Context: an optimization exercise on an open-source flow, tuned for small area, a short achievable clock period and few clock cycles. The choices shown serve that exercise and are no tape-out recipe. RTL that was checked went through simulation tests only; none was proved equivalent to the original. Some runs may be left out. An edit can pass the tests and still lose a function that they never use. Only the layout flow was run in runs 8 and 9; the RTL was not checked for function there. In runs 9 to 16 the design's own scripts or RTL, not TritonCTS, make the clock network. The flow treats the clock pin as an ideal source. Dropping or thinning the clock tree relies on that and would not hold on a real chip.

File: run.sh
#!/bin/bash
# synth_recipe.tcl (not shown) runs the flow's synth.tcl, then flattens the netlist and writes it again
# the make line also repeats each setting of config.mk as NAME=value (left out here)
make -C /OpenROAD-flow-scripts/flow DESIGN_CONFIG=/design/flow/config.mk WORK_HOME=/design/flow/orfs CLKGATE_MAP_FILE= SYNTH_SCRIPT=/design/flow/synth_recipe.tcl finish
File: config.mk
export PLATFORM = sky130hd
export DESIGN_NAME = cache_top
export DESIGN_NICKNAME = cache_top
export VERILOG_FILES = /design/flow/design.v
export SDC_FILE = /design/flow/constraint.sdc
export NUM_CORES = 4
export LEC_CHECK = 0
export CAP_MARGIN = 20
export CORE_AREA = 3 3 61 61
export DIE_AREA = 0 0 64 64
export PLACE_DENSITY = 0.6
export SLEW_MARGIN = 20
File: constraint.sdc
create_clock -name core_clock -period 10.0 [get_ports {clk}]
set_input_delay 2.0000 -clock core_clock [delete_from_list [all_inputs] [get_ports {clk}]]
set_output_delay 2.0000 -clock core_clock [all_outputs]
set_load 0.01 [all_outputs]
File: design.v
module cache_controller (
    input clk,
    input rst,
    input cs_cpu,
    output reg rdy
);
reg [1:0] cs_counter;    
always @(posedge clk or posedge rst) begin
    if (rst) begin
        cs_counter <= 2'd0;
        rdy <= 1'b0;
    end else begin
        cs_counter <= cs_cpu ? cs_counter + 2'd1 : 2'd0;
        rdy <= cs_cpu && cs_counter == 2'd3;
    end
end
endmodule
module cache_top #(
    parameter ADDR_WIDTH = 16,
    parameter ADDR_WIDTH_SRAM = 8,
    parameter DATA_WIDTH = 8,
    parameter DEPTH = 2**ADDR_WIDTH_SRAM
)(
    input clk,
    input rst,
    input [ADDR_WIDTH-1:0] Address_cpu,
    input wr_rd_cpu,
    input cs_cpu,
    input [DATA_WIDTH-1:0] DOut_cpu,
    output wire [DATA_WIDTH-1:0] din_cpu,
    output wire rdy_cpu,
    input [DATA_WIDTH-1:0] DOut_sdram,
    output wire [ADDR_WIDTH-1:0] Address_sdram,
    output wire wr_rd_sdram,
    output wire mstrb_sdram,
    output wire [DATA_WIDTH-1:0] din_sdram
);
    wire rdy;
    cache_controller controller (
        .clk(clk),
        .rst(rst),
        .cs_cpu(cs_cpu),
        .rdy(rdy)
    );
    assign rdy_cpu       = rdy;
    assign mstrb_sdram   = rdy;
    assign Address_sdram = Address_cpu;
    assign wr_rd_sdram   = wr_rd_cpu;
    assign din_sdram     = DOut_cpu;
    assign din_cpu       = DOut_sdram;
endmodule
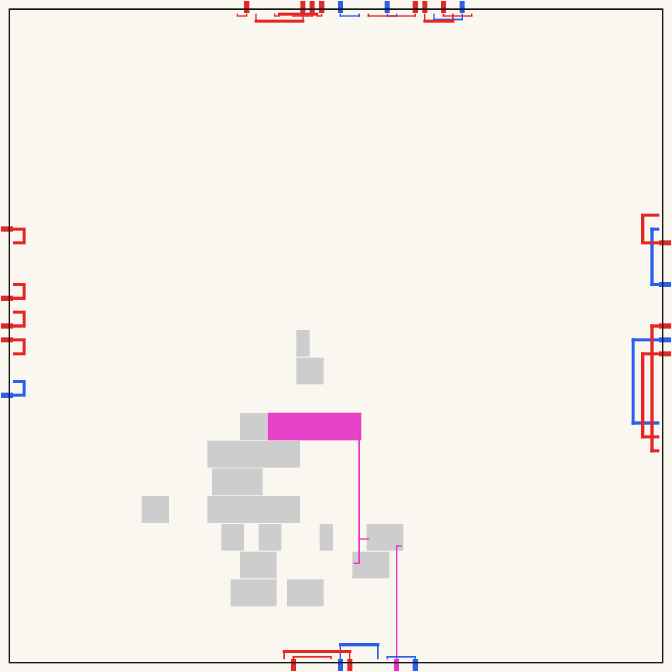
Figure 1: run 1, I/O nets highlighted.
Key: blue = DOut_cpu [bits 8, direction input, edge 3 north, 2 east, 2 south, 1 west, end cells 0, buffers 0, wire 39.5 µm]; red = Address_sdram [bits 16, direction output, edge 7 north, 4 west, 3 east, 2 south, end cells 0, buffers 0, wire 81.7 µm]; magenta = rdy_cpu [bits 1, direction output, edge south, end cells 1, buffers 1, wire 25.5 µm]
IO Pins: 71
count of input and output buffers: 4

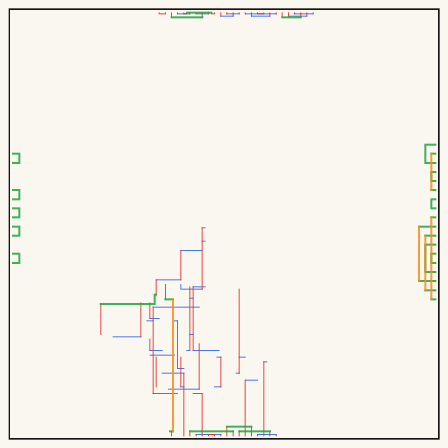
Figure 2: run 1, routed metal, one color a layer.
Key: orange = metal 4 [wire length 53.7 µm]; blue = metal 1 [wire length 84.3 µm]; green = metal 3 [wire length 83.3 µm]; red = metal 2 [wire length 158 µm]
total wire length after detailed routing: 379 µm
average wire per standard cell: 6.32 µm
overall via count from detail_route: 127
all-layer global routing usage: 2.38%

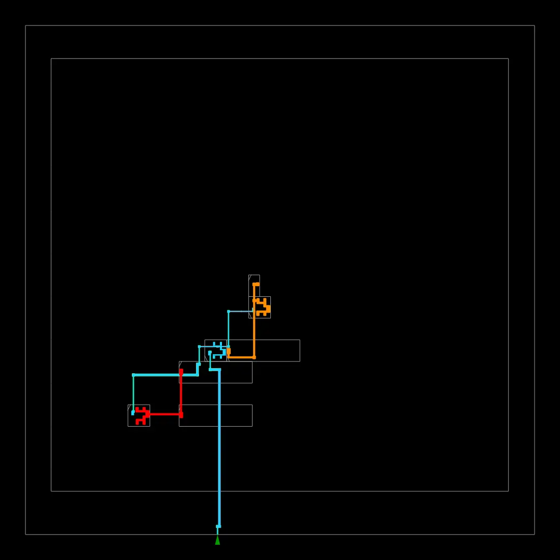
Figure 3: run 1, clock tree branches.
number of sinks driven by the clock tree: 3
num sequential: 3
number of H-tree branching levels: 1
clock buffers created by TritonCTS: 3
Clock Tree Root: sky130_fd_sc_hd__clkbuf_4

==> impl_metrics.json, run 1 <==
{
  "status": "no timing/DRC/antenna violations",
  "post_synth_instance_area_um2": 373,
  "simple_gate_share_of_the_synthesized_area_pct": 7.05,
  "whs_endpoint": "controller.cs_counter[0]$_DFF_PP0_",
  "postRouteAntennaNets": 0,
  "hold_depth": 1,
  "post_synth_xor_area_fraction_pct": 0,
  "numPlacedInstances": 56,
  "grt_max_degree": 4,
  "setup_repair_after_global_routing_missed_its_margin": "false",
  "setup-violations-final": 0,
  "fin_crit_sh_pct": 40.0,
  "r2r_cells": 2,
  "initial_utilization_pct": 11.9,
  "post_layout_nonfiller_instances": 60,
  "synth_seq_cells": 3,
  "synth_seq_area_share_pct": 20.1,
  "cts_resizes": 0,
  "clk_latency_ns": 0.23,
  "std_cell_core_area_um2": 3130,
  "largest_family_of_logic_cells_by_synthesized_area": "buffers and inverters",
  "setup_slack_ns": 6.00,
  "maxCapViolations": 0,
  "first_global_vias": 154,
  "layout.filler_cells": 376,
  "area_growth_syn_to_layout_pct": -35.9,
  "synthMuxAreaShare_pct": 0,
  "dpl_cell_area_um2": 213,
  "worst_r2r_endpoint": "controller.cs_counter[1]$_DFF_PP0_",
  "skew_ns": 0.00340,
  "viasPerCell": 2.12,
  "crit_path_max_fanout": 1,
  "synth.avg_cell_area_um2": 8.88,
  "post_synth_inst_count": 42,
  "worst-endpoint-required_ns": 8.00,
  "synth.yosys.warnings": 1,
  "syn_nets": 79,
  "crit_arrival_ns": 2.00,
  "holdCritPathClass": "reg -> reg",
  "r2r_path_start": "controller.cs_counter[0]$_DFF_PP0_",
  "timing.slew.headroom_pct": 90.2,
  "timing.setup.critical_path_class": "in -> out",
  "grt_first_pass_wirelength_um": 634,
  "cts-root-to-sink-buffers": 2,
  "synth_compound_gate_area_share_pct": 0,
  "max_freq_mhz": 250,
  "post-route-drc-count": 0,
  "ant_cells": 0,
  "critical_path_endpoint_category": "primary output",
  "dpl_worst_slack_ns": 6.00,
  "die_height_um": 64
}
Testbench counts for the RTL of run 1, summed over its fixed seeds: cycles 16,000.
-- run 1: state kept, by name, indices dropped and copies added (netlist names) --
name                   count
controller.cs_counter      2
controller.rdy             1
-- run 1: per-stage QoR --
stage | utilization [%] | hold slack [ns]
2_1_floorplan | - | 0.452
3_3_place_gp | 6.80 | 0.462
3_5_place_dp | 6.80 | 0.478
4_1_cts | 7.64 | 0.483
5_1_grt | 7.64 | 0.510
6_report | 7.64 | 0.481
-- run 1: Yosys cell counts --
| cell | n | area [µm²] |
|---|---|---|
| sky130_fd_sc_hd__buf_4 | 34 | 255 |
| sky130_fd_sc_hd__dfrtp_1 | 3 | 75.1 |
| sky130_fd_sc_hd__and2_1 | 2 | 12.5 |
| sky130_fd_sc_hd__ha_1 | 1 | 12.5 |
| sky130_fd_sc_hd__inv_1 | 1 | 3.75 |
| sky130_fd_sc_hd__nor2b_4 | 1 | 13.8 |
-- run 1: cell usage in the layout (no fill, tap or decap), drive strengths merged --
master and count:
and2 2, clkbuf 4, clkdlybuf4s50 4, dfrtp 3
ha 1, nor2b 1, inv 1
-- run 1: layout make-up --
class                           instances  area [µm²]  area share [%]
Inverter                                1        3.75            1.57
Tap cell                               44        55.1            23.0
Sequential cell                         3        75.1            31.4
Multi-Input combinational cell          4        38.8            16.2
Clock buffer                            4        26.3            11.0
Timing Repair Buffer                    4        40.0            16.8
-- run 1: worst max path at each step --
stage | from | end | slack, ns | depth (start not counted)
floorplan | Address_cpu[0] | Address_sdram[0] | 5.88 | 1
global placement | Address_cpu[0] | Address_sdram[0] | 6.00 | 0
detailed placement | Address_cpu[0] | Address_sdram[0] | 6.00 | 0
CTS | Address_cpu[0] | Address_sdram[0] | 6.00 | 0
global route | Address_cpu[14] | Address_sdram[14] | 6.00 | 0
finish | Address_cpu[3] | Address_sdram[3] | 6.00 | 0
-- run 1: metal layers --
metal,part of all wire [%],global-route usage [%],up-vias
li1,-,-,40
met1,22,0.953,61
met2,42,2.32,16
met3,22,2.64,10
met4,14,6.20,0
met5,0,0,-
==> run 2: changes to the inputs <==
--- a/design.v
+++ b/design.v
@@ -4,14 +4,15 @@
     input cs_cpu,
     output reg rdy
 );
-reg [1:0] cs_counter;    
+reg [1:0] cnt;
 always @(posedge clk or posedge rst) begin
     if (rst) begin
-        cs_counter <= 2'd0;
+        cnt <= 2'b00;
         rdy <= 1'b0;
     end else begin
-        cs_counter <= cs_cpu ? cs_counter + 2'd1 : 2'd0;
-        rdy <= cs_cpu && cs_counter == 2'd3;
+        cnt[0] <= cs_cpu && !cnt[1];
+        cnt[1] <= cnt[0];
+        rdy <= cnt[1] && !cnt[0];
     end
 end
 endmodule
--- a/config.mk
+++ b/config.mk
@@ -7,6 +7,7 @@
 export LEC_CHECK = 0
 export CAP_MARGIN = 20
 export CORE_AREA = 3 3 61 61
+export CTS_BUF_LIST = sky130_fd_sc_hd__clkbuf_1
 export DIE_AREA = 0 0 64 64
 export PLACE_DENSITY = 0.6
 export SLEW_MARGIN = 20
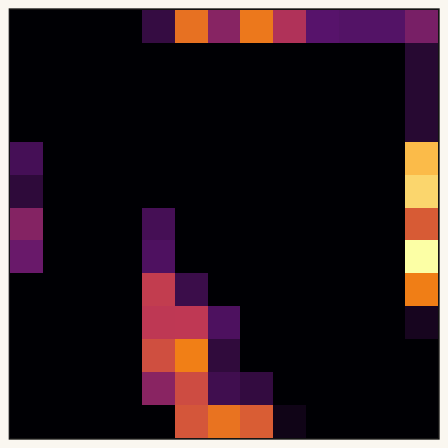
Figure 4: run 2, routed metal per tile.
The die is cut into 13 by 13 equal tiles; black is low, pale yellow is high, scaled to the fullest tile. Values are wire area over tile area, all layers added.
76% of the tiles are nearly empty. 9.5% of the tiles are over half the peak. The emptiest ninth of the die: north-west.
total wire length after detailed routing: 436 µm
average wire per standard cell: 7.52 µm
all-layer global routing usage: 2.45%
overall via count from detail_route: 122

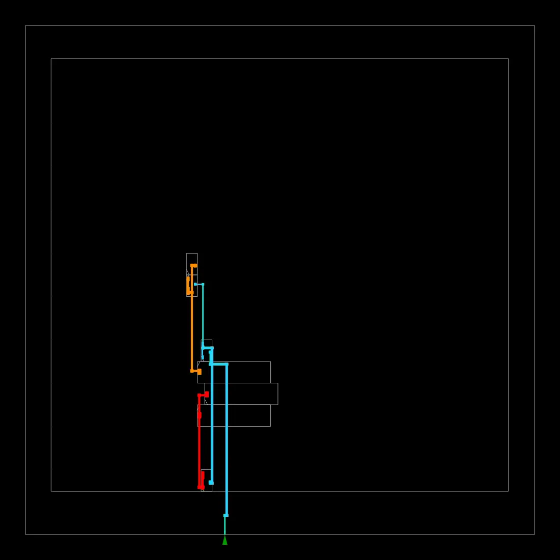
Figure 5: run 2, clock tree branches.
Clock Tree Root: sky130_fd_sc_hd__clkbuf_1

==> run 2 against run 1 <==
  * Clock-buffer cell count is the same
  * Wire length grew 15%
  * Die area is the same
  * Synthesized cell count shrank 4.8%
  * Via count shrank 3.9%
  * Global-route usage grew 0.073 points
  * Setup slack is essentially flat
  * Register-to-register slack gained 0.34 ns
==> impl_metrics.json, run 2 <==
{
  "synth_seq_area_share_pct": 21.5,
  "crit_path_max_fanout": 1,
  "crit_arrival_ns": 2.00,
  "status": "no timing/DRC/antenna violations",
  "syn_nets": 76,
  "synth_seq_cells": 3,
  "first_global_vias": 153,
  "timing.setup.critical_path_class": "in -> out",
  "most-common-layout-cells": "sky130_fd_sc_hd__clkbuf_1, sky130_fd_sc_hd__clkdlybuf4s50_1, sky130_fd_sc_hd__dfrtp_1",
  "async_flop_share_pct": 100,
  "max_freq_mhz": 250,
  "ant_cells": 0,
  "regMostFlops": "controller.cnt",
  "clock_sink_count": 3,
  "clk_latency_ns": 0.23,
  "post_synth_instance_area_um2": 349,
  "numPlacedInstances": 54,
  "port-buffer-count": 4,
  "cts-buffers-inserted": 3,
  "critical_path_endpoint_category": "primary output",
  "grt_max_degree": 4,
  "initial_utilization_pct": 11.2,
  "setup_slack_ns": 6.00,
  "area_growth_syn_to_layout_pct": -41.6,
  "yosys-top-cells-count": "sky130_fd_sc_hd__buf_4, sky130_fd_sc_hd__dfrtp_1, sky130_fd_sc_hd__inv_1, sky130_fd_sc_hd__nor2b_1, sky130_fd_sc_hd__nor2b_2",
  "synth-edff-count": 0,
  "post-synth-top-area-cell": "sky130_fd_sc_hd__buf_4",
  "setup-violations-final": 0,
  "synth.avg_cell_area_um2": 8.73,
  "grt_first_pass_wirelength_um": 648,
  "synth.top_cells.by_area": "sky130_fd_sc_hd__buf_4, sky130_fd_sc_hd__dfrtp_1, sky130_fd_sc_hd__nor2b_2",
  "yosys.cell_count.top_type": "sky130_fd_sc_hd__buf_4",
  "dpl_cell_area_um2": 189,
  "post_layout_nonfiller_instances": 58,
  "design.portCount": 71,
  "maxCapViolations": 0,
  "utilization_pct": 6.52,
  "dpl_worst_slack_ns": 6.00,
  "die_height_um": 64,
  "fin_hold_ws_ns": 0.405
}
Testbench counts for the RTL of run 2, summed over its fixed seeds: cycles 16,000.
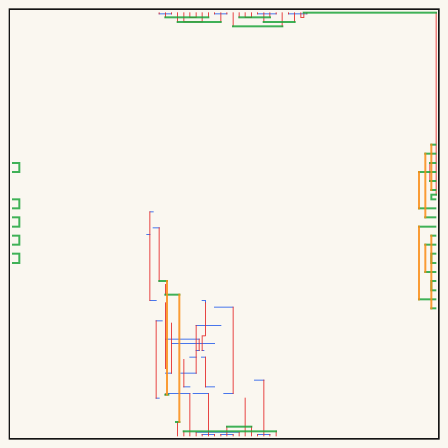
Figure 6: run 2, routed metal, one color a layer.
Key: red = metal 2 [wire length 180 µm]; blue = metal 1 [wire length 60.0 µm]; orange = metal 4 [wire length 83.6 µm]; green = metal 3 [wire length 113 µm]

==> run 2: changes by cell type after synthesis <==
cell	change
sky130_fd_sc_hd__ha_1	-1
sky130_fd_sc_hd__nor2b_2	+1
sky130_fd_sc_hd__nor2b_4	-1
sky130_fd_sc_hd__nor2b_1	+1
sky130_fd_sc_hd__and2_1	-2
==> run 2: logic make-up after synthesis <==
| kind of cell | share of synthesized area, % |
|---|---|
| buf+inv | 74.2 |
| flops | 21.5 |
| simple gates | 4.30 |
==> run 2: worst paths after layout <==
check / startpoint / to / slack, ns / depth (start not counted)
setup / recovery: DOut_sdram[4] / din_cpu[4] / 6.00 / 0
hold / removal: controller.cnt[0]$_DFF_PP0_ / controller.cnt[1]$_DFF_PP0_ / 0.41 / 0
setup reg to reg: controller.cnt[1]$_DFF_PP0_ / controller.rdy$_DFF_PP0_ / 9.38 / 1
hold reg to reg: controller.cnt[0]$_DFF_PP0_ / controller.cnt[1]$_DFF_PP0_ / 0.41 / 0
max in group asynchronous: rst / controller.cnt[1]$_DFF_PP0_ / 7.94 / 2
min in group asynchronous: rst / controller.rdy$_DFF_PP0_ / 1.93 / 2
==> run 2: area by class of cell <==
type / count / area (µm²) / share of cell area, %
well taps: 44 / 55.1 / 27.0
repair buffers: 4 / 40.0 / 19.6
flip-flops and latches: 3 / 75.1 / 36.8
multi-input cells: 2 / 15.0 / 7.36
clock buffers: 4 / 15.0 / 7.36
inverters: 1 / 3.75 / 1.84
==> run 2: routing by layer <==
| metal | track usage (%) | vias up | part of all wire (%) |
|---|---|---|---|
| met1 | 0.742 | 51 | 14 |
| met2 | 2.32 | 23 | 41 |
| met4 | 8.09 | 0 | 19 |
| met3 | 2.11 | 16 | 26 |
| li1 | - | 32 | - |
| met5 | 0 | - | 0 |
==> run 3: changes to the inputs <==
--- a/config.mk
+++ b/config.mk
@@ -7,7 +7,6 @@
 export LEC_CHECK = 0
 export CAP_MARGIN = 20
 export CORE_AREA = 3 3 61 61
-export CTS_BUF_LIST = sky130_fd_sc_hd__clkbuf_1
 export DIE_AREA = 0 0 64 64
 export PLACE_DENSITY = 0.6
 export SLEW_MARGIN = 20
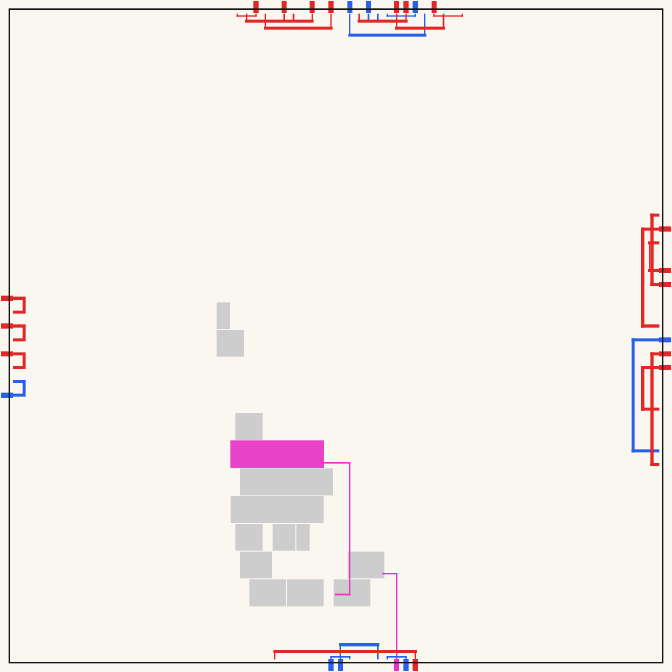
Figure 7: run 3, I/O nets highlighted.
Key: blue = DOut_cpu [bits 8, direction input, edge 3 north, 3 south, 1 west, 1 east, end cells 0, buffers 0, wire 46.5 µm]; magenta = rdy_cpu [bits 1, direction output, edge south, end cells 1, buffers 1, wire 26.8 µm]; red = Address_sdram [bits 16, direction output, edge 7 north, 5 east, 3 west, 1 south, end cells 0, buffers 0, wire 107 µm]

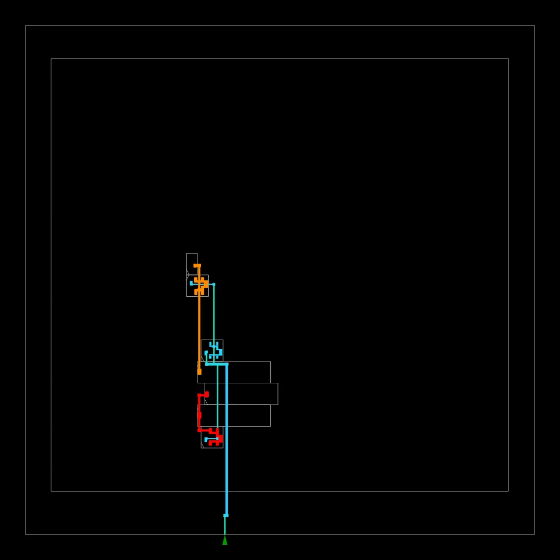
Figure 8: run 3, clock tree branches.
Clock Tree Root: sky130_fd_sc_hd__clkbuf_4

==> run 3 against run 2 <==
  * Utilization grew 0.36 points
  * Final area up 5.5%
  * Via count decreased by 3.3%
  * Synthesized cell count unchanged
  * Sequential share of layout area fell by 1.9 points
  * Flip-flop and latch count is the same
  * Critical endpoint unchanged
==> impl_metrics.json, run 3 <==
{
  "status": "no timing/DRC/antenna violations",
  "timing.setup.critical_path_class": "in -> out",
  "port-buffer-count": 4,
  "post_synth_instance_area_um2": 349,
  "async_flop_share_pct": 100,
  "area_growth_syn_to_layout_pct": -38.4,
  "critical_path_endpoint_category": "primary output",
  "total_stage_count_of_the_critical_path": 0,
  "post_layout_nonfiller_instances": 58,
  "reg2reg_slack_ns": 9.38,
  "cts-root-to-sink-buffers": 2,
  "yosys.cell_count.top_type": "sky130_fd_sc_hd__buf_4",
  "synth.top_cells.by_area": "sky130_fd_sc_hd__buf_4, sky130_fd_sc_hd__dfrtp_1, sky130_fd_sc_hd__nor2b_2",
  "synth.avg_cell_area_um2": 8.73,
  "most-common-layout-cells": "sky130_fd_sc_hd__clkdlybuf4s50_1, sky130_fd_sc_hd__clkbuf_4, sky130_fd_sc_hd__dfrtp_1",
  "crit_path_max_fanout": 1,
  "first_global_vias": 152,
  "grt_max_degree": 4,
  "synth-edff-count": 0,
  "hold_depth": 0,
  "yosys-top-cells-count": "sky130_fd_sc_hd__buf_4, sky130_fd_sc_hd__dfrtp_1, sky130_fd_sc_hd__inv_1, sky130_fd_sc_hd__nor2b_1, sky130_fd_sc_hd__nor2b_2",
  "slew_violations": 0,
  "ant_cells": 0,
  "design.portCount": 71,
  "synth_seq_area_share_pct": 21.5,
  "numPlacedInstances": 54,
  "worst_slew_pin_slew_ns": 0.120,
  "clock_sink_count": 3,
  "setup-violations-final": 0,
  "synth_seq_cells": 3,
  "die_height_um": 64,
  "final_hold_viol_count": 0,
  "grt_first_pass_wirelength_um": 621,
  "r2r_cells": 1,
  "initial_utilization_pct": 11.2,
  "post-synth-top-area-cell": "sky130_fd_sc_hd__buf_4",
  "cts-buffers-inserted": 3,
  "max_freq_mhz": 250,
  "postRouteAntennaNets": 0,
  "seq_area_um2": 75.1,
  "syn_nets": 76,
  "cts_tree": "built",
  "multiInputGateArea_um2": 15.0,
  "crit_arrival_ns": 2.00,
  "regMostFlops": "controller.cnt",
  "clk_latency_ns": 0.23
}
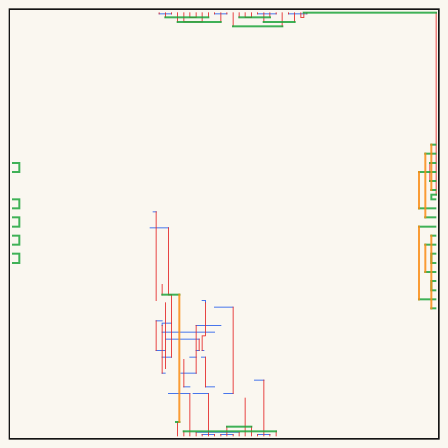
Figure 9: run 3, routed metal, one color a layer.
Key: orange = metal 4 [wire length 66.6 µm]; green = metal 3 [wire length 112 µm]; blue = metal 1 [wire length 65.4 µm]; red = metal 2 [wire length 184 µm]
all-layer global routing usage: 2.27%
overall via count from detail_route: 118
average wire per standard cell: 7.38 µm
total wire length after detailed routing: 428 µm

## run 3: metrics by stage
stage | instance area [µm²] | worst slack [ns] | hold WS (ns) | utilization, %
after CTS | 215 | 6.00 | 0.401 | 6.88
after global placement | 189 | 6.00 | 0.382 | 6.04
after detailed placement | 189 | 6.00 | 0.394 | 6.04
after global routing | 215 | 6.00 | 0.405 | 6.88
after floorplan | 349 | 5.88 | 0.372 | -
final | 215 | 6.00 | 0.402 | 6.88
## run 3: cell families after synthesis
group,share of synthesized area [%]
buffers and inverters,74.2
DFF,21.5
and+or+nand+nor,4.30
## run 3: layer usage
layer	part of all wire (%)	wire length, µm	track usage [%]
met5	0	0	0
met3	26	112	2.11
met1	15	65	0.636
met4	15	66	7.28
met2	43	183	2.19
## run 3: path summary, 6_finish.rpt
path	startpoint	end
min	controller.cnt[0]$_DFF_PP0_	controller.cnt[1]$_DFF_PP0_
max in group asynchronous	rst	controller.cnt[1]$_DFF_PP0_
max reg2reg	controller.cnt[1]$_DFF_PP0_	controller.rdy$_DFF_PP0_
min in group asynchronous	rst	controller.rdy$_DFF_PP0_
min reg2reg	controller.cnt[0]$_DFF_PP0_	controller.cnt[1]$_DFF_PP0_
max	DOut_sdram[4]	din_cpu[4]
## run 3: layout make-up
type	instances	area share (%)
Clock buffer	4	12.2
Inverter	1	1.74
Multi-Input combinational cell	2	6.98
Sequential cell	3	34.9
Tap cell	44	25.6
Timing Repair Buffer	4	18.6
==> run 4: changes to the inputs <==
==> flow/run.sh (new file) <==
#!/bin/bash
# The standard layout (standard.sh: ORFS synthesis to finish), with
# two changes: the port buffers are the platform's smallest buffer (buf_1)
# instead of the resizer's default pick, and the clock tree uses clkbuf_1
# with no dummy loads. Make's full output goes to standard_make.log; each
# ORFS step keeps its own log under orfs/logs/.
set -euo pipefail
bash standard.sh \
  "BUFFER_PORTS_ARGS=-buffer_cell sky130_fd_sc_hd__buf_1" \
  "CTS_ARGS=-sink_clustering_enable -repair_clock_nets -buf_list sky130_fd_sc_hd__clkbuf_1 -root_buf sky130_fd_sc_hd__clkbuf_1 -dont_use_dummy_load" \
  finish > standard_make.log 2>&1
==> standard.sh (new file) <==
#!/bin/bash
# synth_recipe.tcl (not shown) runs the flow's synth.tcl, then flattens the netlist and writes it again
# the make line also repeats each setting of config.mk as NAME=value (left out here)
make -C /OpenROAD-flow-scripts/flow DESIGN_CONFIG=/design/flow/config.mk WORK_HOME=/design/flow/orfs CLKGATE_MAP_FILE= SYNTH_SCRIPT=/design/flow/synth_recipe.tcl "${@:-finish}"
--- a/config.mk
+++ b/config.mk
@@ -7,6 +7,7 @@
 export LEC_CHECK = 0
 export CAP_MARGIN = 20
 export CORE_AREA = 3 3 61 61
+export CTS_BUF_LIST = sky130_fd_sc_hd__clkbuf_1
 export DIE_AREA = 0 0 64 64
 export PLACE_DENSITY = 0.6
 export SLEW_MARGIN = 20
removed: run.sh
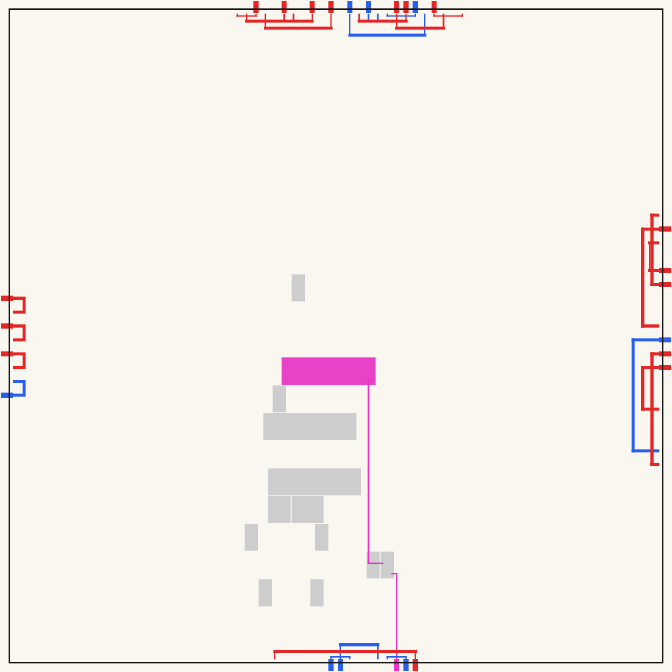
Figure 10: run 4, I/O nets highlighted.
Key: blue = DOut_cpu [bits 8, direction input, edge 3 north, 3 south, 1 west, 1 east, end cells 0, buffers 0, wire 46.5 µm]; red = Address_sdram [bits 16, direction output, edge 7 north, 5 east, 3 west, 1 south, end cells 0, buffers 0, wire 107 µm]; magenta = rdy_cpu [bits 1, direction output, edge south, end cells 1, buffers 1, wire 28.6 µm]

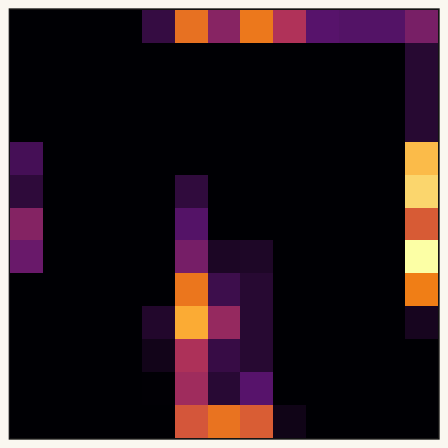
Figure 11: run 4, routed metal per tile.
The die is cut into 13 by 13 equal tiles; black is low, pale yellow is high, scaled to the fullest tile. Values are wire area over tile area, all layers added.
73% of the tiles are nearly empty. The mean over all tiles is 0.024. 7.1% of the tiles are over half the peak. The fullest tile reaches 0.26. The densest ninth of the die: south.
average wire per standard cell: 7.86 µm
all-layer global routing usage: 2.53%
total wire length after detailed routing: 448 µm
overall via count from detail_route: 116

==> run 4 against run 3 <==
  * Critical path depth unchanged
  * First-iteration DRC count did not move
  * Setup slack unchanged
  * Global-route usage grew 0.26 points
  * Die area unchanged
  * Area after synthesis is the same
  * Highest routed layer unchanged
  * Register-to-register slack worse by 0.03 ns
  * Final cell count decreased by 1.7%
  * Clock-buffer cell count shrank 1
==> impl_metrics.json, run 4 <==
{
  "status": "no timing/DRC/antenna violations",
  "global_route.usage.met3_pct": 2.64,
  "synth-edff-count": 0,
  "cts-buffers-inserted": 3,
  "final_hold_viol_count": 0,
  "async_flop_share_pct": 100,
  "seq_area_um2": 75.1,
  "post-synth-top-area-cell": "sky130_fd_sc_hd__buf_4",
  "ctsRootBufferMaster": "sky130_fd_sc_hd__clkbuf_1",
  "grt_max_degree": 4,
  "yosys-top-cells-count": "sky130_fd_sc_hd__buf_4, sky130_fd_sc_hd__dfrtp_1, sky130_fd_sc_hd__inv_1, sky130_fd_sc_hd__nor2b_1, sky130_fd_sc_hd__nor2b_2",
  "crit_path_max_fanout": 1,
  "cts-root-to-sink-buffers": 2,
  "r2r_path_start": "controller.cnt[1]$_DFF_PP0_",
  "numPlacedInstances": 54,
  "postRouteAntennaNets": 0,
  "multiInputGateArea_um2": 15.0,
  "gr-usage-met2_pct": 2.71,
  "synth_seq_area_share_pct": 21.5,
  "crit_arrival_ns": 2.00,
  "max_freq_mhz": 250,
  "post_layout_nonfiller_instances": 57,
  "slew_violations": 0,
  "most-common-layout-cells": "sky130_fd_sc_hd__buf_1, sky130_fd_sc_hd__clkbuf_1, sky130_fd_sc_hd__dfrtp_1",
  "clock_sink_count": 3,
  "yosys.cell_count.top_type": "sky130_fd_sc_hd__buf_4",
  "die_height_um": 64,
  "first_global_vias": 150,
  "synth.top_cells.by_area": "sky130_fd_sc_hd__buf_4, sky130_fd_sc_hd__dfrtp_1, sky130_fd_sc_hd__nor2b_2",
  "cts_tree": "built",
  "syn_nets": 76,
  "busiest_layer": "met4",
  "worst_slew_pin_slew_ns": 0.137,
  "synth.avg_cell_area_um2": 8.73,
  "timing.setup.critical_path_class": "in -> out",
  "synth_seq_cells": 3,
  "ant_cells": 0,
  "post_synth_instance_area_um2": 349
}
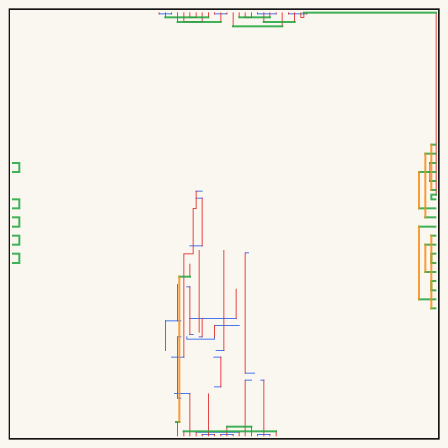
Figure 12: run 4, routed metal, one color a layer.
Key: red = metal 2 [wire length 213 µm]; green = metal 3 [wire length 111 µm]; blue = metal 1 [wire length 55.3 µm]; orange = metal 4 [wire length 69.4 µm]

-- run 4: cell types whose count changed in the layout (fill, tap and decap cells not counted), sizes merged --
cell and change:
buf +4, clkbuf -1, clkdlybuf4s50 -4
-- run 4: metrics by stage --
stage	worst slack [ns]	hold WS, ns	instance area (µm²)	utilization [%]
floorplan	5.88	0.372	349	-
global placement	6.00	0.382	164	5.24
detailed placement	6.00	0.393	164	5.24
CTS	6.00	0.411	175	5.60
global route	6.00	0.426	175	5.60
finish	6.00	0.402	175	5.60
-- run 4: kinds of logic (layout without fill, tap and decap cells) --
group                  count (synthesis)  count (layout)  synth area share [%]
buffers and inverters                 35               8                  74.2
DFF                                    3               3                  21.5
and+or+nand+nor                        2               2                  4.30
-- run 4: layer usage --
layer  wire length (µm)  share of wire [%]
met1                 55                 12
met2                213                 48
met3                111                 25
met4                 69                 15
met5                  0                  0
-- run 4: worst paths after layout --
kind / end / depth (start not counted)
setup reg to reg: controller.rdy$_DFF_PP0_ / 1
hold / removal: controller.cnt[1]$_DFF_PP0_ / 0
hold reg to reg: controller.cnt[1]$_DFF_PP0_ / 0
max in group asynchronous: controller.rdy$_DFF_PP0_ / 2
min in group asynchronous: controller.cnt[1]$_DFF_PP0_ / 2
setup / recovery: din_cpu[4] / 0
-- run 4: area by class of cell --
| type | instances | area share, % |
|---|---|---|
| Inverter | 1 | 2.14 |
| Timing Repair Buffer | 4 | 8.57 |
| Sequential cell | 3 | 42.9 |
| Clock buffer | 3 | 6.43 |
| Multi-Input combinational cell | 2 | 8.57 |
| Tap cell | 44 | 31.4 |
==> run 5: changes to the inputs <==
--- a/flow/run.sh
+++ b/flow/run.sh
@@ -7,5 +7,5 @@
 set -euo pipefail
 bash standard.sh \
   "BUFFER_PORTS_ARGS=-buffer_cell sky130_fd_sc_hd__buf_1" \
-  "CTS_ARGS=-sink_clustering_enable -repair_clock_nets -buf_list sky130_fd_sc_hd__clkbuf_1 -root_buf sky130_fd_sc_hd__clkbuf_1 -dont_use_dummy_load" \
+  "CTS_ARGS=-repair_clock_nets -buf_list sky130_fd_sc_hd__clkbuf_1 -root_buf sky130_fd_sc_hd__clkbuf_1 -dont_use_dummy_load" \
   finish > standard_make.log 2>&1
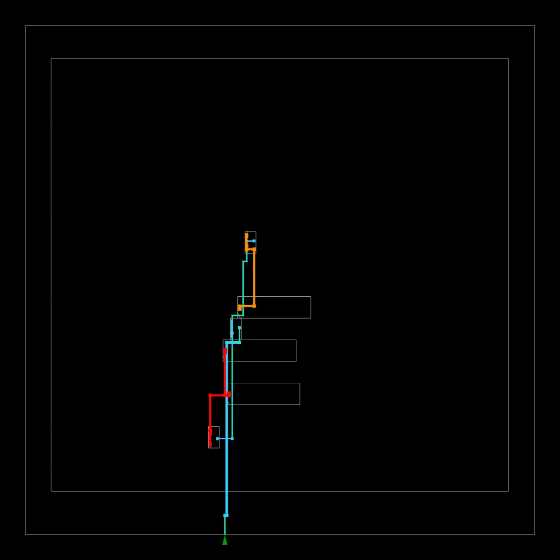
Figure 13: run 5, clock tree branches.
Clock Tree Root: sky130_fd_sc_hd__clkbuf_1

==> run 5 against run 4 <==
  * Still clean on timing, DRC and antenna
  * Register-to-register slack hardly changed
  * Critical path depth stayed put
  * Non-clock buffer count stayed put
  * Critical endpoint unchanged
==> impl_metrics.json, run 5 <==
{
  "crit_path_max_fanout": 1,
  "largestRegisters": "controller.cnt: 2 flops, controller.rdy: 1 flops",
  "syn_nets": 76,
  "cts-root-to-sink-buffers": 2,
  "ys.flop_type": "sky130_fd_sc_hd__dfrtp_1",
  "grt_max_degree": 4,
  "yosysUniqueCellTypes": 5,
  "holdBufCountCts": 0,
  "grt_first_pass_wirelength_um": 634,
  "final_wtd_congestion": 0.575,
  "post-route-drc-count": 0,
  "dr_total_vias": 116,
  "first_global_vias": 150,
  "regMostFlops": "controller.cnt",
  "ant_cells": 0,
  "post_synth_instance_area_um2": 349,
  "synth_seq_cells": 3,
  "drt_wl_total_um": 448,
  "final_hold_viol_count": 0,
  "startpoint_type": "input pin",
  "synth_seq_area_share_pct": 21.5,
  "cts_tree": "built",
  "synth.avg_cell_area_um2": 8.73,
  "synth-edff-count": 0,
  "critical_path_endpoint_category": "primary output",
  "clock_sink_count": 3,
  "drive_gt1_share_pct": 7.69,
  "holdCritPathClass": "reg -> reg",
  "async_flop_share_pct": 100,
  "nets": 51,
  "status": "no timing/DRC/antenna violations",
  "design.portCount": 71,
  "postRouteAntennaNets": 0,
  "die_w_um": 64,
  "wire_per_inst_um": 7.86,
  "max_freq_mhz": 250,
  "grt_overflow_total": 0,
  "clk_latency_ns": 0.22,
  "slew_violations": 0,
  "yosys.cell_count.top_type": "sky130_fd_sc_hd__buf_4",
  "worst_slew_pin_slew_ns": 0.137,
  "initial_utilization_pct": 11.2,
  "yosys-top-cells-count": "sky130_fd_sc_hd__buf_4, sky130_fd_sc_hd__dfrtp_1, sky130_fd_sc_hd__inv_1, sky130_fd_sc_hd__nor2b_1, sky130_fd_sc_hd__nor2b_2",
  "most-common-layout-cells": "sky130_fd_sc_hd__buf_1, sky130_fd_sc_hd__clkbuf_1, sky130_fd_sc_hd__dfrtp_1",
  "crit_arrival_ns": 2.00,
  "floorplan.rows": 20,
  "cts.htree.levels": 1,
  "track_usage_pct": 2.53,
  "synth.top_cells.by_area": "sky130_fd_sc_hd__buf_4, sky130_fd_sc_hd__dfrtp_1, sky130_fd_sc_hd__nor2b_2",
  "cts_resizes": 0,
  "setup_tns_ns": 0,
  "utilization_pct": 5.60,
  "post-synth-top-area-cell": "sky130_fd_sc_hd__buf_4",
  "timing.setup.critical_path_class": "in -> out",
  "cts-buffers-inserted": 3,
  "die_height_um": 64
}
[run 5: cell counts after synthesis]
Identical to the previous run, type by type.
[run 5: logic make-up after synthesis]
family,share of synthesized area (%)
buffers and inverters,74.2
and+or+nand+nor,4.30
DFF,21.5
[run 5: final cells by class]
cell class	count	area, µm²	share of cell area, %
Sequential cell	3	75.1	42.9
Clock buffer	3	11.3	6.43
Timing Repair Buffer	4	15.0	8.57
Multi-Input combinational cell	2	15.0	8.57
Tap cell	44	55.1	31.4
Inverter	1	3.75	2.14
[run 5: path summary, 6_finish.rpt]
check / start / to / slack [ns] / cells after the start
worst max-delay path: DOut_sdram[4] / din_cpu[4] / 6.00 / 0
worst min-delay path: controller.cnt[0]$_DFF_PP0_ / controller.cnt[1]$_DFF_PP0_ / 0.40 / 0
worst max register to register: controller.cnt[1]$_DFF_PP0_ / controller.rdy$_DFF_PP0_ / 9.35 / 1
worst min register to register: controller.cnt[0]$_DFF_PP0_ / controller.cnt[1]$_DFF_PP0_ / 0.40 / 0
max in group asynchronous: rst / controller.rdy$_DFF_PP0_ / 8.25 / 2
min in group asynchronous: rst / controller.cnt[1]$_DFF_PP0_ / 1.60 / 2
[run 5: stage by stage]
stage	setup slack (ns)	hold WS, ns	instance area, µm²	instances
floorplan	5.88	0.372	349	40
finish	6.00	0.402	175	57
CTS	6.00	0.411	175	57
global placement	6.00	0.382	164	54
detailed placement	6.00	0.393	164	54
global route	6.00	0.426	175	57
[run 5: layer usage]
| metal | global-route usage (%) | wire length, µm | vias up |
|---|---|---|---|
| li1 | - | - | 31 |
| met1 | 0.318 | 55 | 50 |
| met3 | 2.64 | 111 | 14 |
| met2 | 2.71 | 213 | 21 |
| met5 | 0 | 0 | - |
| met4 | 8.09 | 69 | 0 |
==> run 6: changes to the inputs <==
--- a/flow/run.sh
+++ b/flow/run.sh
@@ -7,5 +7,5 @@
 set -euo pipefail
 bash standard.sh \
   "BUFFER_PORTS_ARGS=-buffer_cell sky130_fd_sc_hd__buf_1" \
-  "CTS_ARGS=-repair_clock_nets -buf_list sky130_fd_sc_hd__clkbuf_1 -root_buf sky130_fd_sc_hd__clkbuf_1 -dont_use_dummy_load" \
+  "CTS_ARGS=-sink_clustering_enable -sink_clustering_size 4 -sink_clustering_max_diameter 500 -sink_clustering_levels 0 -repair_clock_nets -buf_list sky130_fd_sc_hd__clkbuf_1 -root_buf sky130_fd_sc_hd__clkbuf_1 -dont_use_dummy_load" \
   finish > standard_make.log 2>&1
==> run 6 against run 5 <==
  * Clock skew unchanged
  * Utilization unchanged
  * Critical path depth is the same
  * Sequential share of layout area unchanged
  * First-iteration DRC count unchanged
  * Global-route usage is the same
  * Non-clock buffer count did not move
  * Wire length is the same
  * Critical path type unchanged
  * Setup slack did not move
==> impl_metrics.json, run 6 <==
{
  "cts.htree.levels": 1,
  "die_height_um": 64,
  "grt_max_degree": 4,
  "postRouteAntennaNets": 0,
  "cts-buffers-inserted": 3,
  "yosys.cell_count.top_type": "sky130_fd_sc_hd__buf_4",
  "regMostFlops": "controller.cnt",
  "post_synth_instance_area_um2": 349,
  "cts_resizes": 0,
  "worst_slew_pin_slew_ns": 0.137,
  "final_hold_viol_count": 0,
  "ant_cells": 0,
  "cts_tree": "built",
  "yosys-top-cells-count": "sky130_fd_sc_hd__buf_4, sky130_fd_sc_hd__dfrtp_1, sky130_fd_sc_hd__inv_1, sky130_fd_sc_hd__nor2b_1, sky130_fd_sc_hd__nor2b_2",
  "post-synth-top-area-cell": "sky130_fd_sc_hd__buf_4",
  "largestRegisters": "controller.cnt: 2 flops, controller.rdy: 1 flops",
  "die_w_um": 64,
  "yosysUniqueCellTypes": 5,
  "global_route.usage.met3_pct": 2.64,
  "wire_per_inst_um": 7.86,
  "synth-edff-count": 0,
  "utilization_pct": 5.60,
  "timing.setup.critical_path_class": "in -> out",
  "synth_seq_cells": 3,
  "slew_violations": 0,
  "ctsRootBufferMaster": "sky130_fd_sc_hd__clkbuf_1",
  "holdBufCountCts": 0,
  "first_global_vias": 150,
  "reg2reg_slack_ns": 9.35,
  "most-common-layout-cells": "sky130_fd_sc_hd__buf_1, sky130_fd_sc_hd__clkbuf_1, sky130_fd_sc_hd__dfrtp_1",
  "grt_overflow_total": 0,
  "holdCritPathClass": "reg -> reg",
  "cts-root-to-sink-buffers": 2,
  "startpoint_type": "input pin",
  "setup_tns_ns": 0,
  "design.portCount": 71,
  "crit_arrival_ns": 2.00,
  "synth_seq_area_share_pct": 21.5,
  "status": "no timing/DRC/antenna violations",
  "final_wtd_congestion": 0.575,
  "clock_sink_count": 3,
  "initial_utilization_pct": 11.2,
  "max_freq_mhz": 250,
  "clk_latency_ns": 0.22,
  "dr_total_vias": 116,
  "drive_gt1_share_pct": 7.69,
  "crit_path_max_fanout": 1,
  "synth.avg_cell_area_um2": 8.73,
  "ys.flop_type": "sky130_fd_sc_hd__dfrtp_1"
}
==> run 6: cell counts after synthesis <==
No cell type changed its count.
==> run 6: layout make-up <==
class	count	area (µm²)
sequential	3	75.1
clock buffer	3	11.3
timing repair buffer	4	15.0
tap	44	55.1
fill	367	2950
inverter	1	3.75
multi-input combinational	2	15.0
==> run 6: worst paths after layout <==
check / cells after the start / startpoint / to
worst max-delay path: 0 / DOut_sdram[4] / din_cpu[4]
worst min register to register: 0 / controller.cnt[0]$_DFF_PP0_ / controller.cnt[1]$_DFF_PP0_
worst max register to register: 1 / controller.cnt[1]$_DFF_PP0_ / controller.rdy$_DFF_PP0_
worst min-delay path: 0 / controller.cnt[0]$_DFF_PP0_ / controller.cnt[1]$_DFF_PP0_
min in group asynchronous: 2 / rst / controller.cnt[1]$_DFF_PP0_
max in group asynchronous: 2 / rst / controller.rdy$_DFF_PP0_
==> run 6: stage by stage <==
stage	instance area, µm²	hold slack [ns]	setup slack, ns
2_1_floorplan	349	0.372	5.88
5_1_grt	175	0.426	6.00
3_5_place_dp	164	0.393	6.00
3_3_place_gp	164	0.382	6.00
4_1_cts	175	0.411	6.00
6_report	175	0.402	6.00
==> run 6: cells by family (layout without fill, tap and decap cells) <==
family | Yosys count | in the layout | share of synthesized area [%]
flip-flops | 3 | 3 | 21.5
buffers and inverters | 35 | 8 | 74.2
AND/OR/NAND/NOR | 2 | 2 | 4.30
==> run 6: per-layer routing <==
layer	vias up	routed length, µm
li1	31	-
met1	50	55
met2	21	213
met3	14	111
met4	0	69
met5	-	0
==> run 7: changes to the inputs <==
--- a/flow/run.sh
+++ b/flow/run.sh
@@ -7,5 +7,5 @@
 set -euo pipefail
 bash standard.sh \
   "BUFFER_PORTS_ARGS=-buffer_cell sky130_fd_sc_hd__buf_1" \
-  "CTS_ARGS=-sink_clustering_enable -sink_clustering_size 4 -sink_clustering_max_diameter 500 -sink_clustering_levels 0 -repair_clock_nets -buf_list sky130_fd_sc_hd__clkbuf_1 -root_buf sky130_fd_sc_hd__clkbuf_1 -dont_use_dummy_load" \
+  "CTS_ARGS=-sink_clustering_enable -repair_clock_nets -buf_list sky130_fd_sc_hd__clkbuf_1 -root_buf sky130_fd_sc_hd__clkbuf_1 -dont_use_dummy_load -no_insertion_delay" \
   finish > standard_make.log 2>&1
==> run 7 against run 6 <==
  * First-iteration DRC count is the same
  * Die area did not move
  * Critical path depth unchanged
  * Final cell count unchanged
  * Utilization stayed put
  * Critical endpoint unchanged
  * Highest routed layer unchanged
==> impl_metrics.json, run 7 <==
{
  "status": "no timing/DRC/antenna violations",
  "cts_tree": "built",
  "seq_area_um2": 75.1,
  "floorplan.rows": 20,
  "clk_latency_ns": 0.22,
  "post_synth_instance_area_um2": 349,
  "final_hold_viol_count": 0,
  "postRouteAntennaNets": 0,
  "most-common-layout-cells": "sky130_fd_sc_hd__buf_1, sky130_fd_sc_hd__clkbuf_1, sky130_fd_sc_hd__dfrtp_1",
  "cts_resizes": 0,
  "crit_arrival_ns": 2.00,
  "clkSlewWorstSetupHoldPaths_ns": 0.07,
  "yosys-top-cells-count": "sky130_fd_sc_hd__buf_4, sky130_fd_sc_hd__dfrtp_1, sky130_fd_sc_hd__inv_1, sky130_fd_sc_hd__nor2b_1, sky130_fd_sc_hd__nor2b_2",
  "holdCritPathClass": "reg -> reg",
  "slew_violations": 0,
  "synth.top_cells.by_area": "sky130_fd_sc_hd__buf_4, sky130_fd_sc_hd__dfrtp_1, sky130_fd_sc_hd__nor2b_2",
  "holdBufCountCts": 0,
  "design.portCount": 71,
  "post-synth-top-area-cell": "sky130_fd_sc_hd__buf_4",
  "crit_path_max_fanout": 1,
  "yosys.cell_count.top_type": "sky130_fd_sc_hd__buf_4",
  "largestRegisters": "controller.cnt: 2 flops, controller.rdy: 1 flops",
  "die_height_um": 64,
  "layout_commonest_cell": "sky130_fd_sc_hd__buf_1",
  "skew_ns": 0.0162,
  "cts-buffers-inserted": 3,
  "wire_per_inst_um": 7.86,
  "ys.flop_type": "sky130_fd_sc_hd__dfrtp_1",
  "synth.avg_cell_area_um2": 8.73,
  "worst_slew_pin_slew_ns": 0.137,
  "layout.cell_area.non_filler_um2": 175,
  "cts-root-to-sink-buffers": 2,
  "final_wtd_congestion": 0.575,
  "synth_seq_cells": 3,
  "grt_max_degree": 4,
  "initial_utilization_pct": 11.2,
  "startpoint_type": "input pin",
  "synth-edff-count": 0,
  "dpl_cell_area_um2": 164,
  "cts.htree.levels": 1,
  "setup_tns_ns": 0,
  "first_global_vias": 150,
  "timing.setup.critical_path_class": "in -> out",
  "regMostFlops": "controller.cnt",
  "die_w_um": 64,
  "max_freq_mhz": 250,
  "multiInputGateArea_um2": 15.0,
  "drive_gt1_share_pct": 7.69,
  "clock_sink_count": 3,
  "ant_cells": 0,
  "viasPerCell": 2.04,
  "layout.filler_cells": 367,
  "grt_overflow_total": 0,
  "global_route.usage.met3_pct": 2.64
}
## run 7: cell families (layout without fill, tap and decap cells)
kind of cell | Yosys count | count (layout) | share of synthesized area [%]
and+or+nand+nor | 2 | 2 | 4.30
DFF | 3 | 3 | 21.5
buffers and inverters | 35 | 8 | 74.2
## run 7: final cells by class
cell class | instances | share of cell area, %
Inverter | 1 | 2.14
Clock buffer | 3 | 6.43
Timing Repair Buffer | 4 | 8.57
Multi-Input combinational cell | 2 | 8.57
Sequential cell | 3 | 42.9
Tap cell | 44 | 31.4
## run 7: metal layers
metal | vias up | wire [µm]
met5 | - | 0
met1 | 50 | 55
met2 | 21 | 213
met3 | 14 | 111
li1 | 31 | -
met4 | 0 | 69
## run 7: final timing paths
path                                              from  depth (start not counted)                     endpoint  slack [ns]
max                                      DOut_sdram[4]                          0                   din_cpu[4]        6.00
min                        controller.cnt[0]$_DFF_PP0_                          0  controller.cnt[1]$_DFF_PP0_        0.40
max reg2reg                controller.cnt[1]$_DFF_PP0_                          1     controller.rdy$_DFF_PP0_        9.35
min reg2reg                controller.cnt[0]$_DFF_PP0_                          0  controller.cnt[1]$_DFF_PP0_        0.40
max in group asynchronous                          rst                          2     controller.rdy$_DFF_PP0_        8.25
min in group asynchronous                          rst                          2  controller.cnt[1]$_DFF_PP0_        1.60
## run 7: through the flow
step | util [%] | worst slack [ns] | std cells | hold WS, ns
CTS | 5.60 | 6.00 | 57 | 0.411
floorplan | - | 5.88 | 40 | 0.372
finish | 5.60 | 6.00 | 57 | 0.402
detailed placement | 5.24 | 6.00 | 54 | 0.393
global route | 5.60 | 6.00 | 57 | 0.426
global placement | 5.24 | 6.00 | 54 | 0.382
==> run 8: changes to the inputs <==
--- a/design.v
+++ b/design.v
@@ -5,15 +5,15 @@
     output reg rdy
 );
 reg [1:0] cnt;
+always @(posedge clk) begin
+    cnt[0] <= cs_cpu && !cnt[1];
+    cnt[1] <= cnt[0];
+end
 always @(posedge clk or posedge rst) begin
-    if (rst) begin
-        cnt <= 2'b00;
+    if (rst)
         rdy <= 1'b0;
-    end else begin
-        cnt[0] <= cs_cpu && !cnt[1];
-        cnt[1] <= cnt[0];
-        rdy <= cnt[1] && !cnt[0];
-    end
+    else
+        rdy <= cs_cpu && cnt[1] && !cnt[0];
 end
 endmodule
 module cache_top #(
--- a/flow/run.sh
+++ b/flow/run.sh
@@ -7,5 +7,5 @@
 set -euo pipefail
 bash standard.sh \
   "BUFFER_PORTS_ARGS=-buffer_cell sky130_fd_sc_hd__buf_1" \
-  "CTS_ARGS=-sink_clustering_enable -repair_clock_nets -buf_list sky130_fd_sc_hd__clkbuf_1 -root_buf sky130_fd_sc_hd__clkbuf_1 -dont_use_dummy_load -no_insertion_delay" \
+  "CTS_ARGS=-sink_clustering_enable -repair_clock_nets -buf_list sky130_fd_sc_hd__clkbuf_1 -root_buf sky130_fd_sc_hd__clkbuf_1 -dont_use_dummy_load" \
   finish > standard_make.log 2>&1
--- a/config.mk
+++ b/config.mk
@@ -5,6 +5,7 @@
 export SDC_FILE = /design/flow/constraint.sdc
 export NUM_CORES = 4
 export LEC_CHECK = 0
+export ABC_AREA = 1
 export CAP_MARGIN = 20
 export CORE_AREA = 3 3 61 61
 export CTS_BUF_LIST = sky130_fd_sc_hd__clkbuf_1
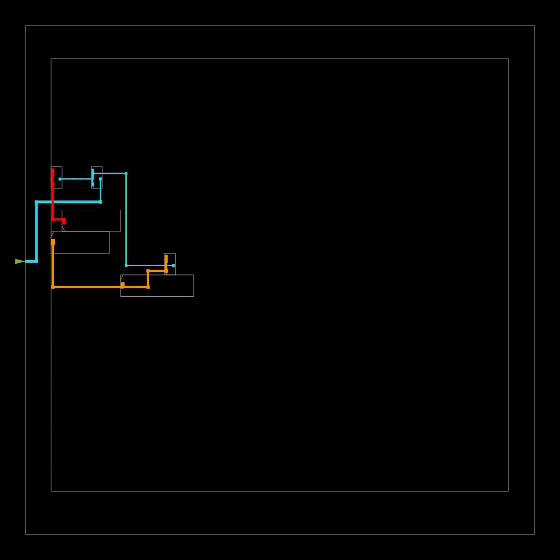
Figure 14: run 8, clock tree branches.

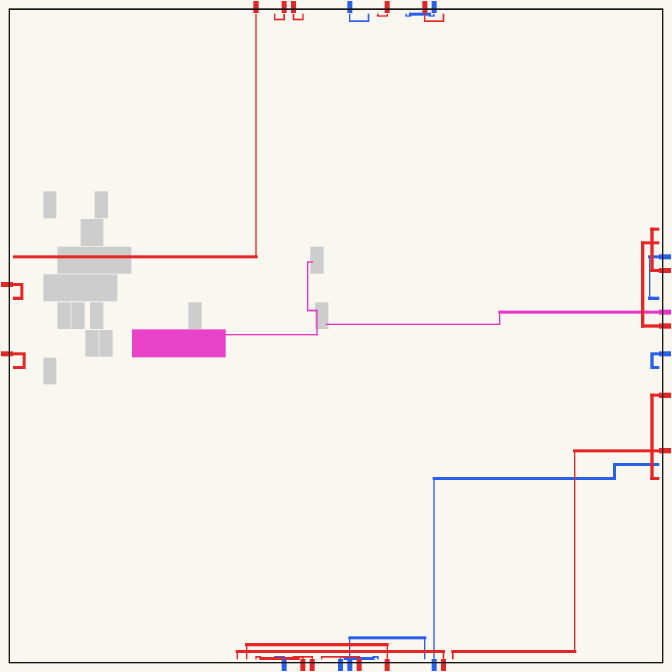
Figure 15: run 8, I/O nets highlighted.
Key: red = Address_sdram [bits 16, direction output, edge 5 north, 5 south, 4 east, 2 west, end cells 0, buffers 0, wire 178 µm]; blue = DOut_cpu [bits 8, direction input, edge 4 south, 2 north, 2 east, end cells 0, buffers 0, wire 72.9 µm]; magenta = rdy_cpu [bits 1, direction output, edge east, end cells 1, buffers 1, wire 51.5 µm]

==> run 8 against run 7 <==
  * Critical path depth is the same
  * Global-route usage up 0.69 points
  * Final cell count grew 3.5%
  * Utilization fell by 0.24 points
  * Flip-flop and latch count stayed put
  * Hold slack worse by 0.081 ns
  * First-iteration DRC count up 3
  * Synthesized cell count grew 5.0%
  * Via count up 1.7%
  * Wire length increased by 35%
  * Highest routed layer unchanged
==> impl_metrics.json, run 8 <==
{
  "status": "no timing/DRC/antenna violations",
  "yosys-top-cells-count": "sky130_fd_sc_hd__buf_4, sky130_fd_sc_hd__dfxtp_1, sky130_fd_sc_hd__inv_1",
  "grt_max_degree": 3,
  "crit_arrival_ns": 2.00,
  "cts_resizes": 0,
  "floorplan.rows": 20,
  "die_w_um": 64,
  "viasPerCell": 2.00,
  "post_synth_instance_area_um2": 342,
  "yosys.cell_count.top_type": "sky130_fd_sc_hd__buf_4",
  "slew_violations": 0,
  "final_wtd_congestion": 0.488,
  "cts-root-to-sink-buffers": 2,
  "design.portCount": 71,
  "ys.flop_type": "sky130_fd_sc_hd__dfxtp_1",
  "largestRegisters": "controller.cnt: 2 flops, controller.rdy: 1 flops",
  "fin_hold_ws_ns": 0.320,
  "cts_tree": "built",
  "clock_sink_count": 3,
  "regMostFlops": "controller.cnt",
  "final_hold_viol_count": 0,
  "worst_slew_pin_slew_ns": 0.180,
  "ant_cells": 0,
  "layout_commonest_cell": "sky130_fd_sc_hd__buf_1",
  "cts.htree.levels": 1,
  "synth.avg_cell_area_um2": 8.13,
  "holdCritPathClass": "reg -> reg",
  "multiInputGateArea_um2": 13.8,
  "synth_seq_cells": 3,
  "layout.filler_cells": 371,
  "setup_slack_ns": 6.00,
  "clk_latency_ns": 0.23,
  "die_height_um": 64,
  "synth.top_cells.by_area": "sky130_fd_sc_hd__buf_4, sky130_fd_sc_hd__dfxtp_1, sky130_fd_sc_hd__dfrtp_1",
  "timing.setup.critical_path_class": "in -> out",
  "initial_utilization_pct": 10.9,
  "first_global_vias": 140
}
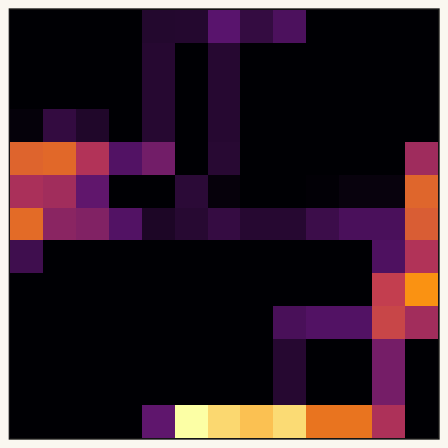
Figure 16: run 8, routed metal per tile.
The die is cut into 13 by 13 equal tiles; black is low, pale yellow is high, scaled to the fullest tile. Values are wire area over tile area, all layers added.
63% of the tiles are nearly empty. The fullest tile reaches 0.27. The emptiest ninth of the die: south-west.
average wire per standard cell: 10.3 µm
total wire length after detailed routing: 607 µm

## run 8: layer usage
layer  track usage [%]  routed length (µm)  vias to the layer above
met4              4.31                  33                        0
met1             0.948                 107                       39
li1                  -                   -                       36
met5                 0                   0                        -
met2              3.48                 250                       33
met3              6.33                 216                       10
## run 8: kinds of logic after synthesis
logic type | count (synthesis) | synth area share [%]
flops | 3 | 19.0
simple gates | 3 | 4.03
buf+inv | 36 | 76.9
## run 8: through the flow
| step | utilization, % | cells | instance area (µm²) |
|---|---|---|---|
| after floorplan | - | 42 | 342 |
| after global placement | 5.00 | 56 | 156 |
| after detailed placement | 5.00 | 56 | 156 |
| after CTS | 5.36 | 59 | 168 |
| after global routing | 5.36 | 59 | 168 |
| final | 5.36 | 59 | 168 |
## run 8: final timing paths
path	startpoint	endpoint	cells past startpoint	slack, ns
hold / removal	controller.cnt[0]$_DFF_P_	controller.cnt[1]$_DFF_P_	0	0.32
hold reg to reg	controller.cnt[0]$_DFF_P_	controller.cnt[1]$_DFF_P_	0	0.32
setup / recovery	DOut_sdram[2]	din_cpu[2]	0	6.00
max in group asynchronous	rst	controller.rdy$_DFF_PP0_	2	8.35
min in group asynchronous	rst	controller.rdy$_DFF_PP0_	2	1.56
setup reg to reg	controller.cnt[1]$_DFF_P_	controller.rdy$_DFF_PP0_	2	9.46
## run 8: worst reg2reg max path, delay by kind of cell (launching register included)
family | cells | cell delay (ns)
AND/OR/NAND/NOR | 2 | 0.15
flip-flops | 1 | 0.34
## run 8: cell type report
type	count	area share (%)
tap	44	32.8
timing repair buffer	4	8.96
clock buffer	3	6.72
inverter	2	4.48
multi-input combinational	3	8.21
sequential	3	38.8
==> run 9: changes to the inputs <==
==> flow/run.sh (replaced) <==
#!/bin/bash
# The standard layout (standard.sh: ORFS synthesis to finish), with
# two changes: the port buffers are the platform's smallest buffer (buf_1)
# instead of the resizer's default pick, and the clock tree is one clkbuf_1
# (flow/cts_one_buffer.tcl). Make's full output goes to standard_make.log;
# each ORFS step keeps its own log under orfs/logs/.
set -euo pipefail
bash standard.sh \
  "BUFFER_PORTS_ARGS=-buffer_cell sky130_fd_sc_hd__buf_1" \
  "PRE_CTS_TCL=$PWD/flow/cts_one_buffer.tcl" \
  finish > standard_make.log 2>&1
==> flow/cts_one_buffer.tcl (new file) <==
# PRE_CTS_TCL hook: for a design this small (three registers, placed close
# together) the clock tree is a single clkbuf_1 between the clock port and
# every register clock pin, placed at the registers' centre. It stands in
# for TritonCTS, whose H-tree here is a root buffer and two leaf buffers.
# The rest of cts.tcl (legalization, timing repair) runs as usual.
rename clock_tree_synthesis tritoncts_clock_tree_synthesis
proc clock_tree_synthesis {args} {
  set block [ord::get_db_block]
  set clk_net [[$block findBTerm clk] getNet]
  set sinks [$clk_net getITerms]
  if {[llength $sinks] == 0 || [llength $sinks] > 8} {
    # not the design this hook is for: leave it to TritonCTS
    return [tritoncts_clock_tree_synthesis {*}$args]
  }
  set sx 0; set sy 0
  foreach it $sinks {
    set bb [[$it getInst] getBBox]
    set sx [expr {$sx + ([$bb xMin] + [$bb xMax]) / 2}]
    set sy [expr {$sy + ([$bb yMin] + [$bb yMax]) / 2}]
  }
  set n [llength $sinks]
  set master [[ord::get_db] findMaster sky130_fd_sc_hd__clkbuf_1]
  set buf [odb::dbInst_create $block $master clkbuf_0_clk]
  set leaf [odb::dbNet_create $block clknet_0_clk]
  $leaf setSigType CLOCK
  $clk_net setSigType CLOCK
  foreach it $sinks {
    $it disconnect
    $it connect $leaf
  }
  [$buf findITerm A] connect $clk_net
  [$buf findITerm X] connect $leaf
  $buf setLocation [expr {$sx / $n}] [expr {$sy / $n}]
  $buf setPlacementStatus PLACED
  set_propagated_clock [all_clocks]
  puts "cts_one_buffer: clkbuf_1 drives $n register clock pins"
}
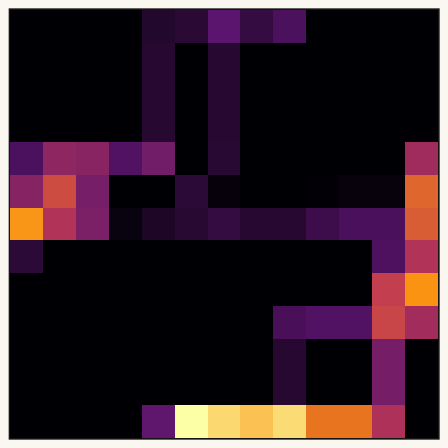
Figure 17: run 9, routed metal per tile.
The die is cut into 13 by 13 equal tiles; black is low, pale yellow is high, scaled to the fullest tile. Values are wire area over tile area, all layers added.
The emptiest ninth of the die: south-west. The mean over all tiles is 0.031. 7.7% of the tiles are over half the peak. The fullest tile reaches 0.27. 65% of the tiles are nearly empty. The densest ninth of the die: south-east.
all-layer global routing usage: 2.45%
total wire length after detailed routing: 567 µm

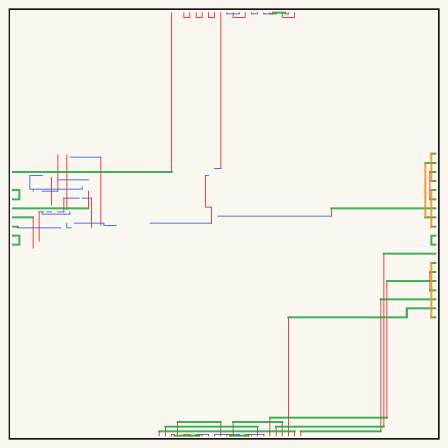
Figure 18: run 9, routed metal, one color a layer.
Key: red = metal 2 [wire length 232 µm]; green = metal 3 [wire length 221 µm]; orange = metal 4 [wire length 25.8 µm]; blue = metal 1 [wire length 88.6 µm]
overall via count from detail_route: 107
average wire per standard cell: 9.95 µm

==> run 9 against run 8 <==
  * Utilization decreased by 0.24 points
  * First-iteration DRC count unchanged
  * Area after synthesis unchanged
  * Setup slack unchanged
  * Global-route usage decreased by 0.77 points
  * Die area unchanged
  * Register-to-register slack about the same
  * Wire length decreased by 6.6%
  * Highest routed layer unchanged
==> impl_metrics.json, run 9 <==
{
  "status": "no timing/DRC/antenna violations",
  "reg2reg_slack_ns": 9.46,
  "final_hold_viol_count": 0,
  "r2r_cells": 2,
  "viasPerCell": 1.88,
  "post_synth_instance_area_um2": 342,
  "first_global_vias": 121,
  "synth_seq_cells": 3,
  "numPlacedInstances": 56,
  "multiInputGateArea_um2": 13.8,
  "slew_violations": 0,
  "regMostFlops": "controller.cnt",
  "holdCritStartpoint": "controller.cnt[0]$_DFF_P_",
  "timing.setup.critical_path_class": "in -> out",
  "post_layout_nonfiller_instances": 57,
  "crit_arrival_ns": 2.00,
  "r2r_path_start": "controller.cnt[1]$_DFF_P_",
  "worst_slew_pin_slew_ns": 0.180,
  "die_w_um": 64,
  "worst_r2r_endpoint": "controller.rdy$_DFF_PP0_",
  "layout.cell_area.non_filler_um2": 160,
  "largestRegisters": "controller.cnt: 2 flops, controller.rdy: 1 flops",
  "layout_commonest_cell": "sky130_fd_sc_hd__buf_1",
  "ys.flop_type": "sky130_fd_sc_hd__dfxtp_1",
  "ant_cells": 0,
  "holdCritPathClass": "reg -> reg",
  "dpl_cell_area_um2": 156,
  "utilization_pct": 5.12,
  "cts_resizes": 0,
  "final_wtd_congestion": 0.488,
  "critPathLaunch": "DOut_sdram[2]",
  "design.portCount": 71
}
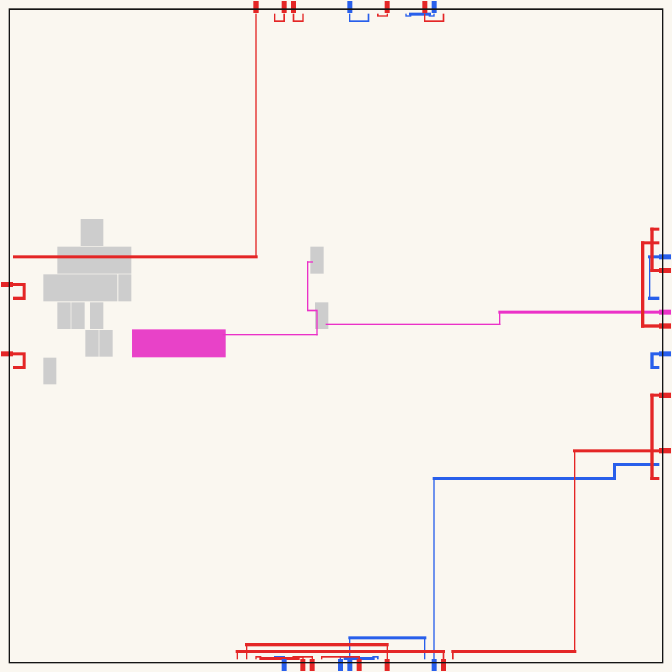
Figure 19: run 9, I/O nets highlighted.
Key: magenta = rdy_cpu [bits 1, direction output, edge east, end cells 1, buffers 1, wire 51.5 µm]; red = Address_sdram [bits 16, direction output, edge 5 north, 5 south, 4 east, 2 west, end cells 0, buffers 0, wire 179 µm]; blue = DOut_cpu [bits 8, direction input, edge 4 south, 2 north, 2 east, end cells 0, buffers 0, wire 72.9 µm]

## run 9: worst min path at each step
stage,endpoint,cells past startpoint
final,controller.cnt[1]$_DFF_P_,0
after global routing,controller.cnt[1]$_DFF_P_,0
after floorplan,controller.cnt[1]$_DFF_P_,0
after CTS,controller.cnt[1]$_DFF_P_,0
after detailed placement,controller.cnt[1]$_DFF_P_,0
after global placement,controller.cnt[1]$_DFF_P_,0
## run 9: layout make-up
class,count,share of cell area (%)
repair buffers,4,9.37
plain buffers,1,2.34
well taps,44,34.4
multi-input cells,3,8.59
flip-flops and latches,3,40.6
inverters,2,4.69
## run 9: stage by stage
stage,hold WS (ns),setup slack [ns]
floorplan,0.350,5.88
global placement,0.355,6.00
detailed placement,0.358,6.00
CTS,0.377,6.00
global route,0.388,6.00
finish,0.375,6.00
## run 9: cell families (layout without fill, tap and decap cells)
group,after synthesis,count (layout),synth area share [%]
buffers and inverters,36,7,76.9
flip-flops,3,3,19.0
AND/OR/NAND/NOR,3,3,4.03
## run 9: layer usage
| metal | vias up | GRT usage [%] | wire (µm) |
|---|---|---|---|
| li1 | 33 | - | - |
| met1 | 33 | 0.843 | 88 |
| met2 | 33 | 3.35 | 232 |
| met3 | 8 | 4.92 | 220 |
| met4 | 0 | 1.35 | 25 |
| met5 | - | 0 | 0 |
==> run 10: changes to the inputs <==
--- a/design.v
+++ b/design.v
@@ -4,16 +4,16 @@
     input cs_cpu,
     output reg rdy
 );
-reg [1:0] cnt;
+reg [1:0] cnt_n;
 always @(posedge clk) begin
-    cnt[0] <= cs_cpu && !cnt[1];
-    cnt[1] <= cnt[0];
+    cnt_n[0] <= !(cs_cpu && cnt_n[1]);
+    cnt_n[1] <= cnt_n[0];
 end
 always @(posedge clk or posedge rst) begin
     if (rst)
         rdy <= 1'b0;
     else
-        rdy <= cs_cpu && cnt[1] && !cnt[0];
+        rdy <= cs_cpu && cnt_n[0] && !cnt_n[1];
 end
 endmodule
 module cache_top #(
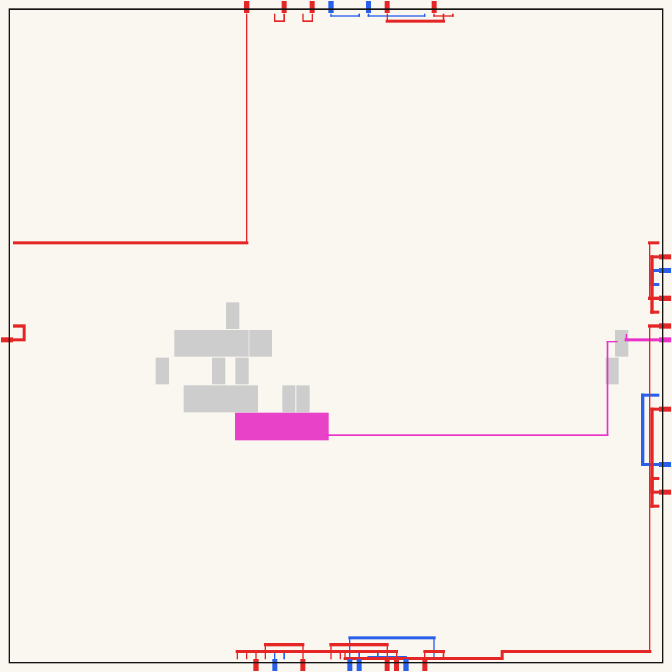
Figure 20: run 10, I/O nets highlighted.
Key: red = Address_sdram [bits 16, direction output, edge 5 south, 5 east, 5 north, 1 west, end cells 0, buffers 0, wire 191 µm]; magenta = rdy_cpu [bits 1, direction output, edge east, end cells 1, buffers 1, wire 41.3 µm]; blue = DOut_cpu [bits 8, direction input, edge 4 south, 2 north, 2 east, end cells 0, buffers 0, wire 43.1 µm]

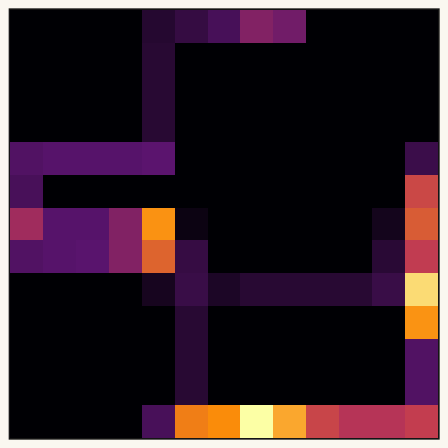
Figure 21: run 10, routed metal per tile.
The die is cut into 13 by 13 equal tiles; black is low, pale yellow is high, scaled to the fullest tile. Values are wire area over tile area, all layers added.
67% of the tiles are nearly empty. The fullest tile reaches 0.25. 7.7% of the tiles are over half the peak. The mean over all tiles is 0.026. The densest ninth of the die: south-east. The emptiest ninth of the die: south-west.
all-layer global routing usage: 2.05%
total wire length after detailed routing: 493 µm
overall via count from detail_route: 105

==> run 10 against run 9 <==
  * Synthesized cell count is 2.4% lower
  * Sequential share of layout area is 0.98 points higher
  * Die area stayed put
  * Global-route usage is 0.40 points lower
  * Hold slack worse by 0.012 ns
  * Maximum frequency stayed put
  * Flip-flop and latch count stayed put
  * Still clean on timing, DRC and antenna
  * Setup slack stayed put
==> impl_metrics.json, run 10 <==
{
  "status": "no timing/DRC/antenna violations",
  "simple_gate_share_of_the_synthesized_area_pct": 4.07,
  "numPlacedInstances": 55,
  "routed.top_layer": "met4",
  "drt-initial-drc-count": 0,
  "post_layout_nonfiller_instances": 56,
  "layout_commonest_cell": "sky130_fd_sc_hd__buf_1",
  "holdCritPathClass": "reg -> reg",
  "worst_slew_pin_slew_ns": 0.132,
  "routed-wl-met3_um": 185,
  "viasPerCell": 1.88,
  "synthMuxAreaShare_pct": 0,
  "ys.flop_type": "sky130_fd_sc_hd__dfxtp_1",
  "crit_arrival_ns": 2.00,
  "synth-adder-area-share_pct": 0,
  "synth_seq_cells": 3,
  "final_hold_viol_count": 0,
  "post-route-drc-count": 0,
  "largest_family_of_logic_cells_by_synthesized_area": "buffers and inverters",
  "post_synth_instance_area_um2": 338,
  "initial_utilization_pct": 10.8,
  "design.portCount": 71,
  "detailroute.wirelength.met2_um": 198,
  "drt-met1-wl_um": 87,
  "first_global_vias": 97,
  "cts_resizes": 0,
  "skew_ns": 0.0000873,
  "timing.setup.critical_path_class": "in -> out",
  "slew_violations": 0,
  "largestRegisters": "controller.cnt_n: 2 flops, controller.rdy: 1 flops",
  "post_synth_xor_area_fraction_pct": 0,
  "synth-edff-count": 0
}
Testbench counts for the RTL of run 10, summed over its fixed seeds: cycles 16,000.
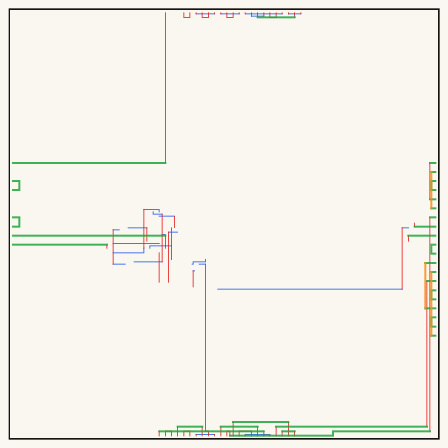
Figure 22: run 10, routed metal, one color a layer.
Key: orange = metal 4 [wire length 21.8 µm]; green = metal 3 [wire length 186 µm]; red = metal 2 [wire length 198 µm]; blue = metal 1 [wire length 87.5 µm]
average wire per standard cell: 8.80 µm

## run 10: cell types whose count changed after synthesis, sizes merged
cell,delta
inv,-1
nand2,+1
nor2,-1
## run 10: final timing paths
kind                                              from                          end  slack, ns  depth (start not counted)
setup / recovery                        Address_cpu[2]             Address_sdram[2]       6.00                          0
hold / removal             controller.cnt_n[0]$_DFF_P_  controller.cnt_n[1]$_DFF_P_       0.36                          0
setup reg to reg           controller.cnt_n[0]$_DFF_P_     controller.rdy$_DFF_PP0_       9.46                          2
hold reg to reg            controller.cnt_n[0]$_DFF_P_  controller.cnt_n[1]$_DFF_P_       0.36                          0
max in group asynchronous                          rst     controller.rdy$_DFF_PP0_       8.24                          2
min in group asynchronous                          rst     controller.rdy$_DFF_PP0_       1.67                          2
## run 10: routing by layer
layer,up-vias,track usage (%)
met2,25,2.32
li1,31,-
met4,0,1.08
met1,43,1.06
met5,-,0
met3,6,4.22
## run 10: area by class of cell
cell class	instances	area, µm²	area share (%)
buffer	1	3.75	2.40
inverter	1	3.75	2.40
multi-input combinational	3	13.8	8.80
sequential	3	65.1	41.6
tap	44	55.1	35.2
timing repair buffer	4	15.0	9.60
## run 10: metrics by stage
step                      setup WS [ns]  util (%)  hold WS, ns  area (µm²)
after floorplan                    5.88         -        0.331         338
after global placement             6.00      4.88        0.338         153
after CTS                          6.00      5.00        0.365         156
after global routing               6.00      5.00        0.377         156
after detailed placement           6.00      4.88        0.345         153
final                              6.00      5.00        0.363         156
## run 10: cell families after synthesis
kind of cell,after synthesis
DFF,3
buffers and inverters,35
and+or+nand+nor,3
## run 10: worst register-to-register path, delay by kind of cell (launching register included)
family | cells | cell delay, ns
DFF | 1 | 0.34
and+or+nand+nor | 2 | 0.13
==> run 11: changes to the inputs <==
--- a/config.mk
+++ b/config.mk
@@ -6,6 +6,7 @@
 export NUM_CORES = 4
 export LEC_CHECK = 0
 export ABC_AREA = 1
+export ABC_CLOCK_PERIOD_IN_PS = 100000
 export CAP_MARGIN = 20
 export CORE_AREA = 3 3 61 61
 export CTS_BUF_LIST = sky130_fd_sc_hd__clkbuf_1
==> run 11 against run 10 <==
  * Register-to-register slack hardly changed
  * Still clean on timing, DRC and antenna
  * Area after synthesis unchanged
  * First-iteration DRC count did not move
  * Final cell count did not move
  * Global-route usage did not move
  * Die area unchanged
  * Critical path type unchanged
  * Setup slack did not move
==> impl_metrics.json, run 11 <==
{
  "design.portCount": 71,
  "viasPerCell": 1.88,
  "largestRegisters": "controller.cnt_n: 2 flops, controller.rdy: 1 flops",
  "cts_resizes": 0,
  "post-route-drc-count": 0,
  "hold_depth": 0,
  "ys.flop_type": "sky130_fd_sc_hd__dfxtp_1",
  "worst_r2r_endpoint": "controller.rdy$_DFF_PP0_",
  "layout_commonest_cell": "sky130_fd_sc_hd__buf_1",
  "dpl_worst_slack_ns": 6.00,
  "reg2reg_slack_ns": 9.46,
  "initial_utilization_pct": 10.8,
  "track_usage_pct": 2.05,
  "holdCritStartpoint": "controller.cnt_n[0]$_DFF_P_",
  "first_global_vias": 97,
  "holdCritPathClass": "reg -> reg",
  "drt-initial-drc-count": 0,
  "r2r_path_start": "controller.cnt_n[0]$_DFF_P_",
  "drt_wl_total_um": 493,
  "status": "no timing/DRC/antenna violations",
  "crit_arrival_ns": 2.00,
  "timing.setup.critical_path_class": "in -> out",
  "final_hold_viol_count": 0,
  "dr_total_vias": 105,
  "r2r_cells": 2
}
[run 11: stage by stage]
| step | hold WS [ns] | util [%] | std cells | cell area, µm² |
|---|---|---|---|---|
| floorplan | 0.331 | - | 41 | 338 |
| global placement | 0.338 | 4.88 | 55 | 153 |
| detailed placement | 0.345 | 4.88 | 55 | 153 |
| CTS | 0.365 | 5.00 | 56 | 156 |
| global route | 0.377 | 5.00 | 56 | 156 |
| finish | 0.363 | 5.00 | 56 | 156 |
[run 11: layout make-up]
type	count	area, µm²
plain buffers	1	3.75
fillers	373	2970
inverters	1	3.75
multi-input cells	3	13.8
flip-flops and latches	3	65.1
well taps	44	55.1
repair buffers	4	15.0
[run 11: cells by family (layout without fill, tap and decap cells)]
kind of cell,Yosys count,after routing,share of synthesized area (%)
simple gates,3,3,4.08
flops,3,3,19.3
buf+inv,35,6,76.7
[run 11: metal layers]
layer,track usage (%),vias up,share of wire [%]
met3,4.22,6,38
met2,2.32,25,40
li1,-,31,-
met4,1.08,0,4.3
met1,1.06,43,18
met5,0,-,0
[run 11: worst register-to-register path: stages, from the launching register on]
cell                      delay [ns]
sky130_fd_sc_hd__dfxtp_1        0.34
sky130_fd_sc_hd__nand2_1        0.06
sky130_fd_sc_hd__nor2_2         0.07
[run 11: worst max path at each step]
| stage | endpoint | startpoint | slack, ns | depth (start not counted) |
|---|---|---|---|---|
| 2_1_floorplan | Address_sdram[0] | Address_cpu[0] | 5.88 | 1 |
| 3_3_place_gp | Address_sdram[2] | Address_cpu[2] | 6.00 | 0 |
| 3_5_place_dp | Address_sdram[2] | Address_cpu[2] | 6.00 | 0 |
| 4_1_cts | Address_sdram[2] | Address_cpu[2] | 6.00 | 0 |
| 5_1_grt | Address_sdram[2] | Address_cpu[2] | 6.00 | 0 |
| 6_report | Address_sdram[2] | Address_cpu[2] | 6.00 | 0 |
==> run 12: changes to the inputs <==
--- a/config.mk
+++ b/config.mk
@@ -5,8 +5,7 @@
 export SDC_FILE = /design/flow/constraint.sdc
 export NUM_CORES = 4
 export LEC_CHECK = 0
-export ABC_AREA = 1
-export ABC_CLOCK_PERIOD_IN_PS = 100000
+export ABC_AREA = 0
 export CAP_MARGIN = 20
 export CORE_AREA = 3 3 61 61
 export CTS_BUF_LIST = sky130_fd_sc_hd__clkbuf_1
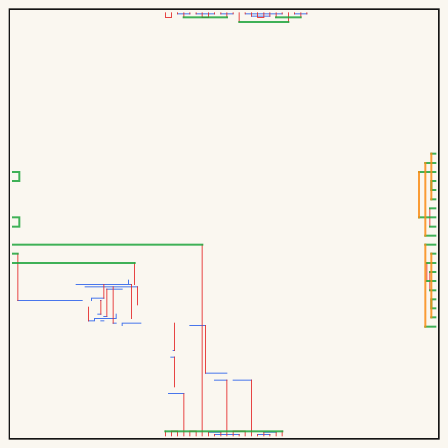
Figure 23: run 12, routed metal, one color a layer.
Key: blue = metal 1 [wire length 80.1 µm]; red = metal 2 [wire length 136 µm]; orange = metal 4 [wire length 46.2 µm]; green = metal 3 [wire length 113 µm]
overall via count from detail_route: 101
all-layer global routing usage: 1.54%
total wire length after detailed routing: 374 µm
average wire per standard cell: 6.80 µm

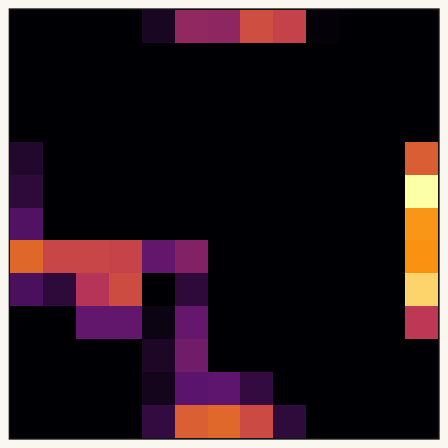
Figure 24: run 12, routed metal per tile.
The die is cut into 13 by 13 equal tiles; black is low, pale yellow is high, scaled to the fullest tile. Values are wire area over tile area, all layers added.
76% of the tiles are nearly empty. The fullest tile reaches 0.22. The mean over all tiles is 0.020.

==> run 12 against run 11 <==
  * Sequential share of layout area rose by 0.34 points
  * Setup slack barely moved
  * Register-to-register slack got worse by 0.06 ns
  * Largest cell class unchanged
  * Final cell count fell by 1.8%
  * Global-route usage fell by 0.51 points
==> impl_metrics.json, run 12 <==
{
  "holdCritPathClass": "reg -> reg",
  "ys.flop_type": "sky130_fd_sc_hd__dfxtp_1",
  "syn_nets": 76,
  "layout.cell_area.non_filler_um2": 155,
  "crit_arrival_ns": 2.00,
  "seq_area_um2": 65.1,
  "multiInputGateArea_um2": 12.5,
  "status": "no timing/DRC/antenna violations",
  "layout_commonest_cell": "sky130_fd_sc_hd__buf_1",
  "design.portCount": 71,
  "final_hold_viol_count": 0,
  "synth-adder-area-share_pct": 0,
  "post-route-drc-count": 0,
  "yosysUniqueCellTypes": 6,
  "grt_first_pass_wirelength_um": 510,
  "first_global_vias": 94,
  "std_cell_core_area_um2": 3130,
  "timing.setup.critical_path_class": "in -> out",
  "total_stage_count_of_the_critical_path": 0,
  "largestRegisters": "controller.cnt_n: 2 flops, controller.rdy: 1 flops",
  "layout.filler_cells": 367,
  "synth_compound_gate_area_share_pct": 0,
  "dpl_cell_area_um2": 151,
  "r2r_cells": 1,
  "drt-initial-drc-count": 0,
  "synthMuxAreaShare_pct": 0,
  "simple_gate_share_of_the_synthesized_area_pct": 3.72,
  "initial_utilization_pct": 10.8,
  "viasPerCell": 1.84,
  "numPlacedInstances": 54,
  "hold_depth": 0
}
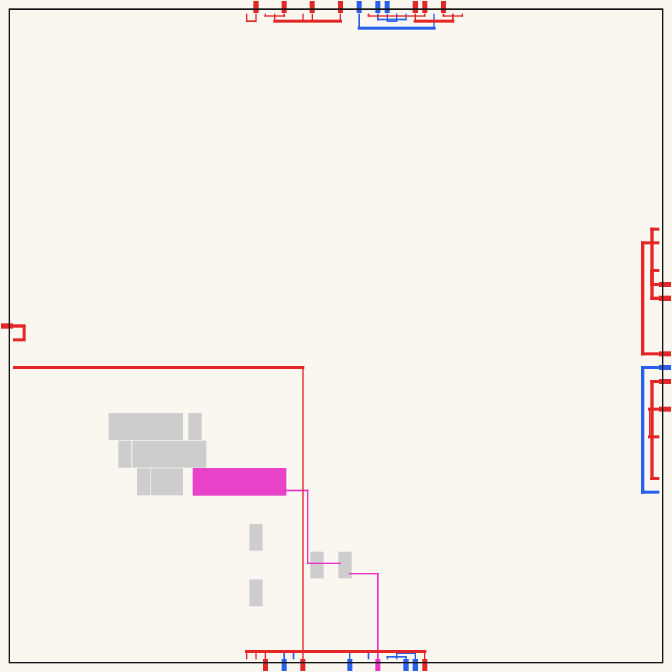
Figure 25: run 12, I/O nets highlighted.
Key: red = Address_sdram [bits 16, direction output, edge 7 north, 5 east, 3 south, 1 west, end cells 0, buffers 0, wire 148 µm]; blue = DOut_cpu [bits 8, direction input, edge 4 south, 3 north, 1 east, end cells 0, buffers 0, wire 41.9 µm]; magenta = rdy_cpu [bits 1, direction output, edge south, end cells 1, buffers 1, wire 23.8 µm]

-- run 12: cell types whose count changed after synthesis, sizes merged --
cell	before	now
and3b	0	1
nand2	2	1
nor2	1	0
-- run 12: cell type report --
cell class	count	share of cell area, %
multi-input cells	2	8.06
repair buffers	4	9.68
flip-flops and latches	3	41.9
well taps	44	35.5
inverters	1	2.42
plain buffers	1	2.42
-- run 12: path summary, 6_finish.rpt --
kind	start	to	slack, ns
max in group asynchronous	rst	controller.rdy$_DFF_PP0_	8.24
worst max register to register	controller.cnt_n[1]$_DFF_P_	controller.rdy$_DFF_PP0_	9.40
worst max-delay path	Address_cpu[4]	Address_sdram[4]	6.00
worst min-delay path	controller.cnt_n[0]$_DFF_P_	controller.cnt_n[1]$_DFF_P_	0.36
min in group asynchronous	rst	controller.rdy$_DFF_PP0_	1.67
worst min register to register	controller.cnt_n[0]$_DFF_P_	controller.cnt_n[1]$_DFF_P_	0.36
-- run 12: cell families (layout without fill, tap and decap cells) --
kind of cell           Yosys count  after routing
and+or+nand+nor                  2              2
buffers and inverters           35              6
DFF                              3              3
-- run 12: per-layer routing --
metal  track usage [%]  up-vias  part of all wire, %  wire length (µm)
met5                 0        -                    0                 0
met4              1.89        0                   12                46
met3              2.46       10                   30               112
met2              1.68       17                   36               135
met1             0.844       45                   21                80
li1                  -       29                    -                 -
-- run 12: stage by stage --
step / hold slack [ns] / setup slack, ns / util, %
after floorplan: 0.324 / 5.88 / -
after global placement: 0.332 / 6.00 / 4.84
after detailed placement: 0.338 / 6.00 / 4.84
after CTS: 0.362 / 6.00 / 4.96
after global routing: 0.373 / 6.00 / 4.96
final: 0.364 / 6.00 / 4.96
==> run 13: changes to the inputs <==
==> flow/run.sh (replaced) <==
#!/bin/bash
# The standard layout (standard.sh: ORFS synthesis to finish), with
# three changes: the port buffers are the platform's smallest buffer (buf_1)
# instead of the resizer's default pick, and the clock tree is one clkbuf_1
# (flow/cts_one_buffer.tcl), and gates ABC mapped at drive strength 2 go
# back to strength 1 (flow/downsize.tcl). Make's full output goes to standard_make.log;
# each ORFS step keeps its own log under orfs/logs/.
set -euo pipefail
bash standard.sh \
  "BUFFER_PORTS_ARGS=-buffer_cell sky130_fd_sc_hd__buf_1" \
  "PRE_CTS_TCL=$PWD/flow/cts_one_buffer.tcl" \
  "POST_FLOORPLAN_TCL=$PWD/flow/downsize.tcl" \
  finish > standard_make.log 2>&1
==> flow/downsize.tcl (new file) <==
# POST_FLOORPLAN hook: area recovery on the synthesized netlist. ABC maps
# some logic gates at drive strength 2 where strength 1 does (every path in
# this design has several ns of slack); swap each such combinational gate
# for the strength-1 cell of the same function. Registers, buffers and
# clock cells are left alone; later repair steps may still upsize.
set n_swapped 0
foreach inst [[ord::get_db_block] getInsts] {
  set m [[$inst getMaster] getName]
  if {![regexp {^sky130_fd_sc_hd__((?:nand|nor|and|or|inv|xor|xnor|a|o)[0-9a-z_]*?)_([2-9]|1[0-9])$} $m -> base drive]} continue
  set small "sky130_fd_sc_hd__${base}_1"
  if {[[ord::get_db] findMaster $small] eq "NULL"} continue
  replace_cell [$inst getName] $small
  puts "downsize: [$inst getName] $m -> $small"
  incr n_swapped
}
puts "downsize: $n_swapped gates swapped"
--- a/config.mk
+++ b/config.mk
@@ -5,7 +5,7 @@
 export SDC_FILE = /design/flow/constraint.sdc
 export NUM_CORES = 4
 export LEC_CHECK = 0
-export ABC_AREA = 0
+export ABC_AREA = 1
 export CAP_MARGIN = 20
 export CORE_AREA = 3 3 61 61
 export CTS_BUF_LIST = sky130_fd_sc_hd__clkbuf_1
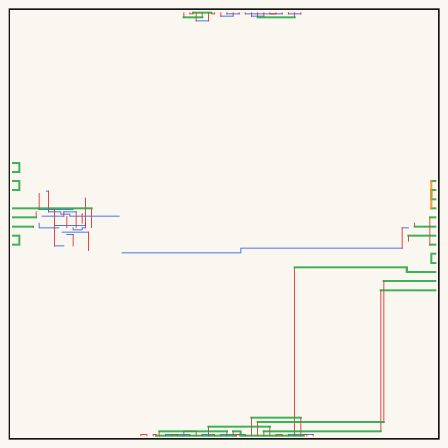
Figure 26: run 13, routed metal, one color a layer.
Key: blue = metal 1 [wire length 110 µm]; green = metal 3 [wire length 178 µm]; red = metal 2 [wire length 140 µm]; orange = metal 4 [wire length 4.10 µm]
average wire per standard cell: 7.70 µm
overall via count from detail_route: 110

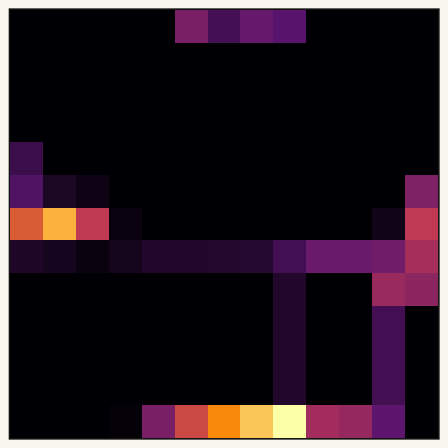
Figure 27: run 13, routed metal per tile.
The die is cut into 13 by 13 equal tiles; black is low, pale yellow is high, scaled to the fullest tile. Values are wire area over tile area, all layers added.
The fullest tile reaches 0.31. The mean over all tiles is 0.023. The densest ninth of the die: south.
all-layer global routing usage: 1.61%
total wire length after detailed routing: 431 µm

==> run 13 against run 12 <==
  * Still clean on timing, DRC and antenna
  * Register-to-register slack improved by 0.07 ns
  * Hold slack gained 0.0029 ns
  * Final area fell by 0.81%
  * Via count up 8.9%
  * Area after synthesis rose by 0.37%
  * Die area did not move
  * Wire length up 15%
  * Utilization about the same
  * Critical path depth unchanged
  * Critical endpoint is now din_sdram[3]
  * Largest cell class unchanged
  * Highest routed layer unchanged
==> impl_metrics.json, run 13 <==
{
  "status": "no timing/DRC/antenna violations",
  "r2r_path_start": "controller.cnt_n[0]$_DFF_P_",
  "grt_util_met1_pct": 1.16,
  "global_route.usage.met3_pct": 3.51,
  "std_cell_core_area_um2": 3130,
  "drt-initial-drc-count": 1,
  "hold_depth": 0,
  "layout_commonest_cell": "sky130_fd_sc_hd__buf_1",
  "grt_first_pass_wirelength_um": 489,
  "timing.setup.critical_path_class": "in -> out",
  "worst_r2r_endpoint": "controller.rdy$_DFF_PP0_",
  "initial_utilization_pct": 10.8,
  "holdBufCountCts": 0,
  "reg2reg_slack_ns": 9.47,
  "post-route-drc-count": 0,
  "final_hold_viol_count": 0,
  "busiest_layer": "met3",
  "yosysUniqueCellTypes": 6,
  "crit_arrival_ns": 2.00,
  "ys.flop_type": "sky130_fd_sc_hd__dfxtp_1",
  "largestRegisters": "controller.cnt_n: 2 flops, controller.rdy: 1 flops",
  "first_global_vias": 73,
  "r2r_cells": 2,
  "viasPerCell": 1.96,
  "utilization_pct": 4.92,
  "gr-usage-met2_pct": 1.55,
  "syn_nets": 77,
  "critPathLaunch": "DOut_cpu[3]"
}
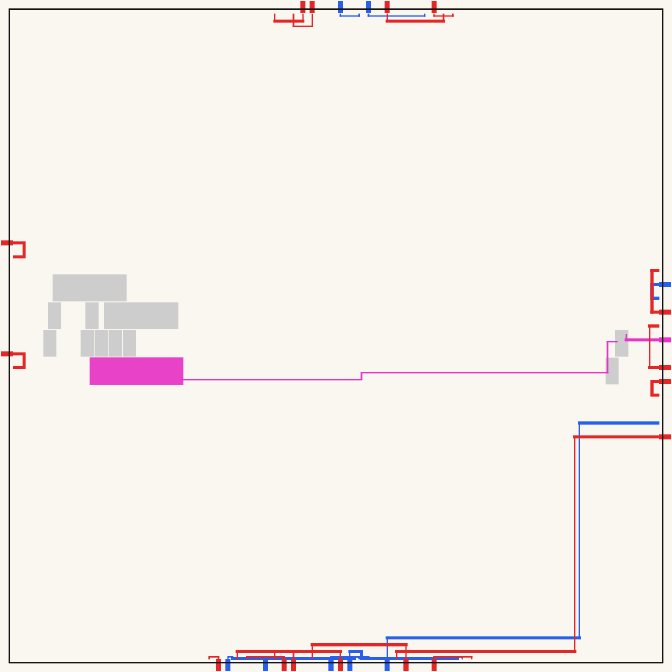
Figure 28: run 13, I/O nets highlighted.
Key: magenta = rdy_cpu [bits 1, direction output, edge east, end cells 1, buffers 1, wire 50.1 µm]; blue = DOut_cpu [bits 8, direction input, edge 5 south, 2 north, 1 east, end cells 0, buffers 0, wire 91.8 µm]; red = Address_sdram [bits 16, direction output, edge 6 south, 4 east, 4 north, 2 west, end cells 0, buffers 0, wire 121 µm]

-- run 13: cell count changes after synthesis, sizes merged --
cell | before | now
nor2 | 0 | 1
nand2 | 1 | 2
and3b | 1 | 0
-- run 13: final cells by class --
cell class / count / area, µm²
fill: 371 / 2970
tap: 44 / 55.1
timing repair buffer: 4 / 15.0
multi-input combinational: 3 / 11.3
sequential: 3 / 65.1
buffer: 1 / 3.75
inverter: 1 / 3.75
-- run 13: per-layer routing --
metal,wire (µm),part of all wire (%)
met1,109,25
met2,140,32
met3,177,41
met4,4,0.93
met5,0,0
-- run 13: worst max path at each step --
| stage | end | slack [ns] | depth (start not counted) |
|---|---|---|---|
| after CTS | din_sdram[3] | 6.00 | 0 |
| after global routing | Address_sdram[11] | 6.00 | 0 |
| after global placement | din_sdram[3] | 6.00 | 0 |
| after floorplan | Address_sdram[0] | 5.88 | 1 |
| after detailed placement | din_sdram[3] | 6.00 | 0 |
| final | din_sdram[3] | 6.00 | 0 |
-- run 13: worst reg2reg max path: stages, from the launching register on --
cell	delay (ns)
sky130_fd_sc_hd__dfxtp_1	0.35
sky130_fd_sc_hd__nand2_1	0.05
sky130_fd_sc_hd__nor2_1	0.07
-- run 13: per-stage QoR --
step	hold WS, ns	std cells	area [µm²]	worst slack [ns]
CTS	0.367	56	154	6.00
detailed placement	0.351	55	150	6.00
floorplan	0.331	41	338	5.88
finish	0.367	56	154	6.00
global route	0.387	56	154	6.00
global placement	0.340	55	150	6.00
-- run 13: logic make-up (layout without fill, tap and decap cells) --
kind of cell           Yosys count  after routing  share of synthesized area (%)
flip-flops                       3              3                           19.3
AND/OR/NAND/NOR                  3              3                           4.08
buffers and inverters           35              6                           76.7
==> run 14: changes to the inputs <==
==> flow/run.sh (replaced) <==
#!/bin/bash
# The standard layout (standard.sh: ORFS synthesis to finish), with
# three changes: the port buffers are the platform's smallest buffer (buf_1)
# instead of the resizer's default pick; the clock tree is one clkbuf_1
# (flow/cts_one_buffer.tcl); and gates ABC mapped at drive strength 2 go
# back to strength 1 (flow/downsize.tcl). Make's full output goes to
# standard_make.log; each ORFS step keeps its own log under orfs/logs/.
set -euo pipefail
bash standard.sh \
  "BUFFER_PORTS_ARGS=-buffer_cell sky130_fd_sc_hd__buf_1" \
  "PRE_CTS_TCL=$PWD/flow/cts_one_buffer.tcl" \
  "POST_FLOORPLAN_TCL=$PWD/flow/downsize.tcl" \
  finish > standard_make.log 2>&1
==> run 14 against run 13 <==
  * Utilization is the same
  * Largest cell class unchanged
  * First-iteration DRC count is the same
  * Still clean on timing, DRC and antenna
  * Highest routed layer unchanged
  * Critical path type unchanged
  * Setup slack is the same
  * Global-route usage is the same
  * Final cell count is the same
  * Critical path depth is the same
  * Final area is the same
  * Sequential share of layout area is the same
  * Wire length is the same
==> impl_metrics.json, run 14 <==
{
  "syn_nets": 77,
  "post-route-drc-count": 0,
  "grt_first_pass_wirelength_um": 489,
  "status": "no timing/DRC/antenna violations",
  "detailroute.wirelength.met2_um": 140,
  "yosysUniqueCellTypes": 6,
  "r2r_path_start": "controller.cnt_n[0]$_DFF_P_",
  "worst_r2r_endpoint": "controller.rdy$_DFF_PP0_",
  "synthMuxAreaShare_pct": 0,
  "total_stage_count_of_the_critical_path": 0,
  "synth-adder-area-share_pct": 0,
  "reg2reg_slack_ns": 9.47,
  "antenna_violations_before_repair": 0,
  "track_usage_pct": 1.61,
  "grt_overflow_total": 0,
  "drt_wl_total_um": 431,
  "drt-initial-drc-count": 1,
  "r2r_cells": 2,
  "largest_family_of_logic_cells_by_synthesized_area": "buffers and inverters",
  "timing.setup.critical_path_class": "in -> out",
  "first_global_vias": 73,
  "synth_seq_area_share_pct": 19.3,
  "layout_commonest_cell": "sky130_fd_sc_hd__buf_1",
  "routed-wl-met3_um": 177,
  "layout.cell_area.non_filler_um2": 154,
  "largestRegisters": "controller.cnt_n: 2 flops, controller.rdy: 1 flops",
  "layout.filler_cells": 371,
  "simple_gate_share_of_the_synthesized_area_pct": 4.07,
  "viasPerCell": 1.96,
  "dpl_cell_area_um2": 150,
  "skew_ns": 0.0000524,
  "dpl_worst_slack_ns": 6.00,
  "holdBufCountCts": 0,
  "utilization_pct": 4.92,
  "ys.flop_type": "sky130_fd_sc_hd__dfxtp_1",
  "final_wtd_congestion": 0.500,
  "setup_slack_ns": 6.00,
  "final_hold_viol_count": 0,
  "post_synth_xor_area_fraction_pct": 0,
  "crit_arrival_ns": 2.00,
  "worst_slew_pin_slew_ns": 0.132,
  "cp-endpoint": "din_sdram[3]",
  "std_cell_core_area_um2": 3130,
  "holdCritStartpoint": "controller.cnt_n[0]$_DFF_P_",
  "initial_utilization_pct": 10.8,
  "critPathLaunch": "DOut_cpu[3]",
  "synth_compound_gate_area_share_pct": 0,
  "dr_total_vias": 110
}
-- run 14: cell counts after synthesis --
Identical to the previous run, type by type.
-- run 14: worst min path at each step --
stage	endpoint	slack, ns	cells after the start
after floorplan	controller.cnt_n[1]$_DFF_P_	0.33	0
after global placement	controller.cnt_n[1]$_DFF_P_	0.34	0
after detailed placement	controller.cnt_n[1]$_DFF_P_	0.35	0
after CTS	controller.cnt_n[1]$_DFF_P_	0.37	0
after global routing	controller.cnt_n[1]$_DFF_P_	0.39	0
final	controller.cnt_n[1]$_DFF_P_	0.37	0
-- run 14: area by class of cell --
type	count	area [µm²]	area share, %
Sequential cell	3	65.1	42.3
Buffer	1	3.75	2.44
Multi-Input combinational cell	3	11.3	7.32
Tap cell	44	55.1	35.8
Inverter	1	3.75	2.44
Timing Repair Buffer	4	15.0	9.76
-- run 14: metrics by stage --
stage / hold slack, ns / std cells
floorplan: 0.331 / 41
global placement: 0.340 / 55
detailed placement: 0.351 / 55
CTS: 0.367 / 56
global route: 0.387 / 56
finish: 0.367 / 56
-- run 14: kinds of logic (layout without fill, tap and decap cells) --
kind of cell	count (synthesis)	count (layout)
and+or+nand+nor	3	3
buffers and inverters	35	6
DFF	3	3
-- run 14: per-layer routing --
metal  track usage (%)  vias to the layer above
li1                  -                       30
met4             0.270                        0
met3              3.51                        2
met5                 0                        -
met2              1.55                       30
met1              1.16                       48
==> run 15: changes to the inputs <==
--- a/design.v
+++ b/design.v
@@ -4,16 +4,15 @@
     input cs_cpu,
     output reg rdy
 );
-reg [1:0] cnt_n;
-always @(posedge clk) begin
-    cnt_n[0] <= !(cs_cpu && cnt_n[1]);
-    cnt_n[1] <= cnt_n[0];
-end
+reg cs_q;    
 always @(posedge clk or posedge rst) begin
-    if (rst)
+    if (rst) begin
+        cs_q <= 1'b0;
         rdy <= 1'b0;
-    else
-        rdy <= cs_cpu && cnt_n[0] && !cnt_n[1];
+    end else begin
+        cs_q <= cs_cpu;
+        rdy <= cs_q && !cs_cpu;
+    end
 end
 endmodule
 module cache_top #(
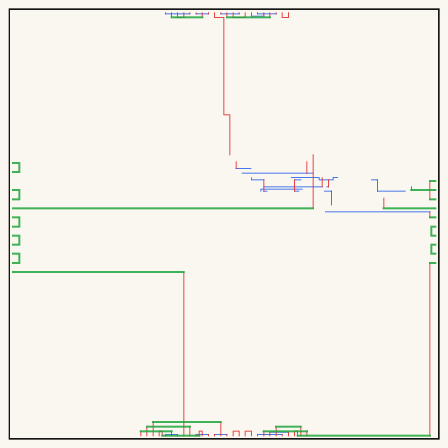
Figure 29: run 15, routed metal, one color a layer.
Key: red = metal 2 [wire length 137 µm]; blue = metal 1 [wire length 86.7 µm]; green = metal 3 [wire length 174 µm]
total wire length after detailed routing: 397 µm
overall via count from detail_route: 91

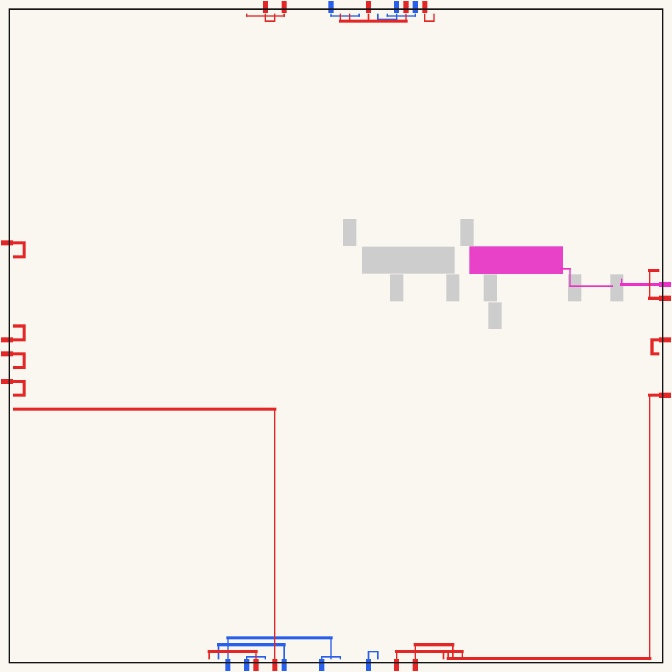
Figure 30: run 15, I/O nets highlighted.
Key: magenta = rdy_cpu [bits 1, direction output, edge east, end cells 1, buffers 1, wire 10.8 µm]; red = Address_sdram [bits 16, direction output, edge 5 north, 4 south, 4 west, 3 east, end cells 0, buffers 0, wire 158 µm]; blue = DOut_cpu [bits 8, direction input, edge 5 south, 3 north, end cells 0, buffers 0, wire 39.1 µm]

==> run 15 against run 14 <==
  * Critical path type unchanged
  * Clock skew barely moved
  * Final cell count is 3.6% lower
  * Final area decreased by 12%
  * Largest cell class is now tap cells
  * Critical path depth did not move
  * Hold slack improved by 0.12 ns
==> impl_metrics.json, run 15 <==
{
  "status": "no timing/DRC/antenna violations",
  "synth_top_area_share_pct": 80.0,
  "detailroute.wirelength.met2_um": 137,
  "ys.flop_type": "sky130_fd_sc_hd__dfrtp_1",
  "clkSlewWorstSetupHoldPaths_ns": 0.07,
  "first_global_vias": 84,
  "setup_slack_ns": 6.00,
  "layout.filler_cells": 377,
  "yosysUniqueCellTypes": 4,
  "drt-initial-drc-count": 0,
  "grt_first_pass_wirelength_um": 503,
  "seq_area_um2": 50.0,
  "synth_seq_area_share_pct": 15.7,
  "synth.yosys.warnings": 1,
  "drive_gt1_share_pct": 0,
  "final_wtd_congestion": 0.487,
  "grt_overflow_total": 0,
  "fin_hold_ws_ns": 0.484,
  "std_cell_core_area_um2": 3130,
  "holdBufCountCts": 0,
  "initial_utilization_pct": 10.2,
  "track_usage_pct": 1.61,
  "area_growth_syn_to_layout_pct": -57.6,
  "dpl_worst_slack_ns": 6.00,
  "crit_path_max_fanout": 1,
  "layout_commonest_cell": "sky130_fd_sc_hd__buf_1",
  "syn_nets": 75,
  "holdCritPathClass": "reg -> reg",
  "routed.top_layer": "met3",
  "routed-wl-met3_um": 173,
  "skew_ns": 0.0000326,
  "crit_arrival_ns": 2.00,
  "dpl_cell_area_um2": 131,
  "drt-met1-wl_um": 86,
  "die_height_um": 64,
  "antenna_violations_before_repair": 0,
  "post-route-drc-count": 0,
  "postRouteAntennaNets": 0,
  "largestRegisters": "controller.cs_q: 1 flops, controller.rdy: 1 flops",
  "floorplan.rows": 20,
  "viasPerCell": 1.69,
  "layout.cell_area.non_filler_um2": 135,
  "final_hold_viol_count": 0,
  "worst_slew_pin_slew_ns": 0.141,
  "timing.setup.critical_path_class": "in -> out",
  "synth_seq_cells": 2,
  "die_w_um": 64,
  "multiInputGateArea_um2": 3.75
}
Testbench counts for the RTL of run 15, summed over its fixed seeds: cycles 19,200.
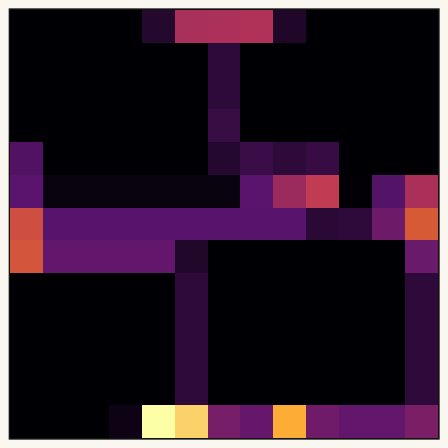
Figure 31: run 15, routed metal per tile.
The die is cut into 13 by 13 equal tiles; black is low, pale yellow is high, scaled to the fullest tile. Values are wire area over tile area, all layers added.
The fullest tile reaches 0.23. 63% of the tiles are nearly empty. The mean over all tiles is 0.022.
average wire per standard cell: 7.35 µm

==> run 15: changes by cell type after synthesis, sizes merged <==
cell,change
dfxtp,-2
nand2,-2
dfrtp,+1
inv,+1
==> run 15: worst paths after layout <==
check,from,end,slack [ns],cells past startpoint
max,Address_cpu[2],Address_sdram[2],6.00,0
min,controller.cs_q$_DFF_PP0_,controller.rdy$_DFF_PP0_,0.48,2
max reg2reg,controller.cs_q$_DFF_PP0_,controller.rdy$_DFF_PP0_,9.44,2
min reg2reg,controller.cs_q$_DFF_PP0_,controller.rdy$_DFF_PP0_,0.48,2
max in group asynchronous,rst,controller.rdy$_DFF_PP0_,8.17,2
min in group asynchronous,rst,controller.cs_q$_DFF_PP0_,1.72,2
==> run 15: cell type report <==
cell class	count	share of cell area, %
plain buffers	1	2.78
well taps	44	40.7
repair buffers	4	11.1
multi-input cells	1	2.78
inverters	2	5.56
flip-flops and latches	2	37.0
==> run 15: cell families after synthesis <==
family / after synthesis / share of synthesized area (%)
flops: 2 / 15.7
buf+inv: 36 / 82.4
simple gates: 1 / 1.96
==> run 15: metal layers <==
metal,GRT usage [%],up-vias
li1,-,24
met4,0.809,0
met1,0.948,41
met2,1.29,26
met3,3.87,0
met5,0,-
==> run 15: worst min-delay path, delay by kind of cell (launching register included) <==
kind	cells	cell delay, ns
buffers and inverters	1	0.05
flip-flops	1	0.36
AND/OR/NAND/NOR	1	0.04
==> run 15: stage by stage <==
step                util, %  std cells
finish                 4.32         54
global placement       4.20         53
CTS                    4.32         54
detailed placement     4.20         53
floorplan                 -         39
global route           4.32         54
==> run 16: changes to the inputs <==
--- a/config.mk
+++ b/config.mk
@@ -5,7 +5,7 @@
 export SDC_FILE = /design/flow/constraint.sdc
 export NUM_CORES = 4
 export LEC_CHECK = 0
-export ABC_AREA = 1
+export ABC_AREA = 0
 export CAP_MARGIN = 20
 export CORE_AREA = 3 3 61 61
 export CTS_BUF_LIST = sky130_fd_sc_hd__clkbuf_1
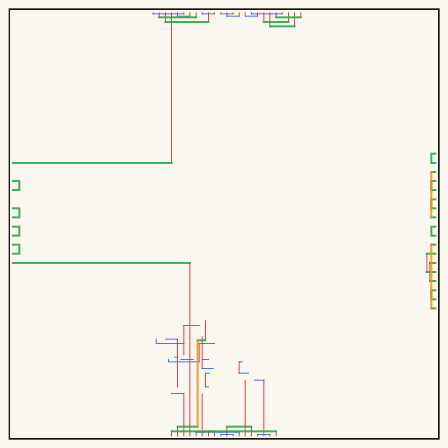
Figure 32: run 16, routed metal, one color a layer.
Key: orange = metal 4 [wire length 29.2 µm]; green = metal 3 [wire length 129 µm]; red = metal 2 [wire length 135 µm]; blue = metal 1 [wire length 55.7 µm]
all-layer global routing usage: 1.50%
total wire length after detailed routing: 348 µm
overall via count from detail_route: 89
average wire per standard cell: 6.57 µm

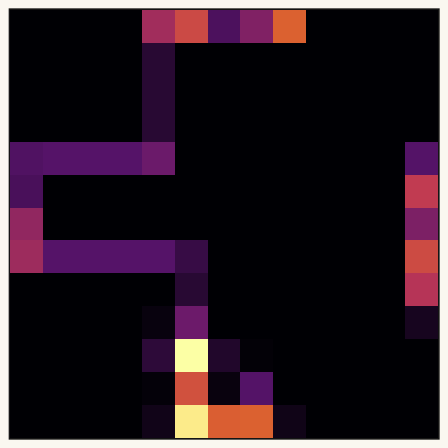
Figure 33: run 16, routed metal per tile.
The die is cut into 13 by 13 equal tiles; black is low, pale yellow is high, scaled to the fullest tile. Values are wire area over tile area, all layers added.
The mean over all tiles is 0.020. The emptiest ninth of the die: south-west. The fullest tile reaches 0.26. The densest ninth of the die: south. 5.3% of the tiles are over half the peak.

==> run 16 against run 15 <==
  * Still clean on timing, DRC and antenna
  * First-iteration DRC count is the same
  * Synthesized cell count shrank 2.6%
  * Global-route usage shrank 0.11 points
  * Final area shrank 0.93%
  * Sequential share of layout area grew 0.35 points
  * Die area is the same
  * Utilization is essentially flat
  * Wire length shrank 12%
  * Critical path type unchanged
  * Critical endpoint is now din_sdram[3]
  * Highest routed layer is now met4
==> impl_metrics.json, run 16 <==
{
  "drive_gt1_share_pct": 0,
  "syn_nets": 74,
  "grt_overflow_total": 0,
  "area_growth_syn_to_layout_pct": -58.5,
  "holdCritPathClass": "reg -> reg",
  "worst_r2r_endpoint": "controller.rdy$_DFF_PP0_",
  "antenna_violations_before_repair": 0,
  "reg2reg_slack_ns": 9.41,
  "r2r_path_start": "controller.cs_q$_DFF_PP0_",
  "postRouteAntennaNets": 0,
  "layout_commonest_cell": "sky130_fd_sc_hd__buf_1",
  "synth_seq_cells": 2,
  "crit_arrival_ns": 2.00,
  "largestRegisters": "controller.cs_q: 1 flops, controller.rdy: 1 flops",
  "post-route-drc-count": 0,
  "skew_ns": 0.0000139,
  "synth_compound_gate_area_share_pct": 0,
  "status": "no timing/DRC/antenna violations",
  "floorplan.rows": 20,
  "first_global_vias": 89,
  "worst_slew_pin_slew_ns": 0.137,
  "holdCritStartpoint": "controller.cs_q$_DFF_PP0_",
  "layout.filler_cells": 374,
  "crit_path_max_fanout": 1,
  "r2r_cells": 1,
  "timing.setup.critical_path_class": "in -> out",
  "fin_hold_ws_ns": 0.481,
  "yosysUniqueCellTypes": 4,
  "largest_family_of_logic_cells_by_synthesized_area": "buffers and inverters",
  "holdBufCountCts": 0,
  "whs_endpoint": "controller.rdy$_DFF_PP0_",
  "layout.cell_area.non_filler_um2": 134,
  "hold_depth": 1,
  "clkSlewWorstSetupHoldPaths_ns": 0.07,
  "viasPerCell": 1.68,
  "synthMuxAreaShare_pct": 0,
  "drt-initial-drc-count": 0,
  "die_w_um": 64,
  "simple_gate_share_of_the_synthesized_area_pct": 4.26,
  "port-buffer-count": 4,
  "initial_utilization_pct": 10.3,
  "dpl_cell_area_um2": 130,
  "post_synth_xor_area_fraction_pct": 0,
  "synth_top_area_share_pct": 79.1,
  "synth_seq_area_share_pct": 15.5,
  "synth-adder-area-share_pct": 0,
  "final_wtd_congestion": 0.534,
  "die_height_um": 64
}
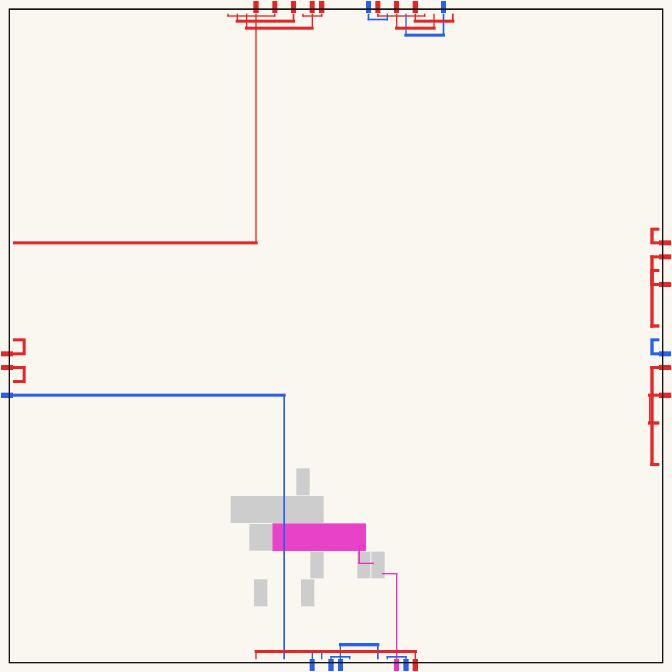
Figure 34: run 16, I/O nets highlighted.
Key: blue = DOut_cpu [bits 8, direction input, edge 4 south, 2 north, 1 west, 1 east, end cells 0, buffers 0, wire 78.5 µm]; magenta = rdy_cpu [bits 1, direction output, edge south, end cells 1, buffers 1, wire 13.2 µm]; red = Address_sdram [bits 16, direction output, edge 8 north, 5 east, 2 west, 1 south, end cells 0, buffers 0, wire 137 µm]

run 16: cells by family (layout without fill, tap and decap cells):
group	after synthesis	after routing
buffers and inverters	35	6
DFF	2	2
and+or+nand+nor	1	1
run 16: how the worst max path moves through the flow:
| stage | slack [ns] | cells past startpoint | end | start |
|---|---|---|---|---|
| 6_report | 6.00 | 0 | din_sdram[3] | DOut_cpu[3] |
| 5_1_grt | 6.00 | 0 | din_sdram[3] | DOut_cpu[3] |
| 4_1_cts | 6.00 | 0 | din_sdram[3] | DOut_cpu[3] |
| 3_5_place_dp | 6.00 | 0 | din_sdram[3] | DOut_cpu[3] |
| 3_3_place_gp | 6.00 | 0 | din_sdram[3] | DOut_cpu[3] |
| 2_1_floorplan | 5.88 | 1 | Address_sdram[0] | Address_cpu[0] |
run 16: metal layers:
layer	share of wire [%]	wire (µm)	global-route usage (%)	vias to the layer above
met2	39	134	1.81	22
met1	16	55	0.421	40
li1	-	-	-	21
met5	0	0	0	-
met4	8.3	29	2.16	0
met3	37	128	2.64	6
run 16: layout make-up:
cell class,instances,area [µm²],share of cell area [%]
Sequential cell,2,50.0,37.4
Inverter,1,3.75,2.80
Buffer,1,3.75,2.80
Tap cell,44,55.1,41.1
Multi-Input combinational cell,1,6.26,4.67
Timing Repair Buffer,4,15.0,11.2
run 16: through the flow:
stage	instances	utilization, %	setup slack, ns
global route	53	4.28	6.00
floorplan	38	-	5.88
detailed placement	52	4.16	6.00
CTS	53	4.28	6.00
global placement	52	4.16	6.00
finish	53	4.28	6.00

## afterwards: timing with drivers on the ports
How much do the figures lean on ideal ports? The routed layouts below were timed once more, with nothing changed but the port constraints.
Step 1: set_driving_cell puts a clkbuf_16 on clk and a buf_2 on each other input, an assumption about the parent block.
Step 2, shift: input delay + t, output delay - t, t = (earliest + latest rising clock arrival at the registers) / 2. This alone moves slack from input paths to output paths.
Three values: ideal ports, drivers, drivers and shift; two values: the first two.
run | t, ns | setup slack, ns | hold WS [ns]
run 1 | 0.246 | 6.000 / 5.951 / 5.951 | 0.481 / 0.481 / 0.481
run 2 | 0.242 | 6.000 / 5.943 / 5.943 | 0.405 / 0.405 / 0.405
run 3 | 0.244 | 6.000 / 5.943 / 5.943 | 0.402 / 0.402 / 0.402
run 4 | 0.228 | 6.000 / 5.943 / 5.943 | 0.402 / 0.402 / 0.402
run 5 | 0.228 | 6.000 / 5.943 / 5.943 | 0.402 / 0.402 / 0.402
run 6 | 0.228 | 6.000 / 5.943 / 5.943 | 0.402 / 0.402 / 0.402
run 7 | 0.228 | 6.000 / 5.943 / 5.943 | 0.402 / 0.402 / 0.402
run 8 | 0.226 | 5.999 / 5.930 / 5.930 | 0.320 / 0.320 / 0.320
run 9 | 0.121 | 5.999 / 5.930 / 5.930 | 0.374 / 0.375 / 0.375
run 10 | 0.124 | 5.999 / 5.928 / 5.928 | 0.363 / 0.363 / 0.363
run 11 | 0.124 | 5.999 / 5.928 / 5.928 | 0.363 / 0.363 / 0.363
run 12 | 0.124 | 6.000 / 5.940 / 5.940 | 0.364 / 0.364 / 0.364
run 13 | 0.124 | 6.000 / 5.935 / 5.935 | 0.367 / 0.367 / 0.367
run 14 | 0.124 | 6.000 / 5.935 / 5.935 | 0.367 / 0.367 / 0.367
run 15 | 0.104 | 6.000 / 5.942 / 5.942 | 0.484 / 0.484 / 0.484
run 16 | 0.104 | 6.000 / 5.942 / 5.942 | 0.481 / 0.481 / 0.481
After both steps every run listed still meets setup and hold.
